Background: an optimization exercise with open tools, aiming at a short achievable clock period and few clock cycles per item. Do not read the settings as production practice. The RTL was checked by simulation tests, not by an equivalence proof against the original design. The series may have gaps, and a smaller design here may also do less where the tests do not look.

<file path="flow/design.v">
module ACCUM (
  input             reset,        
  input             clk,          
  input             clear,        
  input             scan_in0,     
  input             scan_in1,     
  input             scan_in2,     
  input             scan_in3,     
  input             scan_in4,     
  input             scan_enable,  
  input             test_mode,    
  input      [15:0] W,
  output reg [15:0] S,
  output            scan_out0,    
  output            scan_out1,    
  output            scan_out2,    
  output            scan_out3,    
  output            scan_out4     
);
  always@(posedge clk, posedge reset)begin
    if(reset)
      S <= 0;
    else if(clear)
      S <= 0;
    else
      S <= W + S;
  end
endmodule  
module FMULT (
input		reset,
input		clk,
input		scan_in0,
input		scan_in1,
input		scan_in2,
input		scan_in3,
input		scan_in4,
input		scan_enable,
input		test_mode,
output		scan_out0,
output		scan_out1,
output		scan_out2,
output		scan_out3,
output		scan_out4,
input  [15:0]	AnBn,
input  [10:0]	SRnDQn,
output [15:0]	WAnWBn
);
wire		AnBnS;
wire [12:0]	AnBnMAG;			 
wire [5:0]	AnBnMANT;			 
reg  [3:0]	AnBnEXP;			 
wire 		SRnDQnS;
wire [3:0]	SRnDQnEXP;
wire [5:0]	SRnDQnMANT;
wire 		WAnWBnS;
wire [4:0] 	WAnWBnEXP;
wire [11:0] WAnWBnMANT;
wire [14:0]	WAnWBnMAG;
assign AnBnS = AnBn[15];		 
assign SRnDQnS = SRnDQn[10];
assign WAnWBnS = AnBnS ^ SRnDQnS;	 
assign SRnDQnEXP = SRnDQn[9:6];	 
assign SRnDQnMANT = SRnDQn[5:0];	 
assign AnBnMAG = (AnBnS) ? (15'h4000 - {2'b00, AnBn[15:2]}) : (AnBn[15:2]);  
always@ (AnBnMAG) begin
	casez (AnBnMAG)
		13'b1????????????:
			begin
				AnBnEXP <= 4'hD;
			end
		13'b01???????????:
			begin
				AnBnEXP <= 4'hC;
			end
		13'b001??????????:
			begin
				AnBnEXP <= 4'hB;
			end
		13'b0001?????????:
			begin
				AnBnEXP <= 4'hA;
			end
		13'b00001????????:
			begin
				AnBnEXP <= 4'h9;
			end
		13'b000001???????:
			begin
				AnBnEXP <= 4'h8;
			end
		13'b0000001??????:
			begin
				AnBnEXP <= 4'h7;
			end
		13'b00000001?????:
			begin
				AnBnEXP <= 4'h6;
			end
		13'b000000001????:
			begin
				AnBnEXP <= 4'h5;
			end
		13'b0000000001???:
			begin
				AnBnEXP <= 4'h4;
			end
		13'b00000000001??:
			begin
				AnBnEXP <= 4'h3;
			end
		13'b000000000001?:
			begin
				AnBnEXP <= 4'h2;
			end
		13'b0000000000001:
			begin
				AnBnEXP <= 4'h1;
			end
		default:
			begin
				AnBnEXP <= 4'h0;
			end
	endcase
end
assign WAnWBnEXP = AnBnEXP + SRnDQnEXP;
assign WAnWBnMANT = (AnBnMAG)	? ((({AnBnMAG, 6'b000000} >> AnBnEXP) * SRnDQnMANT) + 12'h030) : (((6'h20) * SRnDQnMANT) + 12'h030);
assign WAnWBnMAG = (WAnWBnEXP < 27) ? ({WAnWBnMANT[11:4], 7'b0000000} >> (26 - WAnWBnEXP)) : ({WAnWBnMANT[11:4], 7'b0000000} << (WAnWBnEXP - 26));
assign WAnWBn = (WAnWBnS) ? (17'h10000 - {2'b00, WAnWBnMAG}) : (WAnWBnMAG);
endmodule  
module FMULT_ACCUM (
           reset,
           clk,
           start,
           scan_in0,
           scan_in1,
           scan_in2,
           scan_in3,
           scan_in4,
           scan_enable,
           test_mode,
           scan_out0,
           scan_out1,
           scan_out2,
           scan_out3,
           scan_out4,
           b1,b2,b3,b4,b5,b6,a1,a2,
           dq1,dq2,dq3,dq4,dq5,dq6,sr1,sr2,
           se,sez,
           done
           );
input
    reset,                       
    start,
    clk;
input[15:0] b1,b2,b3,b4,b5,b6,a1,a2;              
input[10:0] dq1,dq2,dq3,dq4,dq5,dq6,sr1,sr2;      
input
    scan_in0,                    
    scan_in1,                    
    scan_in2,                    
    scan_in3,                    
    scan_in4,                    
    scan_enable,                 
    test_mode;                   
output
    scan_out0,                   
    scan_out1,                   
    scan_out2,                   
    scan_out3,                   
    scan_out4;                   
output
    done;
reg [15:0] f1;                 
reg [10:0] f2;
reg [3:0]  in_sel;
wire[15:0] S;
wire[15:0] W;
output reg[14:0] sez,se;
reg clear,done;
FMULT FMULT_INST0(
	   .reset(reset),
           .clk(clk),
           .scan_in0(),
           .scan_in1(),
           .scan_in2(),
           .scan_in3(),
           .scan_in4(),
           .scan_out0(),
           .scan_out1(),
           .scan_out2(),
           .scan_out3(),
           .scan_out4(),
           .scan_enable(scan_enable),
           .test_mode(test_mode),
           .AnBn(f1),
           .SRnDQn(f2),
           .WAnWBn(W) 
);
ACCUM ACCUM_INST0(
	   .reset(reset),
           .clk(clk),
           .clear(clear),
           .scan_in0(),
           .scan_in1(),
           .scan_in2(),
           .scan_in3(),
           .scan_in4(),
           .scan_enable(scan_enable),
           .test_mode(test_mode),
           .W(W),
           .S(S),
           .scan_out0(),
           .scan_out1(),
           .scan_out2(),
           .scan_out3(),
           .scan_out4()
);
always @(posedge reset, posedge clk)
begin
	if(reset)
	begin
		f1<=16'h0000;
		f2<=11'h000;
		in_sel <= 4'h0;
		clear<=1'b1;
		done<=1'b0;
		sez<=15'h0000;
		se <=15'h0000;
	end
	else begin
		if (start) begin
			case (in_sel)
				4'h0: begin
					f1<=16'h0000;
					f2<=11'h000;
					in_sel<= in_sel + 1'b1;
					clear<=1'b0;
					done<=1'b0;
					sez<=15'h0000;
					se <=15'h0000;
				end
				4'h1: begin
					f1 <= b1;
					f2 <= dq1;
					in_sel<= in_sel + 1'b1;
					clear<=1'b0;
					done<=1'b0;
					sez<=15'h0000;
					se <=15'h0000;
				end 
				4'h2: begin
					f1 <= b2;
					f2 <= dq2;
					in_sel<= in_sel + 1'b1;
					clear<=1'b0;
					done<=1'b0;
					sez<=15'h0000;
					se <=15'h0000;
				end
				4'h3: begin
					f1 <= b3;
					f2 <= dq3;
					in_sel<= in_sel + 1'b1;
					clear<=1'b0;
					done<=1'b0;
					sez<=15'h0000;
					se <=15'h0000;
				end
				4'h4: begin
					f1 <= b4;
					f2 <= dq4;
					in_sel<= in_sel + 1'b1;
					clear<=1'b0;
					done<=1'b0;
					sez<=15'h0000;
					se <=15'h0000;
				end
				4'h5: begin
					f1 <= b5;
					f2 <= dq5;
					in_sel<= in_sel + 1'b1;
					clear<=1'b0;
					done<=1'b0;
					sez<=15'h0000;
					se <=15'h0000;
				end
				4'h6: begin
					f1 <= b6;
					f2 <= dq6;
					in_sel<= in_sel + 1'b1;
					clear<=1'b0;
					done<=1'b0;
					sez<=15'h0000;
					se <=15'h0000;
				end
				4'h7: begin
					f1 <= a1;
					f2 <= sr1;
					sez <= 15'h0000;
					se <=15'h0000;
					in_sel<= in_sel + 1'b1;
					clear<=1'b0;
					done<=1'b0;
				end
				4'h8: begin
					f1 <= a2;
					f2 <= sr2;
					in_sel<= in_sel + 1'b1;
					clear<=1'b0;
					done<=1'b0;
					sez[14:0]<=S[15:1];
					se <=15'h0000;
				end
				4'h9: begin
					f1 <= 16'h0000;
					f2 <= 11'h000;
					in_sel<= in_sel + 1'b1;
					clear<=1'b0;
					done<=1'b0;
					sez<=sez;
					se <=15'h0000;
				end
				default: begin
					f1<=16'h0000;
					f2<=11'h000;
					se[14:0]<=S[15:1];
					sez<=sez;
					in_sel<=1'b0;
					clear<=1'b1;
					done<=1'b1;
				end
			endcase  
		end  
	end  
end  
endmodule
module ADDB (
           reset,
           clk,
           scan_in0,
           scan_in1,
           scan_in2,
           scan_in3,
           scan_in4,
           scan_enable,
           test_mode,
           scan_out0,
           scan_out1,
           scan_out2,
           scan_out3,
           scan_out4,
	   DQ,
	   SE,
	   SR
	   );
input
    reset,                       
    clk;                         
input
    scan_in0,                    
    scan_in1,                    
    scan_in2,                    
    scan_in3,                    
    scan_in4,                    
    scan_enable,                 
    test_mode;                   
output
    scan_out0,                   
    scan_out1,                   
    scan_out2,                   
    scan_out3,                   
    scan_out4;                   
input [15:0]
	DQ;
input [14:0]	
	SE;
output wire [15:0]
	SR;
wire
	DQS,
	SES;
wire [15:0] 
	DQI,
	SEI;
assign DQS	= DQ[15];									 
assign DQI	= (DQS == 1'b0)	?	DQ	:	(65536 - ({1'b0,DQ[14:0]}))	;	 
assign SES	= SE[14];									 
assign SEI	= (SES == 1'b0)	?	SE	:	(32768 + SE)	;			 
assign SR	= (DQI + SEI);									 
endmodule  
module ADDC (
           reset,
           clk,
           scan_in0,
           scan_in1,
           scan_in2,
           scan_in3,
           scan_in4,
           scan_enable,
           test_mode,
           scan_out0,
           scan_out1,
           scan_out2,
           scan_out3,
           scan_out4,
           DQ,
           SEZ,
           PK0,
           SIGPK           
       );
input
    reset,                       
    clk;                         
input
    scan_in0,                    
    scan_in1,                    
    scan_in2,                    
    scan_in3,                    
    scan_in4,                    
    scan_enable,                 
    test_mode;                   
output
    scan_out0,                   
    scan_out1,                   
    scan_out2,                   
    scan_out3,                   
    scan_out4;                   
input [15:0]
	DQ;
input [14:0]
	SEZ;
output wire
	PK0,
	SIGPK;
wire
	DQS,
	SEZS;
wire [15:0] 
	DQI,
	DQSEZ,
	SEZI;
assign	DQS	=	DQ[15];							 
assign	DQI	=	(DQS == 0)?	DQ	:	(65536 - (DQ & 32767));	 
assign	SEZS	=	SEZ[14];						 
assign	SEZI	=	(SEZS == 0)?	SEZ	:	((32768) + SEZ);	 
assign	DQSEZ	=	(DQI + SEZI);						 
assign	PK0	=	DQSEZ[15]; 						 
assign	SIGPK	=	(DQSEZ == 0);						 
endmodule  
module FLOATA (
           reset,
           clk,
           scan_in0,
           scan_in1,
           scan_in2,
           scan_in3,
           scan_in4,
           scan_enable,
           test_mode,
           scan_out0,
           scan_out1,
           scan_out2,
           scan_out3,
           scan_out4,
	   DQ,
	   DQ0
       );
input
    reset,                       
    clk;                         
input
    scan_in0,                    
    scan_in1,                    
    scan_in2,                    
    scan_in3,                    
    scan_in4,                    
    scan_enable,                 
    test_mode;                   
output
    scan_out0,                   
    scan_out1,                   
    scan_out2,                   
    scan_out3,                   
    scan_out4;                   
input [15:0] 
	DQ;
output wire [10:0] 
	DQ0;
wire
	DQS;
wire [14:0]
	MAG;
reg [3:0]
	EXP;
wire [5:0]
	MANT;
assign	DQS = DQ[15];
assign	MAG = (DQ & 32767);
always@ (MAG) begin
	casez (MAG)	
		15'b1??????????????:
			begin
				EXP <= 15;
			end
		15'b01?????????????:
			begin
				EXP <= 14;
			end
		15'b001????????????:
			begin
				EXP <= 13;
			end
		15'b0001???????????:
			begin
				EXP <= 12;
			end
		15'b00001??????????:
			begin
				EXP <= 11;
			end
		15'b000001?????????:
			begin
				EXP <= 10;
			end
		15'b0000001????????:
			begin
				EXP <= 9;
			end
		15'b00000001???????:
			begin
				EXP <= 8;
			end
		15'b000000001??????:
			begin
				EXP <= 7;
			end
		15'b0000000001?????:
			begin
				EXP <= 6;
			end
		15'b00000000001????:
			begin
				EXP <= 5;
			end
		15'b000000000001???:
			begin
				EXP <= 4;
			end
		15'b0000000000001??:
			begin
				EXP <= 3;
			end
		15'b00000000000001?:
			begin
				EXP <= 2;
			end
		15'b000000000000001:
			begin
				EXP <= 1;
			end
		default:
			begin
				EXP <= 0;
			end
	endcase
end
assign MANT = (MAG == 0)?32:(({MAG,6'b000000})>>EXP);
assign	DQ0 = ({DQS,EXP,MANT});
endmodule  
module FLOATB (
           reset,
           clk,
           scan_in0,
           scan_in1,
           scan_in2,
           scan_in3,
           scan_in4,
           scan_enable,
           test_mode,
           scan_out0,
           scan_out1,
           scan_out2,
           scan_out3,
           scan_out4,
	   SR,
	   SR0
       );
input
    reset,                       
    clk;                         
input
    scan_in0,                    
    scan_in1,                    
    scan_in2,                    
    scan_in3,                    
    scan_in4,                    
    scan_enable,                 
    test_mode;                   
output
    scan_out0,                   
    scan_out1,                   
    scan_out2,                   
    scan_out3,                   
    scan_out4;                   
input [15:0] 
	SR;
output wire [10:0] 
	SR0;
wire 
	SRS;
wire [14:0]
	MAG;
reg [3:0]
	EXP;
wire [5:0]
	MANT;
assign SRS = SR[15];
assign MAG = (SRS == 0)?SR:((65536-SR) & 32767);
always@ (MAG) begin
	casez (MAG)	
		15'b1??????????????:
			begin
				EXP <= 15;
			end
		15'b01?????????????:
			begin
				EXP <= 14;
			end
		15'b001????????????:
			begin
				EXP <= 13;
			end
		15'b0001???????????:
			begin
				EXP <= 12;
			end
		15'b00001??????????:
			begin
				EXP <= 11;
			end
		15'b000001?????????:
			begin
				EXP <= 10;
			end
		15'b0000001????????:
			begin
				EXP <= 9;
			end
		15'b00000001???????:
			begin
				EXP <= 8;
			end
		15'b000000001??????:
			begin
				EXP <= 7;
			end
		15'b0000000001?????:
			begin
				EXP <= 6;
			end
		15'b00000000001????:
			begin
				EXP <= 5;
			end
		15'b000000000001???:
			begin
				EXP <= 4;
			end
		15'b0000000000001??:
			begin
				EXP <= 3;
			end
		15'b00000000000001?:
			begin
				EXP <= 2;
			end
		15'b000000000000001:
			begin
				EXP <= 1;
			end
		default:
			begin
				EXP <= 0;
			end
	endcase
end
assign MANT = (MAG == 0)?32:({MAG,6'b000000}>>EXP);
assign SR0 = ({SRS,EXP,MANT});
endmodule  
module UPA1 (
	input     reset,
	input     clk,
	input     scan_in0,
	input     scan_in1,
	input     scan_in2,
	input     scan_in3,
	input     scan_in4,
	input     scan_enable,
	input     test_mode,
	output    scan_out0,
	output    scan_out1,
	output    scan_out2,
	output    scan_out3,
	output    scan_out4,
	input     PK0,
	input     PK1,
	input     [15:0]A1,
	input     SIGPK,
	output    [15:0]A1T
);
   reg           [15:0] UGA1;
   wire          PKS,A1S;
   wire          [15:0] ULA1;
   wire          [15:0] UA1;
assign PKS = PK0^PK1;
always @ (SIGPK or PK0 or PK1) begin
	if ( (!PKS) && (!SIGPK))
		UGA1<= 192;
	else if ( (PKS) && (!SIGPK))
		UGA1<= 65344;
	else 
		UGA1<=0;
end
assign A1S=A1[15];
assign ULA1= A1S ? (65536-({8'h00, A1[15:8]} + 65280)) : (65536-{8'h00, A1[15:8]});
assign UA1=(UGA1+ULA1);
assign A1T=(A1+UA1);
endmodule  
module UPA2 (
input               reset,          
input               clk,            
input               test_mode,      
input               scan_enable,    
input               scan_in0,      
input               scan_in1,       
input               scan_in2,      
input               scan_in3,      
input               scan_in4,       
output              scan_out0,      
output              scan_out1,      
output              scan_out2,      
output              scan_out3,      
output              scan_out4,      
input          PK0,            
input          PK1,            
input          PK2,           
input [15:0]   A1,                
input [15:0]   A2,                
input          SIGPK,            
output [15:0]  A2T                
       );
wire        PKS1;
wire        PKS2;
wire [16:0] UGA2A;
wire        A1S;
reg  [16:0] FA1;
wire [16:0] FA;
wire [16:0] UGA2B;
wire        UGA2S;
wire [15:0] UGA2;
wire        A2S;
wire [15:0] ULA2;
wire [15:0] UA2;
wire [15:0] a;
assign PKS1 = PK0 ^ PK1;
assign PKS2 = PK0 ^ PK2; 
assign UGA2A = PKS2 ? 114688 : 16384;
assign A1S = A1[15];  
always @(A1,A1S) begin
	if (!A1S)
		FA1 <= (A1<=8191)?{A1[14:0], 2'b00}:(32764);
	else
		FA1 <= (A1>=57345)? {A1[14:0], 2'b00}: (98308);
end 
assign FA= PKS1 ? FA1 : (131072-FA1);
assign UGA2B =(UGA2A+FA);
assign UGA2S =UGA2B[16];
assign a = UGA2S ? {6'b000000, UGA2B[16:7]}+64512 : {6'b000000, UGA2B[16:7]} ;
assign UGA2 = SIGPK ? 0 : a ;         
assign A2S=A2[15]; 
assign ULA2= A2S ? (65536-({7'b0000000,A2[15:7]}+65024)) : (65536-{7'b0000000,A2[15:7]});
assign UA2 =(UGA2+ULA2);
assign A2T = (A2 + UA2);
endmodule  
module UPB (
input			reset,
input			clk,
input	[1:0]		rate_in,
input			Un,
input [15:0]	DQn,
input [15:0]	Bn,
input			scan_in0,
input			scan_in1,
input			scan_in2,
input			scan_in3,
input			scan_in4,
input			scan_enable,
input			test_mode,
output		scan_out0,
output		scan_out1,
output		scan_out2,
output		scan_out3,
output		scan_out4,
output reg [15:0] BnP
	);
wire [15:0] DQnMAG;	 
wire 		BnS;		 
wire [15:0] UBn;
reg [15:0] UGBn;		 
reg [15:0] ULBn;		 
assign DQnMAG = {1'b0, DQn[14:0]};	 
assign BnS = Bn[15];	 
always@ (DQnMAG, Un) begin
	if (DQnMAG == 16'h0000) begin
		UGBn <= 16'h0000;		 
	end else if (Un) begin
		UGBn <= 16'hFF80;		 
	end else begin
		UGBn <= 16'h0080;		 
	end
end
always@ (Bn, BnS, rate_in) begin
	if (rate_in == 2'b00) begin
		if (BnS) begin
			ULBn <= 17'h10000 - ({9'h1FF, Bn[15:9]});
		end else begin
			ULBn <= 17'h10000 - ({9'h000, Bn[15:9]});
		end
	end else begin
		if (BnS) begin
			ULBn <= 17'h10000 - ({8'hFF, Bn[15:8]});
		end else begin
			ULBn <= 17'h10000 - ({8'h00, Bn[15:8]});
		end
	end
end
assign UBn = UGBn + ULBn;
always@ (UBn, Bn) begin
	BnP <= Bn + UBn;
end
endmodule  
module LIMC (
           reset,
           clk,
           scan_in0,
           scan_in1,
           scan_in2,
           scan_in3,
           scan_in4,
           scan_enable,
           test_mode,
           scan_out0,
           scan_out1,
           scan_out2,
           scan_out3,
           scan_out4,
           A2T,
           A2P
       );
input
    reset,                       
    clk;                         
input
    scan_in0,                    
    scan_in1,                    
    scan_in2,                    
    scan_in3,                    
    scan_in4,                    
    scan_enable,                 
    test_mode;                   
output
    scan_out0,                   
    scan_out1,                   
    scan_out2,                   
    scan_out3,                   
    scan_out4;                   
input [15:0] A2T;
output reg [15:0] A2P;
 reg [15:0] A2UL;
 reg [15:0] A2LL;
always@(A2T)begin
                A2UL  = 16'h3000;                     
                A2LL  = 16'hD000;                     
		if ((16'h8000 <= A2T) && (A2T <= A2LL)) begin        
                A2P = A2LL;
                end
                else if ((A2UL <= A2T) && (A2T <= 16'h7FFF)) begin        
                A2P = A2UL;
                end 
                else begin
                A2P = A2T;
                end
end
endmodule                
module LIMD (
           reset,
           clk,
           scan_in0,
           scan_in1,
           scan_in2,
           scan_in3,
           scan_in4,
           scan_enable,
           test_mode,
           scan_out0,
           scan_out1,
           scan_out2,
           scan_out3,
           scan_out4,
           A1T,
           A2P,
           A1P
       );
input
    reset,                       
    clk;                         
input
    scan_in0,                    
    scan_in1,                    
    scan_in2,                    
    scan_in3,                    
    scan_in4,                    
    scan_enable,                 
    test_mode;                   
output
    scan_out0,                   
    scan_out1,                   
    scan_out2,                   
    scan_out3,                   
    scan_out4;                   
input [15:0]
	A1T;
input [15:0]
	A2P;
output reg [15:0]
       A1P;
 reg [15:0] A1UL;
 reg [15:0] A1LL;
 reg [15:0] OME;
always @(A1T,A2P)begin
                OME   = 16'd15360;
                A1UL  = (OME + 65536 - A2P);                     
                A1LL  = (A2P + 65536 - OME); 
                if ( 32768 <= A1T && A1T <= A1LL) begin        
                A1P = A1LL;
                end 
                else if ( A1UL <= A1T && A1T <= 32767) begin        
                A1P = A1UL;
                end 
                else begin
                A1P = A1T;
                end
end 
endmodule  
module TRIGB (
           reset,
           clk,
           scan_in0,
           scan_in1,
           scan_in2,
           scan_in3,
           scan_in4,
           scan_enable,
           test_mode,
           scan_out0,
           scan_out1,
           scan_out2,
           scan_out3,
           scan_out4,
           TR,
           AnP,
           AnR
       );
input
    reset,                       
    clk;                         
input
    scan_in0,                    
    scan_in1,                    
    scan_in2,                    
    scan_in3,                    
    scan_in4,                    
    scan_enable,                 
    test_mode,                   
    TR;
input [15:0] AnP;
output
    scan_out0,                   
    scan_out1,                   
    scan_out2,                   
    scan_out3,                   
    scan_out4;                   
output [15:0] AnR;
reg [15:0] AnR;
always @ (AnP, TR) begin
	if ( TR == 0) begin
		AnR = AnP;                    
	end else begin
		AnR = 0;                      
	end
end
endmodule  
module XOR (
           reset,
           clk,
           scan_in0,
           scan_in1,
           scan_in2,
           scan_in3,
           scan_in4,
           scan_enable,
           test_mode,
           scan_out0,
           scan_out1,
           scan_out2,
           scan_out3,
           scan_out4,
           DQn,
           DQ,
           Un
       );
input
    reset,                       
    clk;                         
input
    scan_in0,                    
    scan_in1,                    
    scan_in2,                    
    scan_in3,                    
    scan_in4,                    
    scan_enable,                 
    test_mode;                   
input [15:0] DQ;
input [10:0] DQn;
output
    scan_out0,                   
    scan_out1,                   
    scan_out2,                   
    scan_out3,                   
    scan_out4,                   
    Un;
reg DQS;
reg DQnS;
reg Un;
always @ (DQn, DQ) begin
	DQS = DQ [15];        
	DQnS = DQn [10];      
	Un = DQS ^ DQnS;      
end
endmodule  
module DELAY #(
  parameter SIZE   = 16,   
  parameter RSTVAL = 0     
)(
  input                 reset,        
  input                 clk,          
  input                 en,           
  input  [SIZE-1:0]     X,            
  output reg [SIZE-1:0] Y             
);
  localparam [SIZE-1:0] RV = RSTVAL;
  reg [31*SIZE-1:0] R;  
  always@(posedge clk, posedge reset) begin
    if(reset) begin  
      Y <= RV;
      R <= {31{RV}};
    end
    else if(en) begin  
      Y <= R[30*SIZE +: SIZE];
      R <= {R[0 +: 30*SIZE], X};
    end
  end
endmodule
module APRSC (
	input             reset,       
	input             clk,         
	input      [31:0] i_wb_adr,    
	input      [3:0]  i_wb_sel,    
	input             i_wb_we,     
	output reg [31:0] o_wb_dat,    
	input      [31:0] i_wb_dat,    
	input             i_wb_cyc,    
	input             i_wb_stb,    
	output            o_wb_ack,    
	output            o_wb_err     
);
localparam APRSC_TR   = 16'h0000;
localparam APRSC_DQ   = 16'h0004;
localparam APRSC_REQ  = 16'h0008;
localparam APRSC_RATE = 16'h000C;
localparam APRSC_A2P  = 16'h0010;
localparam APRSC_SE   = 16'h0014;
localparam APRSC_ACK  = 16'h0018;
localparam APRSC_SR   = 16'h001C;
wire sigpk, pk0, pk1, pk2;
wire u1, u2, u3, u4, u5, u6;
wire [15:0] sr_int;
wire [10:0] sr0, sr1, sr2;
wire [15:0] a1t, a2t, a1p, a1r, a2r, a1, a2;
wire [15:0] b1, b2, b3, b4, b5, b6;
wire [15:0] b1p, b2p, b3p, b4p, b5p, b6p;
wire [15:0] b1r, b2r, b3r, b4r, b5r, b6r;
wire [10:0] dq0, dq1, dq2, dq3, dq4, dq5, dq6;
wire [14:0] se_int, sez_int;
wire [15:0] a2p_int;
reg [14:0] se;         
reg        req;        
reg [15:0] dq;
reg        tr;
reg [1:0]  rate_in;
reg        ack;        
reg [1:0] state;
wire      MACdone;     
wire      MACstart;    
reg       rd_ack;      
wire wb_req   = i_wb_stb & i_wb_cyc;
wire wb_write = wb_req & i_wb_we;
wire wb_read  = wb_req & (~i_wb_we) & (~rd_ack);   
wire delayEn  = wb_read & (i_wb_adr[15:0] == APRSC_A2P);
assign o_wb_err = 1'b0;
assign o_wb_ack = i_wb_we ? wb_req : (wb_req & rd_ack);
ADDC ADDC_INST0 (           
	   .reset(reset),
           .clk(clk),
           .test_mode(1'b0),
           .DQ(dq),
           .SEZ(sez_int),
           .PK0(pk0),
           .SIGPK(sigpk)    	
	);
DELAY #(.SIZE(1), .RSTVAL(0)) DELAY_PK0(
	   .reset(reset),
           .clk(clk),
           .en(delayEn),
           .X(pk0),
           .Y(pk1)  	
	);
DELAY #(.SIZE(1), .RSTVAL(0)) DELAY_PK1(
	   .reset(reset),
           .clk(clk),
           .en(delayEn),
           .X(pk1),
           .Y(pk2)  	
	);
ADDB ADDB_INST0 (           
	   .reset(reset),
           .clk(clk),
           .test_mode(1'b0),
           .DQ(dq),
           .SE(se_int),
           .SR(sr_int)    	
	);
FLOATB FLOATB_INST0(
	   .reset(reset),
           .clk(clk),
           .test_mode(1'b0),
           .SR(sr_int),
           .SR0(sr0) 	
	);
DELAY #(.SIZE(11), .RSTVAL(32))DELAY_SR0(
	   .reset(reset),
           .clk(clk),
           .en(delayEn),
           .X(sr0),
           .Y(sr1)  	
	);
DELAY #(.SIZE(11), .RSTVAL(32)) DELAY_SR1(
	   .reset(reset),
           .clk(clk),
           .en(delayEn),
           .X(sr1),
           .Y(sr2)  	
	);
FLOATA FLOATA_INST0(
	   .reset(reset),
           .clk(clk),
           .test_mode(1'b0),
           .DQ(dq),
           .DQ0(dq0) 	
	);
DELAY #(.SIZE(11), .RSTVAL(32)) DELAY_DQ0(
	   .reset(reset),
           .clk(clk),
           .en(delayEn),
           .X(dq0),
           .Y(dq1)  	
	);
DELAY #(.SIZE(11), .RSTVAL(32)) DELAY_DQ1(
	   .reset(reset),
           .clk(clk),
           .en(delayEn),
           .X(dq1),
           .Y(dq2)  	
	);
DELAY #(.SIZE(11), .RSTVAL(32)) DELAY_DQ2(
	   .reset(reset),
           .clk(clk),
           .en(delayEn),
           .X(dq2),
           .Y(dq3)  	
	);
DELAY #(.SIZE(11), .RSTVAL(32)) DELAY_DQ3(
	   .reset(reset),
           .clk(clk),
           .en(delayEn),
           .X(dq3),
           .Y(dq4)  	
	);
DELAY #(.SIZE(11), .RSTVAL(32)) DELAY_DQ4(
	   .reset(reset),
           .clk(clk),
           .en(delayEn),
           .X(dq4),
           .Y(dq5)  	
	);
DELAY #(.SIZE(11), .RSTVAL(32)) DELAY_DQ5(
	   .reset(reset),
           .clk(clk),
           .en(delayEn),
           .X(dq5),
           .Y(dq6)  	
	);
UPA1 UPA1_INST0(
	   .reset(reset),
           .clk(clk),
           .test_mode(1'b0),
           .SIGPK(sigpk),
           .PK0(pk0),
           .PK1(pk1),
           .A1(a1),
           .A1T(a1t)
	);
LIMD LIMD_INST0(
	   .reset(reset),
           .clk(clk),
           .test_mode(1'b0),
           .A1T(a1t),
           .A2P(a2p_int),
           .A1P(a1p)
	);
TRIGB TRIGB_A1P(
	   .reset(reset),
           .clk(clk),
           .test_mode(1'b0),
           .AnP(a1p),
           .TR(tr),
           .AnR(a1r)
	);
DELAY #(.SIZE(16), .RSTVAL(0)) DELAY_A1R(
	   .reset(reset),
           .clk(clk),
           .en(delayEn),
           .X(a1r),
           .Y(a1)  	
	);
UPA2 UPA2_INST0(
	   .reset(reset),
           .clk(clk),
           .test_mode(1'b0),
           .SIGPK(sigpk),
           .PK0(pk0),
           .PK1(pk1),
           .PK2(pk2),
           .A1(a1),
           .A2(a2),
           .A2T(a2t)
	);
LIMC LIMC_INST0(
	   .reset(reset),
           .clk(clk),
           .test_mode(1'b0),
           .A2T(a2t),
           .A2P(a2p_int) 
	);
TRIGB TRIGB_A2P(
	   .reset(reset),
           .clk(clk),
           .test_mode(1'b0),
           .AnP(a2p_int), 
           .TR(tr),
           .AnR(a2r)
	);
DELAY #(.SIZE(16), .RSTVAL(0)) DELAY_A2R(
	   .reset(reset),
           .clk(clk),
           .en(delayEn),
           .X(a2r),
           .Y(a2)  	
	);
XOR XOR_INST0(
	   .reset(reset),
           .clk(clk),
           .test_mode(1'b0),
           .DQn(dq1),
           .DQ(dq),
           .Un(u1)
	);
UPB UPB_INST0(
	   .reset(reset),
           .clk(clk),
           .test_mode(1'b0),
           .DQn(dq),
           .Un(u1),
	   .rate_in(rate_in),
           .Bn(b1),
           .BnP(b1p)
	);
TRIGB TRIGB_B1P(
	   .reset(reset),
           .clk(clk),
           .test_mode(1'b0),
           .AnP(b1p),
           .TR(tr),
           .AnR(b1r)
	);
DELAY #(.SIZE(16), .RSTVAL(0)) DELAY_B1R(
	   .reset(reset),
           .clk(clk),
           .en(delayEn),
           .X(b1r),
           .Y(b1)  	
	);
XOR XOR_INST1(
	   .reset(reset),
           .clk(clk),
           .test_mode(1'b0),
           .DQn(dq2),
           .DQ(dq),
           .Un(u2)
	);
UPB UPB_INST1(
	   .reset(reset),
           .clk(clk),
           .test_mode(1'b0),
           .DQn(dq),
           .Un(u2),
	   .rate_in(rate_in),
           .Bn(b2),
           .BnP(b2p)
	);
TRIGB TRIGB_B2P(
	   .reset(reset),
           .clk(clk),
           .test_mode(1'b0),
           .AnP(b2p),
           .TR(tr),
           .AnR(b2r)
	);
DELAY #(.SIZE(16), .RSTVAL(0)) DELAY_B2R(
	   .reset(reset),
           .clk(clk),
           .en(delayEn),
           .X(b2r),
           .Y(b2)  	
	);
XOR XOR_INST2(
	   .reset(reset),
           .clk(clk),
           .test_mode(1'b0),
           .DQn(dq3),
           .DQ(dq),
           .Un(u3)
	);
UPB UPB_INST2(
	   .reset(reset),
           .clk(clk),
           .test_mode(1'b0),
           .DQn(dq),
           .Un(u3),
	   .rate_in(rate_in),
           .Bn(b3),
           .BnP(b3p)
	);
TRIGB TRIGB_B3P(
	   .reset(reset),
           .clk(clk),
           .test_mode(1'b0),
           .AnP(b3p),
           .TR(tr),
           .AnR(b3r)
	);
DELAY #(.SIZE(16), .RSTVAL(0)) DELAY_B3R(
	   .reset(reset),
           .clk(clk),
           .en(delayEn),
           .X(b3r),
           .Y(b3)  	
	);
XOR XOR_INST3(
	   .reset(reset),
           .clk(clk),
           .test_mode(1'b0),
           .DQn(dq4),
           .DQ(dq),
           .Un(u4)
	);
UPB UPB_INST3(
	   .reset(reset),
           .clk(clk),
           .test_mode(1'b0),
           .DQn(dq),
           .Un(u4),
	   .rate_in(rate_in),
           .Bn(b4),
           .BnP(b4p)
	);
TRIGB TRIGB_B4P(
	   .reset(reset),
           .clk(clk),
           .test_mode(1'b0),
           .AnP(b4p),
           .TR(tr),
           .AnR(b4r)
	);
DELAY #(.SIZE(16), .RSTVAL(0)) DELAY_B4R(
	   .reset(reset),
           .clk(clk),
           .en(delayEn),
           .X(b4r),
           .Y(b4)  	
	);
XOR XOR_INST4(
	   .reset(reset),
           .clk(clk),
           .test_mode(1'b0),
           .DQn(dq5),
           .DQ(dq),
           .Un(u5)
	);
UPB UPB_INST4(
	   .reset(reset),
           .clk(clk),
           .test_mode(1'b0),
           .DQn(dq),
           .Un(u5),
	   .rate_in(rate_in),
           .Bn(b5),
           .BnP(b5p)
	);
TRIGB TRIGB_B5P(
	   .reset(reset),
           .clk(clk),
           .test_mode(1'b0),
           .AnP(b5p),
           .TR(tr),
           .AnR(b5r)
	);
DELAY #(.SIZE(16), .RSTVAL(0)) DELAY_B5R(
	   .reset(reset),
           .clk(clk),
           .en(delayEn),
           .X(b5r),
           .Y(b5)  	
	);
XOR XOR_INST5(
	   .reset(reset),
           .clk(clk),
           .test_mode(1'b0),
           .DQn(dq6),
           .DQ(dq),
           .Un(u6)
	);
UPB UPB_INST5(
	   .reset(reset),
           .clk(clk),
           .test_mode(1'b0),
           .DQn(dq),
           .Un(u6),
	   .rate_in(rate_in),
           .Bn(b6),
           .BnP(b6p)
	);
TRIGB TRIGB_B6P(
	   .reset(reset),
           .clk(clk),
           .test_mode(1'b0),
           .AnP(b6p),
           .TR(tr),
           .AnR(b6r)
	);
DELAY #(.SIZE(16), .RSTVAL(0)) DELAY_B6R(
	   .reset(reset),
           .clk(clk),
           .en(delayEn),
           .X(b6r),
           .Y(b6)  	
	);
FMULT_ACCUM FMULT_ACCUM_INST0 (
           .reset(reset),
           .clk(clk),
           .start(MACstart),
           .test_mode(1'b0),
           .b1(b1),
           .b2(b2),
           .b3(b3),
           .b4(b4),
           .b5(b5),
           .b6(b6),
           .a1(a1),
           .a2(a2),
           .dq1(dq1),
           .dq2(dq2),
           .dq3(dq3),
           .dq4(dq4),
           .dq5(dq5),
           .dq6(dq6),
           .sr1(sr1),
           .sr2(sr2),
           .se(se_int),
           .sez(sez_int),
           .done(MACdone)
           );
assign MACstart = (state == 2'b01) | ((state == 2'b11) & ~MACdone);
always @(posedge clk or posedge reset) begin
	if(reset) begin
		se    <= 15'h0000;
		state <= 2'b00;
	end
	else begin
		case(state)
			2'b00: if(req) state <= 2'b01;
			2'b01: state <= 2'b11;
			2'b11: if(MACdone) begin
				state <= 2'b10;
				se    <= se_int;
			end
			default: if(!req) state <= 2'b00;
		endcase
	end
end
always @(posedge clk or posedge reset) begin
	if (reset) begin
		o_wb_dat <= 32'h0000_0000;
		rd_ack   <= 1'b0;
		req      <= 1'b0;
		tr       <= 1'b0;
		dq       <= 16'h0000;
		rate_in  <= 2'b00;
		ack      <= 1'b0;
	end else begin
		if ((state == 2'b11) & MACdone)
			ack <= 1'b1;
		if (wb_write) begin
			case (i_wb_adr[15:0])
				APRSC_REQ:	begin
					req <= i_wb_dat[0];
					if (i_wb_dat[0]) ack <= 1'b0;
				end
				APRSC_TR:	tr      <= i_wb_dat[0];
				APRSC_DQ:	dq      <= i_wb_dat[15:0];
				APRSC_RATE:	rate_in <= i_wb_dat[1:0];
				default:	req     <= req;
			endcase
		end
		rd_ack <= wb_read;
		if (wb_read) begin
			case (i_wb_adr[15:0])
				APRSC_ACK:	o_wb_dat <= {31'h0000_0000, ack};
				APRSC_A2P:	o_wb_dat <= {16'h0000, a2p_int};
				APRSC_SE:	o_wb_dat <= {17'h00000, se};
				APRSC_SR:	o_wb_dat <= {16'h0000, sr_int};
				default:	o_wb_dat <= 32'hdead_beef;
			endcase
		end
	end
end
endmodule  
</file>
<file path="flow/run.sh">
#!/bin/bash
# synth_recipe.tcl (not shown) runs the flow's synth.tcl, then flattens the netlist and writes it again
# the make line also repeats each setting of config.mk as NAME=value (left out here)
make -C /OpenROAD-flow-scripts/flow DESIGN_CONFIG=/design/flow/config.mk WORK_HOME=/design/flow/orfs CLKGATE_MAP_FILE= SYNTH_SCRIPT=/design/flow/synth_recipe.tcl finish
</file>
<file path="flow/config.mk">
export PLATFORM = sky130hd
export DESIGN_NAME = APRSC
export DESIGN_NICKNAME = APRSC
export VERILOG_FILES = /design/flow/design.v
export SDC_FILE = /design/flow/constraint.sdc
export NUM_CORES = 4
export LEC_CHECK = 0
export CAP_MARGIN = 20
export CORE_MARGIN = 2
export CORE_UTILIZATION = 40
export SLEW_MARGIN = 20
</file>
<file path="flow/constraint.sdc">
create_clock -name core_clock -period 11.5 [get_ports {clk}]
set_input_delay 2.3000 -clock core_clock [delete_from_list [all_inputs] [get_ports {clk}]]
set_output_delay 2.3000 -clock core_clock [all_outputs]
set_load 0.01 [all_outputs]
</file>
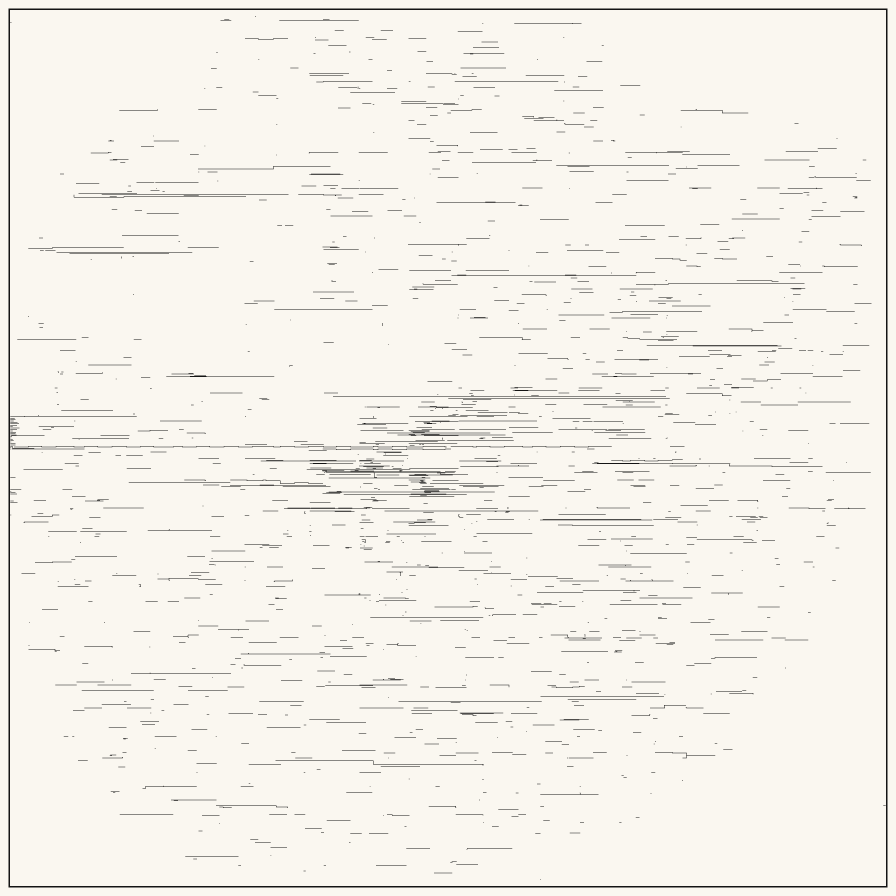
run_1/met3.png
- main direction: horizontal
- longest straight run: 323 um
met3 Usage GRT: 0.02368
Vias: 202800

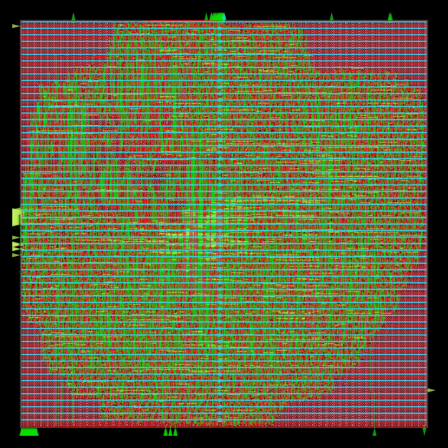
run_1/final_all.png
die area: 720400 um2
Util after Layout: 0.4562

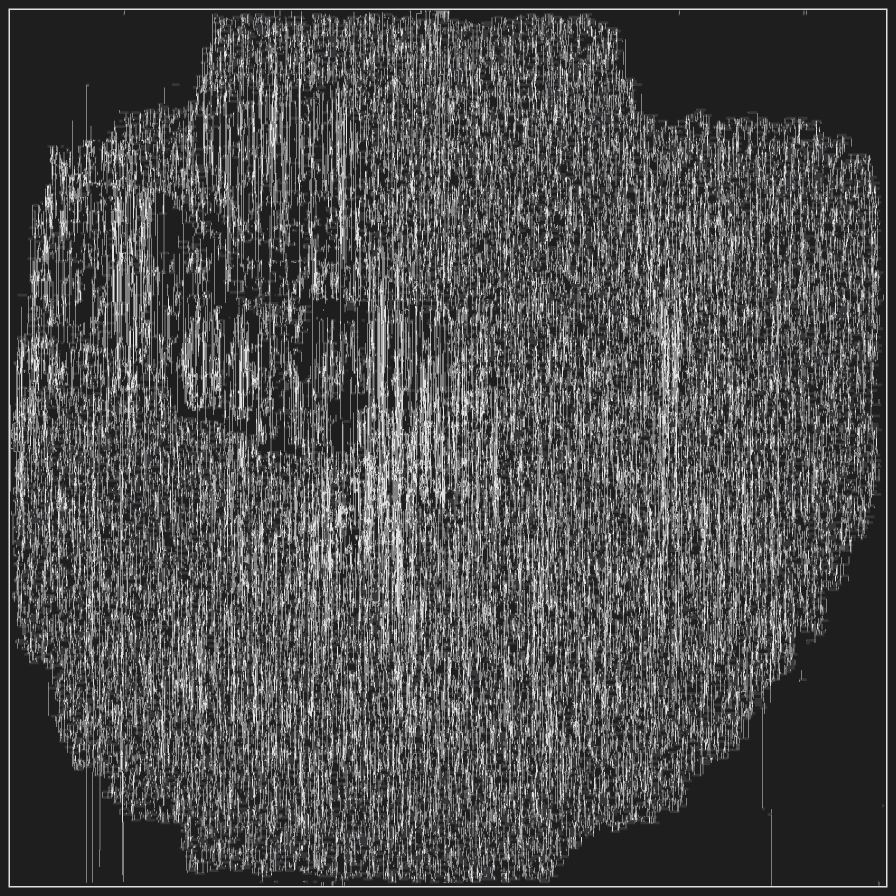
run_1/met2.png
- nets with wire on the layer: 24536
- main direction: vertical
- wire length on this layer: 309 mm
- share of all routed wire: 45%
met2 GRT Util: 0.2945
total wire length: 686700 um

[run 1: logic make-up after synthesis]
family                   synth area share
AO/OA/AOI/OAI                     0.02736
XOR/XNOR                         0.008131
adder cells (fa/ha/maj)           0.02200
buffers and inverters             0.02819
flip-flops                         0.6243
multiplexers                     0.004392
other                          0.00002631
AND/OR/NAND/NOR                    0.2856
[run 1: cells in the mapped netlist (all sizes together) (33+ instances only)]
library cell / number
buf: 43
mux2: 56
ha: 318
nor2: 236
xnor2: 186
o21a: 39
nand3: 69
a21o: 51
mux2i: 57
nor2b: 42
fa: 115
nor3: 70
a21oi: 214
dfrtp: 6852
and3: 39
clkbuf: 1666
dfstp: 257
xor2: 79
nand2: 20780
a22o: 69
o22ai: 33
a221oi: 70
a31oi: 47
o31ai: 53
inv: 372
o21ai: 357
[run 1: metrics by stage]
stage,std cells,hold WS (ns),setup slack (ns),cell area (um2)
5_1_grt,42670,0.3798,-0.04621,324700
2_1_floorplan,32640,0.4309,-89.82,285500
3_5_place_dp,41260,0.4402,-0.6068,298500
4_1_cts,42650,0.3799,0.008467,324100
3_3_place_gp,41260,0.4381,-1.025,298400
6_report,42680,0.3565,0.5822,324700
[run 1: sequential cells by signal, summed over array words and instances (netlist names), 31 cells and up]
| signal | cells |
|---|---|
| DELAY_DQ4.R | 341 |
| DELAY_B3R.R | 496 |
| DELAY_DQ1.R | 341 |
| DELAY_B5R.R | 496 |
| DELAY_DQ0.R | 341 |
| DELAY_B4R.R | 496 |
| DELAY_SR1.R | 341 |
| DELAY_SR0.R | 341 |
| DELAY_A2R.R | 496 |
| DELAY_DQ2.R | 341 |
| DELAY_B1R.R | 496 |
| DELAY_B6R.R | 496 |
| DELAY_B2R.R | 496 |
| DELAY_PK0.R | 31 |
| DELAY_A1R.R | 496 |
| DELAY_PK1.R | 31 |
| DELAY_DQ5.R | 341 |
| DELAY_DQ3.R | 341 |
[run 1: area by class of cell]
cell class	count	area [um2]	area share
Sequential cell	7109	178200	0.5488
Multi-Input combinational cell	23440	99970	0.3079
Clock buffer	1164	22210	0.06840
Tap cell	9516	11910	0.03667
Timing Repair Buffer	842	7821	0.02409
Clock inverter	218	3149	0.009699
Inverter	375	1411	0.004346
Antenna cell	10	25.02	0.00007706
[run 1: critical path, delay by kind of cell (launching register included)]
family                   cells  cell delay (ns)
flip-flops                   1             0.37
buffers and inverters       11             1.46
XOR/XNOR                     3             0.50
AND/OR/NAND/NOR             11             1.58
adder cells (fa/ha/maj)      8             2.62
AO/OA/AOI/OAI               18             3.68
multiplexers                 3             0.59
[run 1: routing by layer]
metal	up-vias	wire (um)	global-route usage
li1	99760	-	-
met1	99750	339100	0.2866
met2	2458	309000	0.2945
met3	832	24980	0.02368
met4	4	13530	0.03692
met5	-	26	0
[run 1: how the worst min path moves through the flow]
stage / depth (start not counted) / slack (ns) / from / to
4_1_cts: 2 / 0.38 / DELAY_B2R.R[8] / DELAY_B2R.R[24]
5_1_grt: 2 / 0.38 / DELAY_B6R.R[467] / DELAY_B6R.R[483]
2_1_floorplan: 2 / 0.43 / DELAY_SR0.R[5] / DELAY_SR0.R[16]
3_5_place_dp: 2 / 0.44 / DELAY_DQ1.R[335] / DELAY_DQ1.Y[5]
3_3_place_gp: 2 / 0.44 / DELAY_DQ1.R[170] / DELAY_DQ1.R[181]
6_report: 2 / 0.36 / DELAY_B2R.R[8] / DELAY_B2R.R[24]
[run 1: what timing repair did]
item	CTS	global route
buffers inserted	7	17
hold buffers	0	0
gates resized for setup	41	100
setup endpoints to repair	22	23
pin swaps	12	69
cloned	0	0
==> impl_results.md, run 1 <==
- Critical path launch point type: flop
- Most frequent cells in the layout: 20780 x nand2_1, 6851 x dfrtp_1, 748 x clkbuf_16, 664 x buf_4, 368 x inv_1
- Clk slew on worst S/H paths: around 0.060 ns
- DRC Markers: 0
- Max Cap Viol: 0
- Worst skew pair latency: 1.17 ns
- Clock Tree Buf Depth: 4
- Tcrit/Tclk final: 0.9494
- Vias in the first global route: 204000
- CTS buffer count: between 700 and 800
- Rows: 310
- CP Class: reg2reg
- Starting density of the core: 0.4011
- Port Buffers: 64
- Ys async rst share: 1.000
- Worst-Margin Slew: 1.272 ns
- Post-synth top area share: 0.6007
- DRT Pass-1 Iters: 6
- Routed WL per cell: between 15 and 20 um
- Synth Flop Type: dfrtp_1
- Mean Syn Cell Area: 8.752 um2
- Slowest CP cell: fa_1
- Area leader, netlist: dfrtp_1
- Cells after Synth: 32620
- Starting DRT DRC Count: 16950
- Share of cells above drive strength 1: 0.07342
- Tmin final: 10.92 ns
- Final net count: around 33000
- Max-slew violations: 0
- Crit end category: flop
- Launching point of the worst reg2reg path: FMULT_ACCUM_INST0.f1[3]
- CTS tree: built
- Area contributors post-synth: dfrtp_1 60%, nand2_1 27%, dfstp_2 2.4%
- Root Driver: clkbuf_16
- Placer Congestion: 0.8389
- Most used cell, CP: buf_4
- Overall global routing resource usage: 0.1892
- Status: timing/DRC/antenna clean
- Setup TNS: 0 ns
- Setup crit end: FMULT_ACCUM_INST0.ACCUM_INST0.S[15]
- Tightest Hold Check Type: reg2reg
- Syn. warnings: 16
- Post-synthesis sequential area ratio: 0.6243
- Flop2flop setup slack: approximately 0.58 ns
- Layout Skew: between 0.1 and 0.15 ns
- Commonest non-fill, non-tap cell in the layout: nand2_1
- Clk sinks: 7109
- Antenna violations before repair: 25
- Netlist cell types: 119
- R2R cell count: 54
- Crit path max fanout: 7
- Drt via density: roughly 4.8
Testbench counts for the RTL of run 1, summed over its fixed seeds: cycles 110,592, samples 4,096.
run_1/final_congestion.png
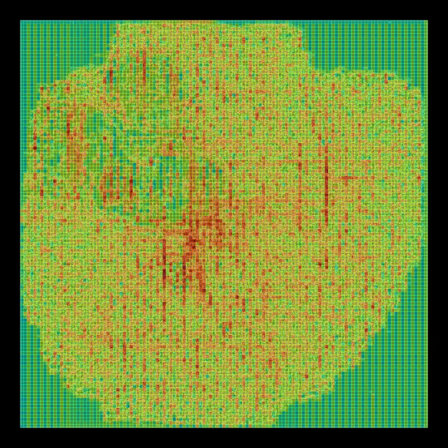

--- run 2 (changed files replaced; the others as in run 1) ---
==> flow/design.v <==
module ACCUM (
  input             reset,        
  input             clk,          
  input             clear,        
  input             scan_in0,     
  input             scan_in1,     
  input             scan_in2,     
  input             scan_in3,     
  input             scan_in4,     
  input             scan_enable,  
  input             test_mode,    
  input      [15:0] W,
  output reg [15:0] S,
  output            scan_out0,    
  output            scan_out1,    
  output            scan_out2,    
  output            scan_out3,    
  output            scan_out4     
);
  always@(posedge clk, posedge reset)begin
    if(reset)
      S <= 0;
    else if(clear)
      S <= 0;
    else
      S <= W + S;
  end
endmodule  
module FMULT_PRE (
input  [15:0]	AnBn,
input  [10:0]	SRnDQn,
output		S,		 
output [4:0]	EXP,		 
output [5:0]	AMANT,		 
output [5:0]	BMANT		 
);
wire [12:0]	AnBnMAG;
reg  [3:0]	AnBnEXP;
assign S = AnBn[15] ^ SRnDQn[10];
assign AnBnMAG = (AnBn[15]) ? (15'h4000 - {2'b00, AnBn[15:2]}) : (AnBn[15:2]);
always @(*) begin
	casez (AnBnMAG)
		13'b1????????????: AnBnEXP = 4'hD;
		13'b01???????????: AnBnEXP = 4'hC;
		13'b001??????????: AnBnEXP = 4'hB;
		13'b0001?????????: AnBnEXP = 4'hA;
		13'b00001????????: AnBnEXP = 4'h9;
		13'b000001???????: AnBnEXP = 4'h8;
		13'b0000001??????: AnBnEXP = 4'h7;
		13'b00000001?????: AnBnEXP = 4'h6;
		13'b000000001????: AnBnEXP = 4'h5;
		13'b0000000001???: AnBnEXP = 4'h4;
		13'b00000000001??: AnBnEXP = 4'h3;
		13'b000000000001?: AnBnEXP = 4'h2;
		13'b0000000000001: AnBnEXP = 4'h1;
		default:           AnBnEXP = 4'h0;
	endcase
end
wire [18:0] norm = {AnBnMAG, 6'b000000} >> AnBnEXP;
assign EXP   = AnBnEXP + SRnDQn[9:6];
assign AMANT = (AnBnMAG != 13'd0) ? norm[5:0] : 6'h20;
assign BMANT = SRnDQn[5:0];
endmodule  
module FMULT_POST (
input		S,
input  [4:0]	EXP,
input  [5:0]	AMANT,
input  [5:0]	BMANT,
output [15:0]	WAnWBn
);
wire [11:0] MANT = AMANT * BMANT + 12'h030;
wire [14:0] MAG  = (EXP < 27) ? ({MANT[11:4], 7'b0000000} >> (26 - EXP)) : ({MANT[11:4], 7'b0000000} << (EXP - 26));
assign WAnWBn = (S) ? (17'h10000 - {2'b00, MAG}) : (MAG);
endmodule  
module FMULT (
input  [15:0]	AnBn,
input  [10:0]	SRnDQn,
output [15:0]	WAnWBn
);
wire		S;
wire [4:0]	EXP;
wire [5:0]	AMANT, BMANT;
FMULT_PRE  PRE  (.AnBn(AnBn), .SRnDQn(SRnDQn), .S(S), .EXP(EXP), .AMANT(AMANT), .BMANT(BMANT));
FMULT_POST POST (.S(S), .EXP(EXP), .AMANT(AMANT), .BMANT(BMANT), .WAnWBn(WAnWBn));
endmodule  
module FMULT_ACCUM (
           reset,
           clk,
           start,
           scan_in0,
           scan_in1,
           scan_in2,
           scan_in3,
           scan_in4,
           scan_enable,
           test_mode,
           scan_out0,
           scan_out1,
           scan_out2,
           scan_out3,
           scan_out4,
           b1,b2,b3,b4,b5,b6,a1,a2,
           dq1,dq2,dq3,dq4,dq5,dq6,sr1,sr2,
           se,sez,
           done
           );
input
    reset,                       
    start,
    clk;
input[15:0] b1,b2,b3,b4,b5,b6,a1,a2;              
input[10:0] dq1,dq2,dq3,dq4,dq5,dq6,sr1,sr2;      
input
    scan_in0,                    
    scan_in1,                    
    scan_in2,                    
    scan_in3,                    
    scan_in4,                    
    scan_enable,                 
    test_mode;                   
output
    scan_out0,                   
    scan_out1,                   
    scan_out2,                   
    scan_out3,                   
    scan_out4;                   
output
    done;
reg [15:0] f1;                 
reg [10:0] f2;
reg [3:0]  in_sel;
wire[15:0] S;
wire[15:0] W;
output reg[14:0] sez,se;
reg clear,done;
FMULT FMULT_INST0(
           .AnBn(f1),
           .SRnDQn(f2),
           .WAnWBn(W)
);
ACCUM ACCUM_INST0(
	   .reset(reset),
           .clk(clk),
           .clear(clear),
           .scan_in0(),
           .scan_in1(),
           .scan_in2(),
           .scan_in3(),
           .scan_in4(),
           .scan_enable(scan_enable),
           .test_mode(test_mode),
           .W(W),
           .S(S),
           .scan_out0(),
           .scan_out1(),
           .scan_out2(),
           .scan_out3(),
           .scan_out4()
);
always @(posedge reset, posedge clk)
begin
	if(reset)
	begin
		f1<=16'h0000;
		f2<=11'h000;
		in_sel <= 4'h0;
		clear<=1'b1;
		done<=1'b0;
		sez<=15'h0000;
		se <=15'h0000;
	end
	else begin
		if (start) begin
			case (in_sel)
				4'h0: begin
					f1<=16'h0000;
					f2<=11'h000;
					in_sel<= in_sel + 1'b1;
					clear<=1'b0;
					done<=1'b0;
					sez<=15'h0000;
					se <=15'h0000;
				end
				4'h1: begin
					f1 <= b1;
					f2 <= dq1;
					in_sel<= in_sel + 1'b1;
					clear<=1'b0;
					done<=1'b0;
					sez<=15'h0000;
					se <=15'h0000;
				end 
				4'h2: begin
					f1 <= b2;
					f2 <= dq2;
					in_sel<= in_sel + 1'b1;
					clear<=1'b0;
					done<=1'b0;
					sez<=15'h0000;
					se <=15'h0000;
				end
				4'h3: begin
					f1 <= b3;
					f2 <= dq3;
					in_sel<= in_sel + 1'b1;
					clear<=1'b0;
					done<=1'b0;
					sez<=15'h0000;
					se <=15'h0000;
				end
				4'h4: begin
					f1 <= b4;
					f2 <= dq4;
					in_sel<= in_sel + 1'b1;
					clear<=1'b0;
					done<=1'b0;
					sez<=15'h0000;
					se <=15'h0000;
				end
				4'h5: begin
					f1 <= b5;
					f2 <= dq5;
					in_sel<= in_sel + 1'b1;
					clear<=1'b0;
					done<=1'b0;
					sez<=15'h0000;
					se <=15'h0000;
				end
				4'h6: begin
					f1 <= b6;
					f2 <= dq6;
					in_sel<= in_sel + 1'b1;
					clear<=1'b0;
					done<=1'b0;
					sez<=15'h0000;
					se <=15'h0000;
				end
				4'h7: begin
					f1 <= a1;
					f2 <= sr1;
					sez <= 15'h0000;
					se <=15'h0000;
					in_sel<= in_sel + 1'b1;
					clear<=1'b0;
					done<=1'b0;
				end
				4'h8: begin
					f1 <= a2;
					f2 <= sr2;
					in_sel<= in_sel + 1'b1;
					clear<=1'b0;
					done<=1'b0;
					sez[14:0]<=S[15:1];
					se <=15'h0000;
				end
				4'h9: begin
					f1 <= 16'h0000;
					f2 <= 11'h000;
					in_sel<= in_sel + 1'b1;
					clear<=1'b0;
					done<=1'b0;
					sez<=sez;
					se <=15'h0000;
				end
				default: begin
					f1<=16'h0000;
					f2<=11'h000;
					se[14:0]<=S[15:1];
					sez<=sez;
					in_sel<=1'b0;
					clear<=1'b1;
					done<=1'b1;
				end
			endcase  
		end  
	end  
end  
endmodule
module ADDB (
           reset,
           clk,
           scan_in0,
           scan_in1,
           scan_in2,
           scan_in3,
           scan_in4,
           scan_enable,
           test_mode,
           scan_out0,
           scan_out1,
           scan_out2,
           scan_out3,
           scan_out4,
	   DQ,
	   SE,
	   SR
	   );
input
    reset,                       
    clk;                         
input
    scan_in0,                    
    scan_in1,                    
    scan_in2,                    
    scan_in3,                    
    scan_in4,                    
    scan_enable,                 
    test_mode;                   
output
    scan_out0,                   
    scan_out1,                   
    scan_out2,                   
    scan_out3,                   
    scan_out4;                   
input [15:0]
	DQ;
input [14:0]	
	SE;
output wire [15:0]
	SR;
wire
	DQS,
	SES;
wire [15:0] 
	DQI,
	SEI;
assign DQS	= DQ[15];									 
assign DQI	= (DQS == 1'b0)	?	DQ	:	(65536 - ({1'b0,DQ[14:0]}))	;	 
assign SES	= SE[14];									 
assign SEI	= (SES == 1'b0)	?	SE	:	(32768 + SE)	;			 
assign SR	= (DQI + SEI);									 
endmodule  
module ADDC (
           reset,
           clk,
           scan_in0,
           scan_in1,
           scan_in2,
           scan_in3,
           scan_in4,
           scan_enable,
           test_mode,
           scan_out0,
           scan_out1,
           scan_out2,
           scan_out3,
           scan_out4,
           DQ,
           SEZ,
           PK0,
           SIGPK           
       );
input
    reset,                       
    clk;                         
input
    scan_in0,                    
    scan_in1,                    
    scan_in2,                    
    scan_in3,                    
    scan_in4,                    
    scan_enable,                 
    test_mode;                   
output
    scan_out0,                   
    scan_out1,                   
    scan_out2,                   
    scan_out3,                   
    scan_out4;                   
input [15:0]
	DQ;
input [14:0]
	SEZ;
output wire
	PK0,
	SIGPK;
wire
	DQS,
	SEZS;
wire [15:0] 
	DQI,
	DQSEZ,
	SEZI;
assign	DQS	=	DQ[15];							 
assign	DQI	=	(DQS == 0)?	DQ	:	(65536 - (DQ & 32767));	 
assign	SEZS	=	SEZ[14];						 
assign	SEZI	=	(SEZS == 0)?	SEZ	:	((32768) + SEZ);	 
assign	DQSEZ	=	(DQI + SEZI);						 
assign	PK0	=	DQSEZ[15]; 						 
assign	SIGPK	=	(DQSEZ == 0);						 
endmodule  
module FLOATA (
           reset,
           clk,
           scan_in0,
           scan_in1,
           scan_in2,
           scan_in3,
           scan_in4,
           scan_enable,
           test_mode,
           scan_out0,
           scan_out1,
           scan_out2,
           scan_out3,
           scan_out4,
	   DQ,
	   DQ0
       );
input
    reset,                       
    clk;                         
input
    scan_in0,                    
    scan_in1,                    
    scan_in2,                    
    scan_in3,                    
    scan_in4,                    
    scan_enable,                 
    test_mode;                   
output
    scan_out0,                   
    scan_out1,                   
    scan_out2,                   
    scan_out3,                   
    scan_out4;                   
input [15:0] 
	DQ;
output wire [10:0] 
	DQ0;
wire
	DQS;
wire [14:0]
	MAG;
reg [3:0]
	EXP;
wire [5:0]
	MANT;
assign	DQS = DQ[15];
assign	MAG = (DQ & 32767);
always@ (MAG) begin
	casez (MAG)	
		15'b1??????????????:
			begin
				EXP <= 15;
			end
		15'b01?????????????:
			begin
				EXP <= 14;
			end
		15'b001????????????:
			begin
				EXP <= 13;
			end
		15'b0001???????????:
			begin
				EXP <= 12;
			end
		15'b00001??????????:
			begin
				EXP <= 11;
			end
		15'b000001?????????:
			begin
				EXP <= 10;
			end
		15'b0000001????????:
			begin
				EXP <= 9;
			end
		15'b00000001???????:
			begin
				EXP <= 8;
			end
		15'b000000001??????:
			begin
				EXP <= 7;
			end
		15'b0000000001?????:
			begin
				EXP <= 6;
			end
		15'b00000000001????:
			begin
				EXP <= 5;
			end
		15'b000000000001???:
			begin
				EXP <= 4;
			end
		15'b0000000000001??:
			begin
				EXP <= 3;
			end
		15'b00000000000001?:
			begin
				EXP <= 2;
			end
		15'b000000000000001:
			begin
				EXP <= 1;
			end
		default:
			begin
				EXP <= 0;
			end
	endcase
end
assign MANT = (MAG == 0)?32:(({MAG,6'b000000})>>EXP);
assign	DQ0 = ({DQS,EXP,MANT});
endmodule  
module FLOATB (
           reset,
           clk,
           scan_in0,
           scan_in1,
           scan_in2,
           scan_in3,
           scan_in4,
           scan_enable,
           test_mode,
           scan_out0,
           scan_out1,
           scan_out2,
           scan_out3,
           scan_out4,
	   SR,
	   SR0
       );
input
    reset,                       
    clk;                         
input
    scan_in0,                    
    scan_in1,                    
    scan_in2,                    
    scan_in3,                    
    scan_in4,                    
    scan_enable,                 
    test_mode;                   
output
    scan_out0,                   
    scan_out1,                   
    scan_out2,                   
    scan_out3,                   
    scan_out4;                   
input [15:0] 
	SR;
output wire [10:0] 
	SR0;
wire 
	SRS;
wire [14:0]
	MAG;
reg [3:0]
	EXP;
wire [5:0]
	MANT;
assign SRS = SR[15];
assign MAG = (SRS == 0)?SR:((65536-SR) & 32767);
always@ (MAG) begin
	casez (MAG)	
		15'b1??????????????:
			begin
				EXP <= 15;
			end
		15'b01?????????????:
			begin
				EXP <= 14;
			end
		15'b001????????????:
			begin
				EXP <= 13;
			end
		15'b0001???????????:
			begin
				EXP <= 12;
			end
		15'b00001??????????:
			begin
				EXP <= 11;
			end
		15'b000001?????????:
			begin
				EXP <= 10;
			end
		15'b0000001????????:
			begin
				EXP <= 9;
			end
		15'b00000001???????:
			begin
				EXP <= 8;
			end
		15'b000000001??????:
			begin
				EXP <= 7;
			end
		15'b0000000001?????:
			begin
				EXP <= 6;
			end
		15'b00000000001????:
			begin
				EXP <= 5;
			end
		15'b000000000001???:
			begin
				EXP <= 4;
			end
		15'b0000000000001??:
			begin
				EXP <= 3;
			end
		15'b00000000000001?:
			begin
				EXP <= 2;
			end
		15'b000000000000001:
			begin
				EXP <= 1;
			end
		default:
			begin
				EXP <= 0;
			end
	endcase
end
assign MANT = (MAG == 0)?32:({MAG,6'b000000}>>EXP);
assign SR0 = ({SRS,EXP,MANT});
endmodule  
module UPA1 (
	input     reset,
	input     clk,
	input     scan_in0,
	input     scan_in1,
	input     scan_in2,
	input     scan_in3,
	input     scan_in4,
	input     scan_enable,
	input     test_mode,
	output    scan_out0,
	output    scan_out1,
	output    scan_out2,
	output    scan_out3,
	output    scan_out4,
	input     PK0,
	input     PK1,
	input     [15:0]A1,
	input     SIGPK,
	output    [15:0]A1T
);
   reg           [15:0] UGA1;
   wire          PKS,A1S;
   wire          [15:0] ULA1;
   wire          [15:0] UA1;
assign PKS = PK0^PK1;
always @(*) begin
	if ( (!PKS) && (!SIGPK))
		UGA1<= 192;
	else if ( (PKS) && (!SIGPK))
		UGA1<= 65344;
	else 
		UGA1<=0;
end
assign A1S=A1[15];
assign ULA1= A1S ? (65536-({8'h00, A1[15:8]} + 65280)) : (65536-{8'h00, A1[15:8]});
assign UA1=(UGA1+ULA1);
assign A1T=(A1+UA1);
endmodule  
module UPA2 (
input               reset,          
input               clk,            
input               test_mode,      
input               scan_enable,    
input               scan_in0,      
input               scan_in1,       
input               scan_in2,      
input               scan_in3,      
input               scan_in4,       
output              scan_out0,      
output              scan_out1,      
output              scan_out2,      
output              scan_out3,      
output              scan_out4,      
input          PK0,            
input          PK1,            
input          PK2,           
input [15:0]   A1,                
input [15:0]   A2,                
input          SIGPK,            
output [15:0]  A2T                
       );
wire        PKS1;
wire        PKS2;
wire [16:0] UGA2A;
wire        A1S;
reg  [16:0] FA1;
wire [16:0] FA;
wire [16:0] UGA2B;
wire        UGA2S;
wire [15:0] UGA2;
wire        A2S;
wire [15:0] ULA2;
wire [15:0] UA2;
wire [15:0] a;
assign PKS1 = PK0 ^ PK1;
assign PKS2 = PK0 ^ PK2; 
assign UGA2A = PKS2 ? 114688 : 16384;
assign A1S = A1[15];  
always @(*) begin
	if (!A1S)
		FA1 <= (A1<=8191)?{A1[14:0], 2'b00}:(32764);
	else
		FA1 <= (A1>=57345)? {A1[14:0], 2'b00}: (98308);
end 
assign FA= PKS1 ? FA1 : (131072-FA1);
assign UGA2B =(UGA2A+FA);
assign UGA2S =UGA2B[16];
assign a = UGA2S ? {6'b000000, UGA2B[16:7]}+64512 : {6'b000000, UGA2B[16:7]} ;
assign UGA2 = SIGPK ? 0 : a ;         
assign A2S=A2[15]; 
assign ULA2= A2S ? (65536-({7'b0000000,A2[15:7]}+65024)) : (65536-{7'b0000000,A2[15:7]});
assign UA2 =(UGA2+ULA2);
assign A2T = (A2 + UA2);
endmodule  
module UPB (
input			reset,
input			clk,
input	[1:0]		rate_in,
input			Un,
input [15:0]	DQn,
input [15:0]	Bn,
input			scan_in0,
input			scan_in1,
input			scan_in2,
input			scan_in3,
input			scan_in4,
input			scan_enable,
input			test_mode,
output		scan_out0,
output		scan_out1,
output		scan_out2,
output		scan_out3,
output		scan_out4,
output reg [15:0] BnP
	);
wire [15:0] DQnMAG;	 
wire 		BnS;		 
wire [15:0] UBn;
reg [15:0] UGBn;		 
reg [15:0] ULBn;		 
assign DQnMAG = {1'b0, DQn[14:0]};	 
assign BnS = Bn[15];	 
always @(*) begin
	if (DQnMAG == 16'h0000) begin
		UGBn <= 16'h0000;		 
	end else if (Un) begin
		UGBn <= 16'hFF80;		 
	end else begin
		UGBn <= 16'h0080;		 
	end
end
always @(*) begin
	if (rate_in == 2'b00) begin
		if (BnS) begin
			ULBn <= 17'h10000 - ({9'h1FF, Bn[15:9]});
		end else begin
			ULBn <= 17'h10000 - ({9'h000, Bn[15:9]});
		end
	end else begin
		if (BnS) begin
			ULBn <= 17'h10000 - ({8'hFF, Bn[15:8]});
		end else begin
			ULBn <= 17'h10000 - ({8'h00, Bn[15:8]});
		end
	end
end
assign UBn = UGBn + ULBn;
always @(*) begin
	BnP <= Bn + UBn;
end
endmodule  
module LIMC (
           reset,
           clk,
           scan_in0,
           scan_in1,
           scan_in2,
           scan_in3,
           scan_in4,
           scan_enable,
           test_mode,
           scan_out0,
           scan_out1,
           scan_out2,
           scan_out3,
           scan_out4,
           A2T,
           A2P
       );
input
    reset,                       
    clk;                         
input
    scan_in0,                    
    scan_in1,                    
    scan_in2,                    
    scan_in3,                    
    scan_in4,                    
    scan_enable,                 
    test_mode;                   
output
    scan_out0,                   
    scan_out1,                   
    scan_out2,                   
    scan_out3,                   
    scan_out4;                   
input [15:0] A2T;
output reg [15:0] A2P;
 reg [15:0] A2UL;
 reg [15:0] A2LL;
always@(A2T)begin
                A2UL  = 16'h3000;                     
                A2LL  = 16'hD000;                     
		if ((16'h8000 <= A2T) && (A2T <= A2LL)) begin        
                A2P = A2LL;
                end
                else if ((A2UL <= A2T) && (A2T <= 16'h7FFF)) begin        
                A2P = A2UL;
                end 
                else begin
                A2P = A2T;
                end
end
endmodule                
module LIMD (
           reset,
           clk,
           scan_in0,
           scan_in1,
           scan_in2,
           scan_in3,
           scan_in4,
           scan_enable,
           test_mode,
           scan_out0,
           scan_out1,
           scan_out2,
           scan_out3,
           scan_out4,
           A1T,
           A2P,
           A1P
       );
input
    reset,                       
    clk;                         
input
    scan_in0,                    
    scan_in1,                    
    scan_in2,                    
    scan_in3,                    
    scan_in4,                    
    scan_enable,                 
    test_mode;                   
output
    scan_out0,                   
    scan_out1,                   
    scan_out2,                   
    scan_out3,                   
    scan_out4;                   
input [15:0]
	A1T;
input [15:0]
	A2P;
output reg [15:0]
       A1P;
 reg [15:0] A1UL;
 reg [15:0] A1LL;
 reg [15:0] OME;
always @(A1T,A2P)begin
                OME   = 16'd15360;
                A1UL  = (OME + 65536 - A2P);                     
                A1LL  = (A2P + 65536 - OME); 
                if ( 32768 <= A1T && A1T <= A1LL) begin        
                A1P = A1LL;
                end 
                else if ( A1UL <= A1T && A1T <= 32767) begin        
                A1P = A1UL;
                end 
                else begin
                A1P = A1T;
                end
end 
endmodule  
module TRIGB (
           reset,
           clk,
           scan_in0,
           scan_in1,
           scan_in2,
           scan_in3,
           scan_in4,
           scan_enable,
           test_mode,
           scan_out0,
           scan_out1,
           scan_out2,
           scan_out3,
           scan_out4,
           TR,
           AnP,
           AnR
       );
input
    reset,                       
    clk;                         
input
    scan_in0,                    
    scan_in1,                    
    scan_in2,                    
    scan_in3,                    
    scan_in4,                    
    scan_enable,                 
    test_mode,                   
    TR;
input [15:0] AnP;
output
    scan_out0,                   
    scan_out1,                   
    scan_out2,                   
    scan_out3,                   
    scan_out4;                   
output [15:0] AnR;
reg [15:0] AnR;
always @ (AnP, TR) begin
	if ( TR == 0) begin
		AnR = AnP;                    
	end else begin
		AnR = 0;                      
	end
end
endmodule  
module XOR (
           reset,
           clk,
           scan_in0,
           scan_in1,
           scan_in2,
           scan_in3,
           scan_in4,
           scan_enable,
           test_mode,
           scan_out0,
           scan_out1,
           scan_out2,
           scan_out3,
           scan_out4,
           DQn,
           DQ,
           Un
       );
input
    reset,                       
    clk;                         
input
    scan_in0,                    
    scan_in1,                    
    scan_in2,                    
    scan_in3,                    
    scan_in4,                    
    scan_enable,                 
    test_mode;                   
input [15:0] DQ;
input [10:0] DQn;
output
    scan_out0,                   
    scan_out1,                   
    scan_out2,                   
    scan_out3,                   
    scan_out4,                   
    Un;
reg DQS;
reg DQnS;
reg Un;
always @ (DQn, DQ) begin
	DQS = DQ [15];        
	DQnS = DQn [10];      
	Un = DQS ^ DQnS;      
end
endmodule  
module DELAY #(
  parameter SIZE   = 16,   
  parameter RSTVAL = 0     
)(
  input                 reset,        
  input                 clk,          
  input                 en,           
  input  [SIZE-1:0]     X,            
  output reg [SIZE-1:0] Y,            
  output [SIZE-1:0]     T             
);
  localparam [SIZE-1:0] RV = RSTVAL;
  reg [31*SIZE-1:0] R;  
  assign T = R[30*SIZE +: SIZE];
  always@(posedge clk, posedge reset) begin
    if(reset) begin  
      Y <= RV;
      R <= {31{RV}};
    end
    else if(en) begin  
      Y <= R[30*SIZE +: SIZE];
      R <= {R[0 +: 30*SIZE], X};
    end
  end
endmodule
module APRSC (
	input             reset,       
	input             clk,         
	input      [31:0] i_wb_adr,    
	input      [3:0]  i_wb_sel,    
	input             i_wb_we,     
	output reg [31:0] o_wb_dat,    
	input      [31:0] i_wb_dat,    
	input             i_wb_cyc,    
	input             i_wb_stb,    
	output            o_wb_ack,    
	output            o_wb_err     
);
localparam APRSC_TR   = 16'h0000;
localparam APRSC_DQ   = 16'h0004;
localparam APRSC_REQ  = 16'h0008;
localparam APRSC_RATE = 16'h000C;
localparam APRSC_A2P  = 16'h0010;
localparam APRSC_SE   = 16'h0014;
localparam APRSC_ACK  = 16'h0018;
localparam APRSC_SR   = 16'h001C;
wire wb_req   = i_wb_stb & i_wb_cyc;
wire wb_write = wb_req & i_wb_we;
wire wb_read  = wb_req & ~i_wb_we;
assign o_wb_err = 1'b0;
assign o_wb_ack = wb_req;
reg         shift;                        
wire        pk1, pk2, pk1n, pk2n;
wire [10:0] sr1, sr2, sr1n, sr2n;
wire [10:0] dq1, dq2, dq3, dq4, dq5, dq6;
wire [10:0] dq1n, dq2n, dq3n, dq4n, dq5n, dq6n;
wire [15:0] a1, a2, a1n, a2n;
wire [15:0] b1, b2, b3, b4, b5, b6;
wire [15:0] b1n, b2n, b3n, b4n, b5n, b6n;
reg         u_pk0;
reg  [10:0] u_sr0, u_dq0;
reg  [15:0] u_a1r, u_a2r;
reg  [15:0] u_b1r, u_b2r, u_b3r, u_b4r, u_b5r, u_b6r;
DELAY #(.SIZE(1),  .RSTVAL(0))  DELAY_PK0 (.reset(reset), .clk(clk), .en(shift), .X(u_pk0), .Y(pk1), .T(pk1n));
DELAY #(.SIZE(1),  .RSTVAL(0))  DELAY_PK1 (.reset(reset), .clk(clk), .en(shift), .X(pk1),   .Y(pk2), .T(pk2n));
DELAY #(.SIZE(11), .RSTVAL(32)) DELAY_SR0 (.reset(reset), .clk(clk), .en(shift), .X(u_sr0), .Y(sr1), .T(sr1n));
DELAY #(.SIZE(11), .RSTVAL(32)) DELAY_SR1 (.reset(reset), .clk(clk), .en(shift), .X(sr1),   .Y(sr2), .T(sr2n));
DELAY #(.SIZE(11), .RSTVAL(32)) DELAY_DQ0 (.reset(reset), .clk(clk), .en(shift), .X(u_dq0), .Y(dq1), .T(dq1n));
DELAY #(.SIZE(11), .RSTVAL(32)) DELAY_DQ1 (.reset(reset), .clk(clk), .en(shift), .X(dq1),   .Y(dq2), .T(dq2n));
DELAY #(.SIZE(11), .RSTVAL(32)) DELAY_DQ2 (.reset(reset), .clk(clk), .en(shift), .X(dq2),   .Y(dq3), .T(dq3n));
DELAY #(.SIZE(11), .RSTVAL(32)) DELAY_DQ3 (.reset(reset), .clk(clk), .en(shift), .X(dq3),   .Y(dq4), .T(dq4n));
DELAY #(.SIZE(11), .RSTVAL(32)) DELAY_DQ4 (.reset(reset), .clk(clk), .en(shift), .X(dq4),   .Y(dq5), .T(dq5n));
DELAY #(.SIZE(11), .RSTVAL(32)) DELAY_DQ5 (.reset(reset), .clk(clk), .en(shift), .X(dq5),   .Y(dq6), .T(dq6n));
DELAY #(.SIZE(16), .RSTVAL(0))  DELAY_A1R (.reset(reset), .clk(clk), .en(shift), .X(u_a1r), .Y(a1),  .T(a1n));
DELAY #(.SIZE(16), .RSTVAL(0))  DELAY_A2R (.reset(reset), .clk(clk), .en(shift), .X(u_a2r), .Y(a2),  .T(a2n));
DELAY #(.SIZE(16), .RSTVAL(0))  DELAY_B1R (.reset(reset), .clk(clk), .en(shift), .X(u_b1r), .Y(b1),  .T(b1n));
DELAY #(.SIZE(16), .RSTVAL(0))  DELAY_B2R (.reset(reset), .clk(clk), .en(shift), .X(u_b2r), .Y(b2),  .T(b2n));
DELAY #(.SIZE(16), .RSTVAL(0))  DELAY_B3R (.reset(reset), .clk(clk), .en(shift), .X(u_b3r), .Y(b3),  .T(b3n));
DELAY #(.SIZE(16), .RSTVAL(0))  DELAY_B4R (.reset(reset), .clk(clk), .en(shift), .X(u_b4r), .Y(b4),  .T(b4n));
DELAY #(.SIZE(16), .RSTVAL(0))  DELAY_B5R (.reset(reset), .clk(clk), .en(shift), .X(u_b5r), .Y(b5),  .T(b5n));
DELAY #(.SIZE(16), .RSTVAL(0))  DELAY_B6R (.reset(reset), .clk(clk), .en(shift), .X(u_b6r), .Y(b6),  .T(b6n));
wire [7:0]  m_s;
wire [39:0] m_exp;
wire [47:0] m_am, m_bm;
reg  [7:0]  p1_s;
reg  [39:0] p1_exp;
reg  [47:0] p1_am, p1_bm;
FMULT_PRE PRE1 (.AnBn(b1n), .SRnDQn(dq1n), .S(m_s[0]), .EXP(m_exp[ 0 +: 5]), .AMANT(m_am[ 0 +: 6]), .BMANT(m_bm[ 0 +: 6]));
FMULT_PRE PRE2 (.AnBn(b2n), .SRnDQn(dq2n), .S(m_s[1]), .EXP(m_exp[ 5 +: 5]), .AMANT(m_am[ 6 +: 6]), .BMANT(m_bm[ 6 +: 6]));
FMULT_PRE PRE3 (.AnBn(b3n), .SRnDQn(dq3n), .S(m_s[2]), .EXP(m_exp[10 +: 5]), .AMANT(m_am[12 +: 6]), .BMANT(m_bm[12 +: 6]));
FMULT_PRE PRE4 (.AnBn(b4n), .SRnDQn(dq4n), .S(m_s[3]), .EXP(m_exp[15 +: 5]), .AMANT(m_am[18 +: 6]), .BMANT(m_bm[18 +: 6]));
FMULT_PRE PRE5 (.AnBn(b5n), .SRnDQn(dq5n), .S(m_s[4]), .EXP(m_exp[20 +: 5]), .AMANT(m_am[24 +: 6]), .BMANT(m_bm[24 +: 6]));
FMULT_PRE PRE6 (.AnBn(b6n), .SRnDQn(dq6n), .S(m_s[5]), .EXP(m_exp[25 +: 5]), .AMANT(m_am[30 +: 6]), .BMANT(m_bm[30 +: 6]));
FMULT_PRE PRE7 (.AnBn(a1n), .SRnDQn(sr1n), .S(m_s[6]), .EXP(m_exp[30 +: 5]), .AMANT(m_am[36 +: 6]), .BMANT(m_bm[36 +: 6]));
FMULT_PRE PRE8 (.AnBn(a2n), .SRnDQn(sr2n), .S(m_s[7]), .EXP(m_exp[35 +: 5]), .AMANT(m_am[42 +: 6]), .BMANT(m_bm[42 +: 6]));
wire [15:0] a2t_c0, a2t_c1, a2t_cz, a2p_c0, a2p_c1, a2p_cz;
wire [15:0] a1t_c0, a1t_c1, a1t_cz;
reg  [15:0] p1_a2p_c0, p1_a2p_c1, p1_a2p_cz;
reg  [15:0] p1_a1t_c0, p1_a1t_c1, p1_a1t_cz;
UPA2 UPA2_C0 (.reset(reset), .clk(clk), .test_mode(1'b0), .SIGPK(1'b0), .PK0(1'b0), .PK1(pk1n), .PK2(pk2n), .A1(a1n), .A2(a2n), .A2T(a2t_c0));
UPA2 UPA2_C1 (.reset(reset), .clk(clk), .test_mode(1'b0), .SIGPK(1'b0), .PK0(1'b1), .PK1(pk1n), .PK2(pk2n), .A1(a1n), .A2(a2n), .A2T(a2t_c1));
UPA2 UPA2_CZ (.reset(reset), .clk(clk), .test_mode(1'b0), .SIGPK(1'b1), .PK0(1'b0), .PK1(pk1n), .PK2(pk2n), .A1(a1n), .A2(a2n), .A2T(a2t_cz));
LIMC LIMC_C0 (.reset(reset), .clk(clk), .test_mode(1'b0), .A2T(a2t_c0), .A2P(a2p_c0));
LIMC LIMC_C1 (.reset(reset), .clk(clk), .test_mode(1'b0), .A2T(a2t_c1), .A2P(a2p_c1));
LIMC LIMC_CZ (.reset(reset), .clk(clk), .test_mode(1'b0), .A2T(a2t_cz), .A2P(a2p_cz));
UPA1 UPA1_C0 (.reset(reset), .clk(clk), .test_mode(1'b0), .SIGPK(1'b0), .PK0(1'b0), .PK1(pk1n), .A1(a1n), .A1T(a1t_c0));
UPA1 UPA1_C1 (.reset(reset), .clk(clk), .test_mode(1'b0), .SIGPK(1'b0), .PK0(1'b1), .PK1(pk1n), .A1(a1n), .A1T(a1t_c1));
UPA1 UPA1_CZ (.reset(reset), .clk(clk), .test_mode(1'b0), .SIGPK(1'b1), .PK0(1'b0), .PK1(pk1n), .A1(a1n), .A1T(a1t_cz));
always @(posedge clk or posedge reset) begin
	if (reset) begin
		p1_s      <= 8'h00;
		p1_exp    <= 40'h0;
		p1_am     <= 48'h0;
		p1_bm     <= 48'h0;
		p1_a2p_c0 <= 16'h0000;
		p1_a2p_c1 <= 16'h0000;
		p1_a2p_cz <= 16'h0000;
		p1_a1t_c0 <= 16'h0000;
		p1_a1t_c1 <= 16'h0000;
		p1_a1t_cz <= 16'h0000;
	end else begin
		p1_s      <= m_s;
		p1_exp    <= m_exp;
		p1_am     <= m_am;
		p1_bm     <= m_bm;
		p1_a2p_c0 <= a2p_c0;
		p1_a2p_c1 <= a2p_c1;
		p1_a2p_cz <= a2p_cz;
		p1_a1t_c0 <= a1t_c0;
		p1_a1t_c1 <= a1t_c1;
		p1_a1t_cz <= a1t_cz;
	end
end
wire [127:0] w;
wire [15:0]  a1p_c0, a1p_c1, a1p_cz;
reg  [127:0] p2_w;
reg  [15:0]  p2_a2p_c0, p2_a2p_c1, p2_a2p_cz;
reg  [15:0]  p2_a1p_c0, p2_a1p_c1, p2_a1p_cz;
genvar gi;
generate
	for (gi = 0; gi < 8; gi = gi + 1) begin : g_post
		FMULT_POST POST (.S(p1_s[gi]), .EXP(p1_exp[5*gi +: 5]), .AMANT(p1_am[6*gi +: 6]),
		                 .BMANT(p1_bm[6*gi +: 6]), .WAnWBn(w[16*gi +: 16]));
	end
endgenerate
LIMD LIMD_C0 (.reset(reset), .clk(clk), .test_mode(1'b0), .A1T(p1_a1t_c0), .A2P(p1_a2p_c0), .A1P(a1p_c0));
LIMD LIMD_C1 (.reset(reset), .clk(clk), .test_mode(1'b0), .A1T(p1_a1t_c1), .A2P(p1_a2p_c1), .A1P(a1p_c1));
LIMD LIMD_CZ (.reset(reset), .clk(clk), .test_mode(1'b0), .A1T(p1_a1t_cz), .A2P(p1_a2p_cz), .A1P(a1p_cz));
always @(posedge clk or posedge reset) begin
	if (reset) begin
		p2_w      <= 128'h0;
		p2_a2p_c0 <= 16'h0000;
		p2_a2p_c1 <= 16'h0000;
		p2_a2p_cz <= 16'h0000;
		p2_a1p_c0 <= 16'h0000;
		p2_a1p_c1 <= 16'h0000;
		p2_a1p_cz <= 16'h0000;
	end else begin
		p2_w      <= w;
		p2_a2p_c0 <= p1_a2p_c0;
		p2_a2p_c1 <= p1_a2p_c1;
		p2_a2p_cz <= p1_a2p_cz;
		p2_a1p_c0 <= a1p_c0;
		p2_a1p_c1 <= a1p_c1;
		p2_a1p_cz <= a1p_cz;
	end
end
wire [15:0] sum_z = p2_w[0 +: 16] + p2_w[16 +: 16] + p2_w[32 +: 16]
                  + p2_w[48 +: 16] + p2_w[64 +: 16] + p2_w[80 +: 16];
wire [15:0] sum_p = p2_w[96 +: 16] + p2_w[112 +: 16];
wire [15:0] sum_a = sum_z + sum_p;
reg [14:0] se, sez;
reg [15:0] a2p_c0_q, a2p_c1_q, a2p_cz_q;
reg [15:0] a1p_c0_q, a1p_c1_q, a1p_cz_q;
always @(posedge clk or posedge reset) begin
	if (reset) begin
		se       <= 15'h0000;
		sez      <= 15'h0000;
		a2p_c0_q <= 16'h0080;
		a2p_c1_q <= 16'hFF80;
		a2p_cz_q <= 16'h0000;
		a1p_c0_q <= 16'h00C0;
		a1p_c1_q <= 16'hFF40;
		a1p_cz_q <= 16'h0000;
	end else if (shift) begin
		se       <= sum_a[15:1];
		sez      <= sum_z[15:1];
		a2p_c0_q <= p2_a2p_c0;
		a2p_c1_q <= p2_a2p_c1;
		a2p_cz_q <= p2_a2p_cz;
		a1p_c0_q <= p2_a1p_c0;
		a1p_c1_q <= p2_a1p_c1;
		a1p_cz_q <= p2_a1p_cz;
	end
end
reg [15:0] dq;
reg        tr;
reg [1:0]  rate_in;
reg        ack;         
reg [15:0] sr_q;        
reg        pk0_q, sigpk_q;
reg [15:0] a2p_q;       
wire [15:0] sr_w;
wire        pk0_w, sigpk_w;
ADDB ADDB_INST0 (.reset(reset), .clk(clk), .test_mode(1'b0), .DQ(i_wb_dat[15:0]), .SE(se), .SR(sr_w));
ADDC ADDC_INST0 (.reset(reset), .clk(clk), .test_mode(1'b0), .DQ(i_wb_dat[15:0]), .SEZ(sez), .PK0(pk0_w), .SIGPK(sigpk_w));
wire [15:0] a2p_w = sigpk_w ? a2p_cz_q : (pk0_w ? a2p_c1_q : a2p_c0_q);
wire wr_tr   = wb_write & (i_wb_adr[15:0] == APRSC_TR);
wire wr_dq   = wb_write & (i_wb_adr[15:0] == APRSC_DQ);
wire wr_req  = wb_write & (i_wb_adr[15:0] == APRSC_REQ);
wire wr_rate = wb_write & (i_wb_adr[15:0] == APRSC_RATE);
wire rd_a2p  = wb_read  & (i_wb_adr[15:0] == APRSC_A2P);
always @(posedge clk or posedge reset) begin
	if (reset) begin
		dq      <= 16'h0000;
		tr      <= 1'b0;
		rate_in <= 2'b00;
		ack     <= 1'b0;
		sr_q    <= 16'h0000;
		pk0_q   <= 1'b0;
		sigpk_q <= 1'b1;
		a2p_q   <= 16'h0000;
		shift   <= 1'b0;
	end else begin
		if (wr_tr)   tr      <= i_wb_dat[0];
		if (wr_rate) rate_in <= i_wb_dat[1:0];
		if (wr_dq) begin
			dq      <= i_wb_dat[15:0];
			sr_q    <= sr_w;
			pk0_q   <= pk0_w;
			sigpk_q <= sigpk_w;
			a2p_q   <= a2p_w;
		end
		if (wr_req & i_wb_dat[0]) ack <= 1'b1;
		else if (shift)           ack <= 1'b0;
		shift <= rd_a2p;
	end
end
wire [15:0] b1p, b2p, b3p, b4p, b5p, b6p;
wire [15:0] b1r, b2r, b3r, b4r, b5r, b6r;
wire        u1, u2, u3, u4, u5, u6;
wire [10:0] dq0, sr0;
wire [15:0] a1p = sigpk_q ? a1p_cz_q : (pk0_q ? a1p_c1_q : a1p_c0_q);
FLOATA FLOATA_INST0 (.reset(reset), .clk(clk), .test_mode(1'b0), .DQ(dq), .DQ0(dq0));
FLOATB FLOATB_INST0 (.reset(reset), .clk(clk), .test_mode(1'b0), .SR(sr_q), .SR0(sr0));
XOR XOR_INST0 (.reset(reset), .clk(clk), .test_mode(1'b0), .DQn(dq1), .DQ(dq), .Un(u1));
XOR XOR_INST1 (.reset(reset), .clk(clk), .test_mode(1'b0), .DQn(dq2), .DQ(dq), .Un(u2));
XOR XOR_INST2 (.reset(reset), .clk(clk), .test_mode(1'b0), .DQn(dq3), .DQ(dq), .Un(u3));
XOR XOR_INST3 (.reset(reset), .clk(clk), .test_mode(1'b0), .DQn(dq4), .DQ(dq), .Un(u4));
XOR XOR_INST4 (.reset(reset), .clk(clk), .test_mode(1'b0), .DQn(dq5), .DQ(dq), .Un(u5));
XOR XOR_INST5 (.reset(reset), .clk(clk), .test_mode(1'b0), .DQn(dq6), .DQ(dq), .Un(u6));
UPB UPB_INST0 (.reset(reset), .clk(clk), .test_mode(1'b0), .DQn(dq), .Un(u1), .rate_in(rate_in), .Bn(b1), .BnP(b1p));
UPB UPB_INST1 (.reset(reset), .clk(clk), .test_mode(1'b0), .DQn(dq), .Un(u2), .rate_in(rate_in), .Bn(b2), .BnP(b2p));
UPB UPB_INST2 (.reset(reset), .clk(clk), .test_mode(1'b0), .DQn(dq), .Un(u3), .rate_in(rate_in), .Bn(b3), .BnP(b3p));
UPB UPB_INST3 (.reset(reset), .clk(clk), .test_mode(1'b0), .DQn(dq), .Un(u4), .rate_in(rate_in), .Bn(b4), .BnP(b4p));
UPB UPB_INST4 (.reset(reset), .clk(clk), .test_mode(1'b0), .DQn(dq), .Un(u5), .rate_in(rate_in), .Bn(b5), .BnP(b5p));
UPB UPB_INST5 (.reset(reset), .clk(clk), .test_mode(1'b0), .DQn(dq), .Un(u6), .rate_in(rate_in), .Bn(b6), .BnP(b6p));
TRIGB TRIGB_B1P (.reset(reset), .clk(clk), .test_mode(1'b0), .AnP(b1p), .TR(tr), .AnR(b1r));
TRIGB TRIGB_B2P (.reset(reset), .clk(clk), .test_mode(1'b0), .AnP(b2p), .TR(tr), .AnR(b2r));
TRIGB TRIGB_B3P (.reset(reset), .clk(clk), .test_mode(1'b0), .AnP(b3p), .TR(tr), .AnR(b3r));
TRIGB TRIGB_B4P (.reset(reset), .clk(clk), .test_mode(1'b0), .AnP(b4p), .TR(tr), .AnR(b4r));
TRIGB TRIGB_B5P (.reset(reset), .clk(clk), .test_mode(1'b0), .AnP(b5p), .TR(tr), .AnR(b5r));
TRIGB TRIGB_B6P (.reset(reset), .clk(clk), .test_mode(1'b0), .AnP(b6p), .TR(tr), .AnR(b6r));
always @(posedge clk or posedge reset) begin
	if (reset) begin
		u_pk0 <= 1'b0;
		u_sr0 <= 11'd32;
		u_dq0 <= 11'd32;
		u_a1r <= 16'h0000;
		u_a2r <= 16'h0000;
		u_b1r <= 16'h0000;
		u_b2r <= 16'h0000;
		u_b3r <= 16'h0000;
		u_b4r <= 16'h0000;
		u_b5r <= 16'h0000;
		u_b6r <= 16'h0000;
	end else begin
		u_pk0 <= pk0_q;
		u_sr0 <= sr0;
		u_dq0 <= dq0;
		u_a1r <= tr ? 16'h0000 : a1p;
		u_a2r <= tr ? 16'h0000 : a2p_q;
		u_b1r <= b1r;
		u_b2r <= b2r;
		u_b3r <= b3r;
		u_b4r <= b4r;
		u_b5r <= b5r;
		u_b6r <= b6r;
	end
end
always @(*) begin
	case (i_wb_adr[15:0])
		APRSC_ACK:	o_wb_dat = {31'h0000_0000, ack};
		APRSC_A2P:	o_wb_dat = {16'h0000, a2p_q};
		APRSC_SE:	o_wb_dat = {17'h00000, se};
		APRSC_SR:	o_wb_dat = {16'h0000, sr_q};
		default:	o_wb_dat = 32'hdead_beef;
	endcase
end
endmodule  
==> flow/config.mk <==
export PLATFORM = sky130hd
export DESIGN_NAME = APRSC
export DESIGN_NICKNAME = APRSC
export VERILOG_FILES = /design/flow/design.v
export SDC_FILE = /design/flow/constraint.sdc
export NUM_CORES = 4
export LEC_CHECK = 0
export ABC_CLOCK_PERIOD_IN_PS = 4000
export CAP_MARGIN = 20
export CORE_MARGIN = 2
export CORE_UTILIZATION = 40
export SETUP_SLACK_MARGIN = 5
export SLEW_MARGIN = 20
export TNS_END_PERCENT = 100
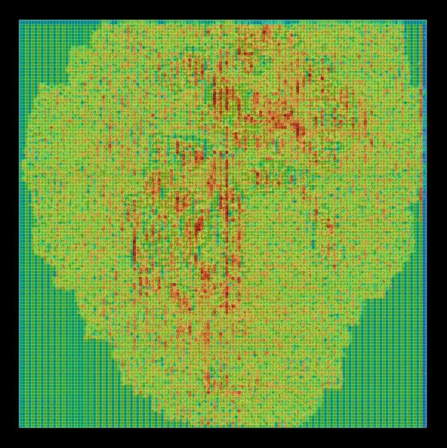
run_2/final_congestion.png
Routed WL per cell: 18.08 um
Util after Layout: 0.4505

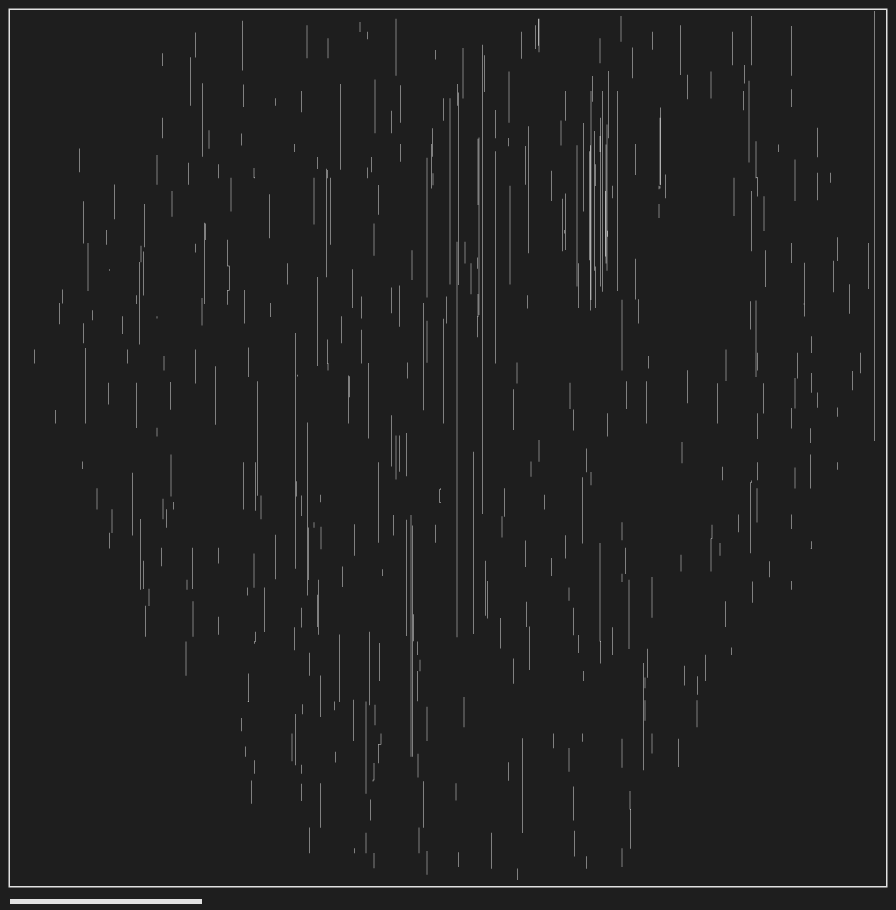
run_2/met4.png
Bar = 200 um.
- main direction: vertical
- wire length on this layer: 16700 um
- share of all routed wire: 2.6%
- longest straight run: 489 um

==> impl_results.md, run 2 <==
- Share of cells above drive strength 1: 0.3788
- CTS buffer count: 791
- Flop2flop setup slack: 5.25 ns
- Post-synth top area share: 0.5622
- Netlist cell types: 106
- Commonest non-fill, non-tap cell in the layout: dfrtp_1
- Synth Area in Compound Gates: 0.04267
- Largest family of logic cells by synthesized area: multiplexers
- Max Cap Viol: 0
- CP Class: in2out
- Layout Skew: 0.1400 ns
- Clk slew on worst S/H paths: 0.06 ns
- Clock Tree Buf Depth: 4
- Ys async rst share: 1.000
- Starting DRT DRC Count: 10390
- Rows: roughly 330
- Status: timing/DRC/antenna clean
- Antenna violations before repair: 42
- Clk sinks: 7709
- Crit path max fanout: 11
- Cells after Synth: 23420
- Overall global routing resource usage: 0.1502
- Area leader, netlist: dfrtp_1
- Area contributors post-synth: dfrtp_1 56%, mux2_2 24%, ha_1 2.5%
- Most frequent cells in the layout: 7426 x dfrtp_1, 7023 x mux2_2, 800 x clkbuf_16, 782 x inv_1, 755 x nand2_1
Testbench counts for the RTL of run 2, summed over its fixed seeds: cycles 36,864, samples 4,096.
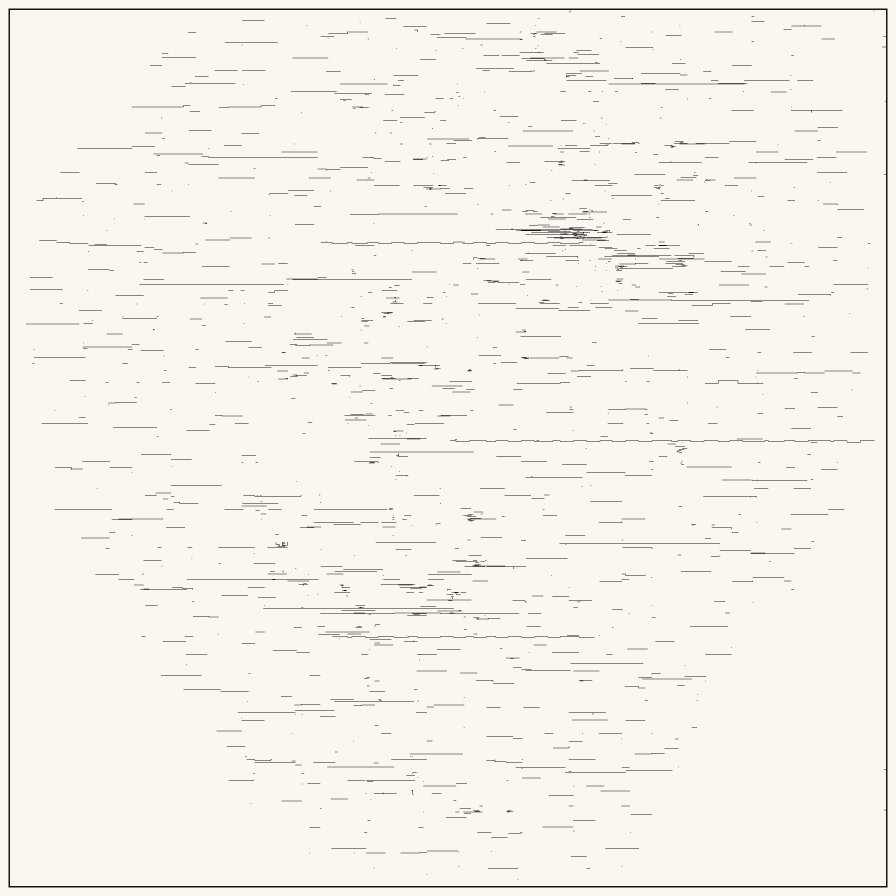
run_2/met3.png
- share of all routed wire: 3.2%
- wire length on this layer: 20000 um
- main direction: horizontal
total wire length: 633400 um
met3 Usage GRT: 0.01798
Vias: 177200

run 2: cell count changes in the layout (fill, tap and decap cells not counted), moves of 164 or more:
| cell | before | now |
|---|---|---|
| nand2_1 | 20777 | 755 |
| mux2_2 | 50 | 7023 |
| dfrtp_1 | 6851 | 7426 |
| buf_4 | 664 | 180 |
| inv_1 | 368 | 782 |
| nor2_1 | 228 | 591 |
| ha_1 | 310 | 659 |
| and2_1 | 25 | 266 |
| xnor2_1 | 182 | 417 |
| o21ai_0 | 328 | 552 |
| fa_1 | 114 | 336 |
| a21oi_1 | 197 | 387 |
| nor3_1 | 65 | 229 |
run 2: per-layer routing:
layer,part of all wire,global-route usage
met4,0.026,0.03872
met5,0,0
met1,0.50,0.2271
met3,0.032,0.01798
met2,0.44,0.2304
run 2: cells by family after synthesis:
family | Yosys count
flip-flops | 7709
XOR/XNOR | 644
AND/OR/NAND/NOR | 2760
adder cells (fa/ha/maj) | 1007
buffers and inverters | 1930
multiplexers | 7249
other | 2
AO/OA/AOI/OAI | 2120
run 2: stage by stage:
stage                 util  area (um2)  instances
floorplan                -      330800      23430
finish              0.4505      372000      35030
CTS                 0.4497      371400      34990
global route        0.4505      372000      35010
detailed placement  0.4158      343400      33520
global placement    0.4158      343300      33510
run 2: worst max-delay path by stage:
stage	from	to	slack (ns)	cells after the start
6_report	i_wb_adr[11]	o_wb_dat[23]	5.07	8
5_1_grt	DELAY_A1R.R[482]	p1_a2p_c0[12]	4.93	27
4_1_cts	i_wb_adr[1]	o_wb_dat[8]	4.94	7
3_5_place_dp	DELAY_A1R.R[482]	p1_a2p_c1[1]	3.88	27
3_3_place_gp	DELAY_A1R.R[482]	p1_a2p_c1[3]	3.88	27
2_1_floorplan	reset	DELAY_A1R.R[0]	-98.20	1
run 2: cell type report:
| cell class | count | area share |
|---|---|---|
| clock inverter | 311 | 0.01173 |
| sequential | 7709 | 0.5195 |
| antenna | 27 | 0.0001816 |
| timing repair buffer | 319 | 0.009191 |
| inverter | 807 | 0.008196 |
| tap | 10920 | 0.03672 |
| clock buffer | 1153 | 0.06278 |
| multi-input combinational | 13790 | 0.3517 |
run 2: timing repair:
action                                  CTS  global route
endpoints found under the setup margin   77           153
setup buffers                            13            13
pin swaps                                 9            31
gates resized for setup                  73           100
run 2: critical path: stages:
cell and delay [ns]:
clkdlybuf4s50_1 0.41, nor4_2 0.28, nand4_1 0.25, nor2_4 0.18
clkinvlp_4 0.13, buf_4 0.14, buf_4 0.15, dlygate4sd2_1 0.29
run_2/met2.png
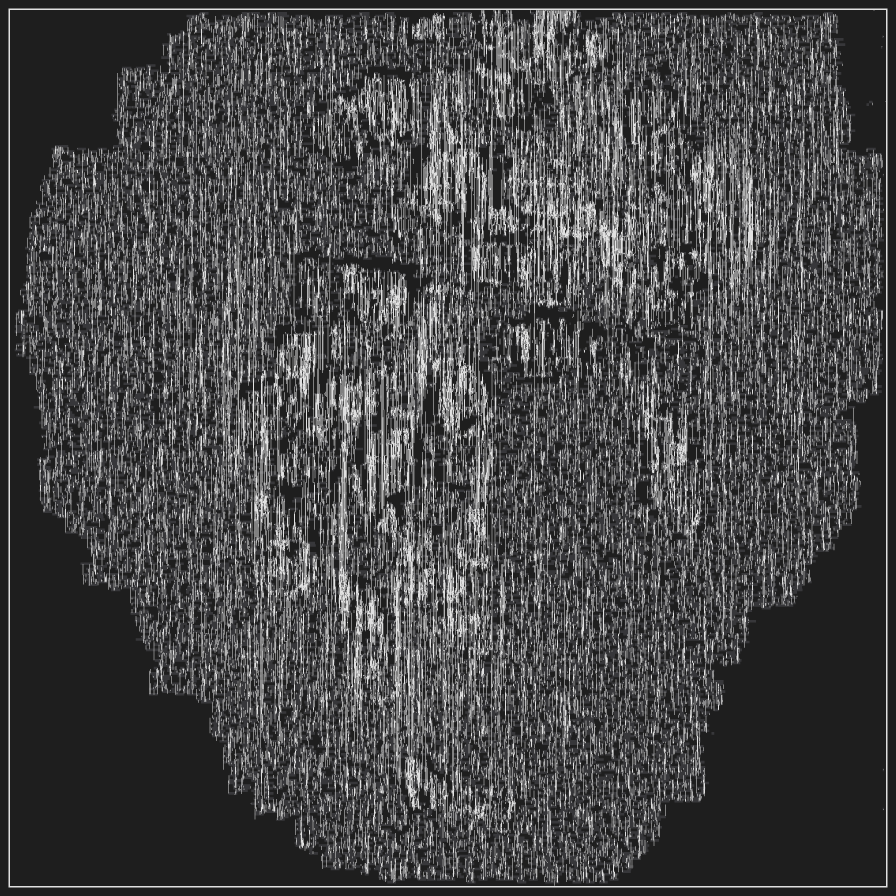

==> run 3, diff against run 2 <==
==> flow/flow/run.sh (new file) <==
#!/bin/bash
# Standard layout, with plain buffers (not delay cells) on the ports and
# resizing not limited to the same cell footprint, so that the port-to-port
# read path can be sped up.
set -euo pipefail
bash standard.sh \
  MATCH_CELL_FOOTPRINT=0 \
  "BUFFER_PORTS_ARGS=-buffer_cell sky130_fd_sc_hd__buf_4" \
  SETUP_SLACK_MARGIN=6.5 \
  ABC_CLOCK_PERIOD_IN_PS=4000 \
  TNS_END_PERCENT=100 \
  finish > standard_flow.log 2>&1
==> flow/standard.sh (new file) <==
#!/bin/bash
# synth_recipe.tcl (not shown) runs the flow's synth.tcl, then flattens the netlist and writes it again
# the make line also repeats each setting of config.mk as NAME=value (left out here)
make -C /OpenROAD-flow-scripts/flow DESIGN_CONFIG=/design/flow/config.mk WORK_HOME=/design/flow/orfs CLKGATE_MAP_FILE= SYNTH_SCRIPT=/design/flow/synth_recipe.tcl "${@:-finish}"
==> flow/config.mk (replaced) <==
export PLATFORM = sky130hd
export DESIGN_NAME = APRSC
export DESIGN_NICKNAME = APRSC
export VERILOG_FILES = /design/flow/design.v
export SDC_FILE = /design/flow/constraint.sdc
export NUM_CORES = 4
export LEC_CHECK = 0
export CAP_MARGIN = 20
export CORE_MARGIN = 2
export CORE_UTILIZATION = 40
export SLEW_MARGIN = 20
removed: flow/run.sh
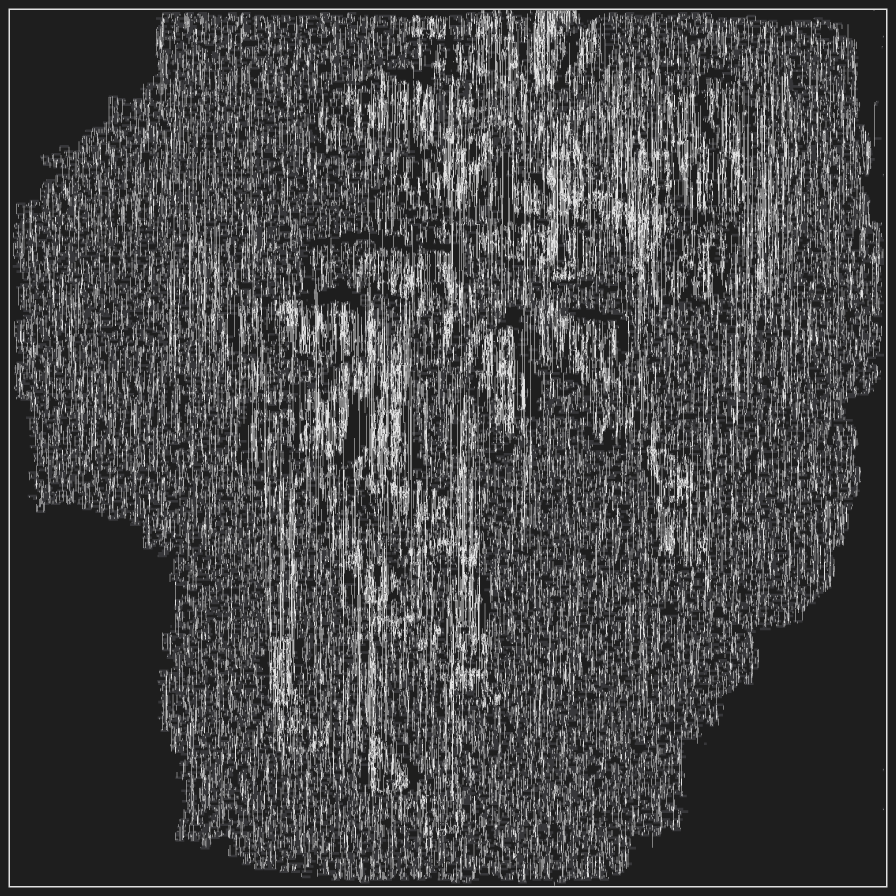
run_3/met2.png
- nets with wire on the layer: 22753
- longest straight run: 255 um
- wire length on this layer: 284 mm

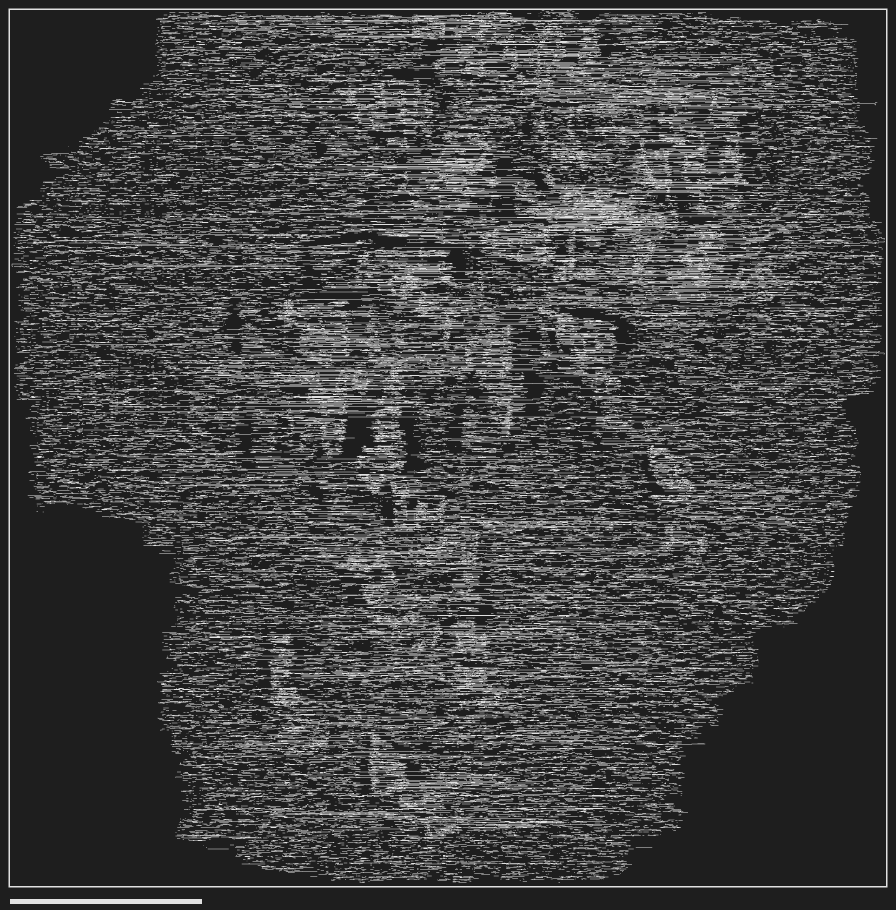
run_3/met1.png
Bar = 200 um.
- longest straight run: 270 um
- wire length on this layer: 319 mm
- share of all routed wire: 50%
- nets with wire on the layer: 23861
Vias: 179300
met1 GRT Util: 0.2296
total wire length: 643000 um

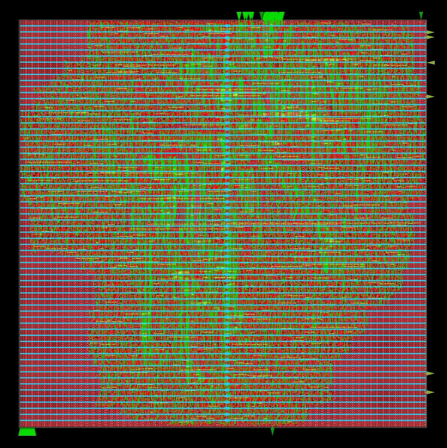
run_3/final_all.png
Util after Layout: 0.4612
chip width: 913.3 um
Ports: 107

==> impl_results.md, run 3 <==
- CTS buffer count: 793
- Synth Area in Compound Gates: 0.04267
- CP Class: reg2reg
- Tcrit/Tclk final: 0.5241
- Syn. warnings: 14
- Mean Syn Cell Area: approximately 14 um2
- Max-slew violations: 0
- Pre-CTS setup slack: roughly 3.6 ns
- Area contributors post-synth: dfrtp_1 56%, mux2_2 24%, ha_1 2.5%
- Share of cells above drive strength 1: 0.4218
- Netlist cell types: around 110
- Xor-xnor portion of the synthesized cell area: 0.01705
- Synth cell count leaders: 7431 x dfrtp_1, 7023 x mux2_2, 1076 x clkbuf_1, 791 x inv_1, 756 x nand2_1
- Setup TNS: 0 ns
- Multiplexer area fraction after synthesis: 0.2465
- Synth Flop Type: dfrtp_1
- Placer Congestion: 0.8269
- DRT Pass-1 Iters: 5
- Most frequent cells in the layout: 7376 x dfrtp_1, 7017 x mux2_2, 797 x clkbuf_16, 749 x inv_1, 717 x nand2_1
- Post-synthesis adder-cell area fraction: 0.04580
- Clock Tree Buf Depth: 4
- Antenna violations before repair: 44
- Die area: 834100 um2
- Worst-Margin Slew: approximately 1.3 ns
- Port Buffers: 64
- Status: timing/DRC/antenna clean
- Ys async rst share: 1.000
- Rows: 334
run 3: per-layer routing:
| layer | vias up | global-route usage | share of wire |
|---|---|---|---|
| met4 | 0 | 0.04203 | 0.029 |
| li1 | 83890 | - | - |
| met5 | - | 0 | 0 |
| met2 | 2203 | 0.2316 | 0.44 |
| met3 | 1012 | 0.01887 | 0.033 |
| met1 | 92180 | 0.2296 | 0.50 |
run 3: through the flow:
step           std cells  utilization  hold WS [ns]
4_1_cts            35290       0.4569        0.3770
2_1_floorplan      23430            -        0.3501
5_1_grt            35440       0.4611        0.3862
3_3_place_gp       33520       0.4155        0.3564
6_report           35470       0.4612        0.3711
3_5_place_dp       33520       0.4155        0.3626
run 3: worst paths after layout:
path | startpoint | end | slack [ns] | cells past startpoint
setup reg to reg | p2_w[34] | se[14] | 5.47 | 26
setup / recovery | p2_w[34] | se[14] | 5.47 | 26
min in group asynchronous | reset | DELAY_A1R.R[3] | 1.38 | 2
hold reg to reg | DELAY_DQ5.R[331] | p1_bm[31] | 0.37 | 0
hold / removal | DELAY_DQ5.R[331] | p1_bm[31] | 0.37 | 0
max in group asynchronous | reset | DELAY_B6R.R[76] | 7.30 | 5
run 3: timing repair:
action,CTS,global route
resized for setup,941,444
endpoints found under the hold margin,0,0
hold buffers,0,0
pin swaps,428,311
setup endpoints to repair,292,307
buffers inserted,299,144
gates cloned,6,0
run 3: area by class of cell:
type / instances / area (um2)
diodes: 32 / 80.08
fillers: 72410 / 445000
flip-flops and latches: 7709 / 193300
inverters: 807 / 3085
repair buffers: 745 / 7084
multi-input cells: 13790 / 136200
well taps: 10920 / 13660
clock buffers: 1141 / 22830
clock inverters: 326 / 4542
run 3: cells by family after synthesis:
group | Yosys count
AOI/OAI and AO/OA | 2120
xor gates and xnor gates | 644
adders and majority gates | 1007
buffers and inverters | 1930
DFF | 7709
muxes | 7249
other | 2
and+or+nand+nor | 2760
run 3: worst max-delay path, stage by stage, from the launching register on:
cell and delay (ns):
dfrtp_1 0.39, fa_1 0.64, inv_2 0.07, fa_1 0.45, fa_1 0.51, inv_2 0.05
ha_4 0.15, fa_2 0.33, a21o_1 0.18, a21oi_2 0.16, buf_4 0.12, buf_4 0.09
buf_4 0.09, buf_4 0.09, buf_4 0.10, buf_6 0.10, xnor2_4 0.15, fa_1 0.51
ha_4 0.20, or3_4 0.38, o211ai_1 0.28, a31oi_2 0.16, a21o_1 0.21, a21oi_2 0.12
xnor2_1 0.14, xnor2_1 0.14, mux2i_1 0.09

## afterwards: timing with drivers on the ports
The flow's constraints put no driver on any port. The routed layouts listed below were extracted and timed again, unchanged, in two steps. Step 1: set_driving_cell puts a clkbuf_16 on clk and a buf_2 on each other input, an assumption about the parent block. Step 2 also shifts input and output timing later by t, the mid clock arrival at the registers, as if the neighbouring blocks saw the same clock. a / b / c = no drivers / after step 1 / after step 2; a / b = the first two.
| run | shift t [ns] | slack for setup (ns) | worst hold slack (ns) | clock arrival spread, ns | slew at the worst register clock pin (ns) |
|---|---|---|---|---|---|
| run 1 | 1.236 | 0.582 / 0.582 / 0.582 | 0.356 / 0.356 / 0.356 | 0.130 / 0.131 | 0.07 / 0.07 |
| run 2 | 1.294 | 5.067 / 5.046 / 4.312 | 0.368 / 0.368 / 0.368 | 0.145 / 0.146 | 0.07 / 0.07 |
| run 3 | 1.244 | 5.472 / 5.454 / 5.440 | 0.371 / 0.371 / 0.371 | 0.126 / 0.126 | 0.07 / 0.07 |
After both steps setup and hold are still met in every run listed. For run 2, which loses most, drivers alone change the setup slack by -0.021 ns; drivers and shift together by -0.755 ns.
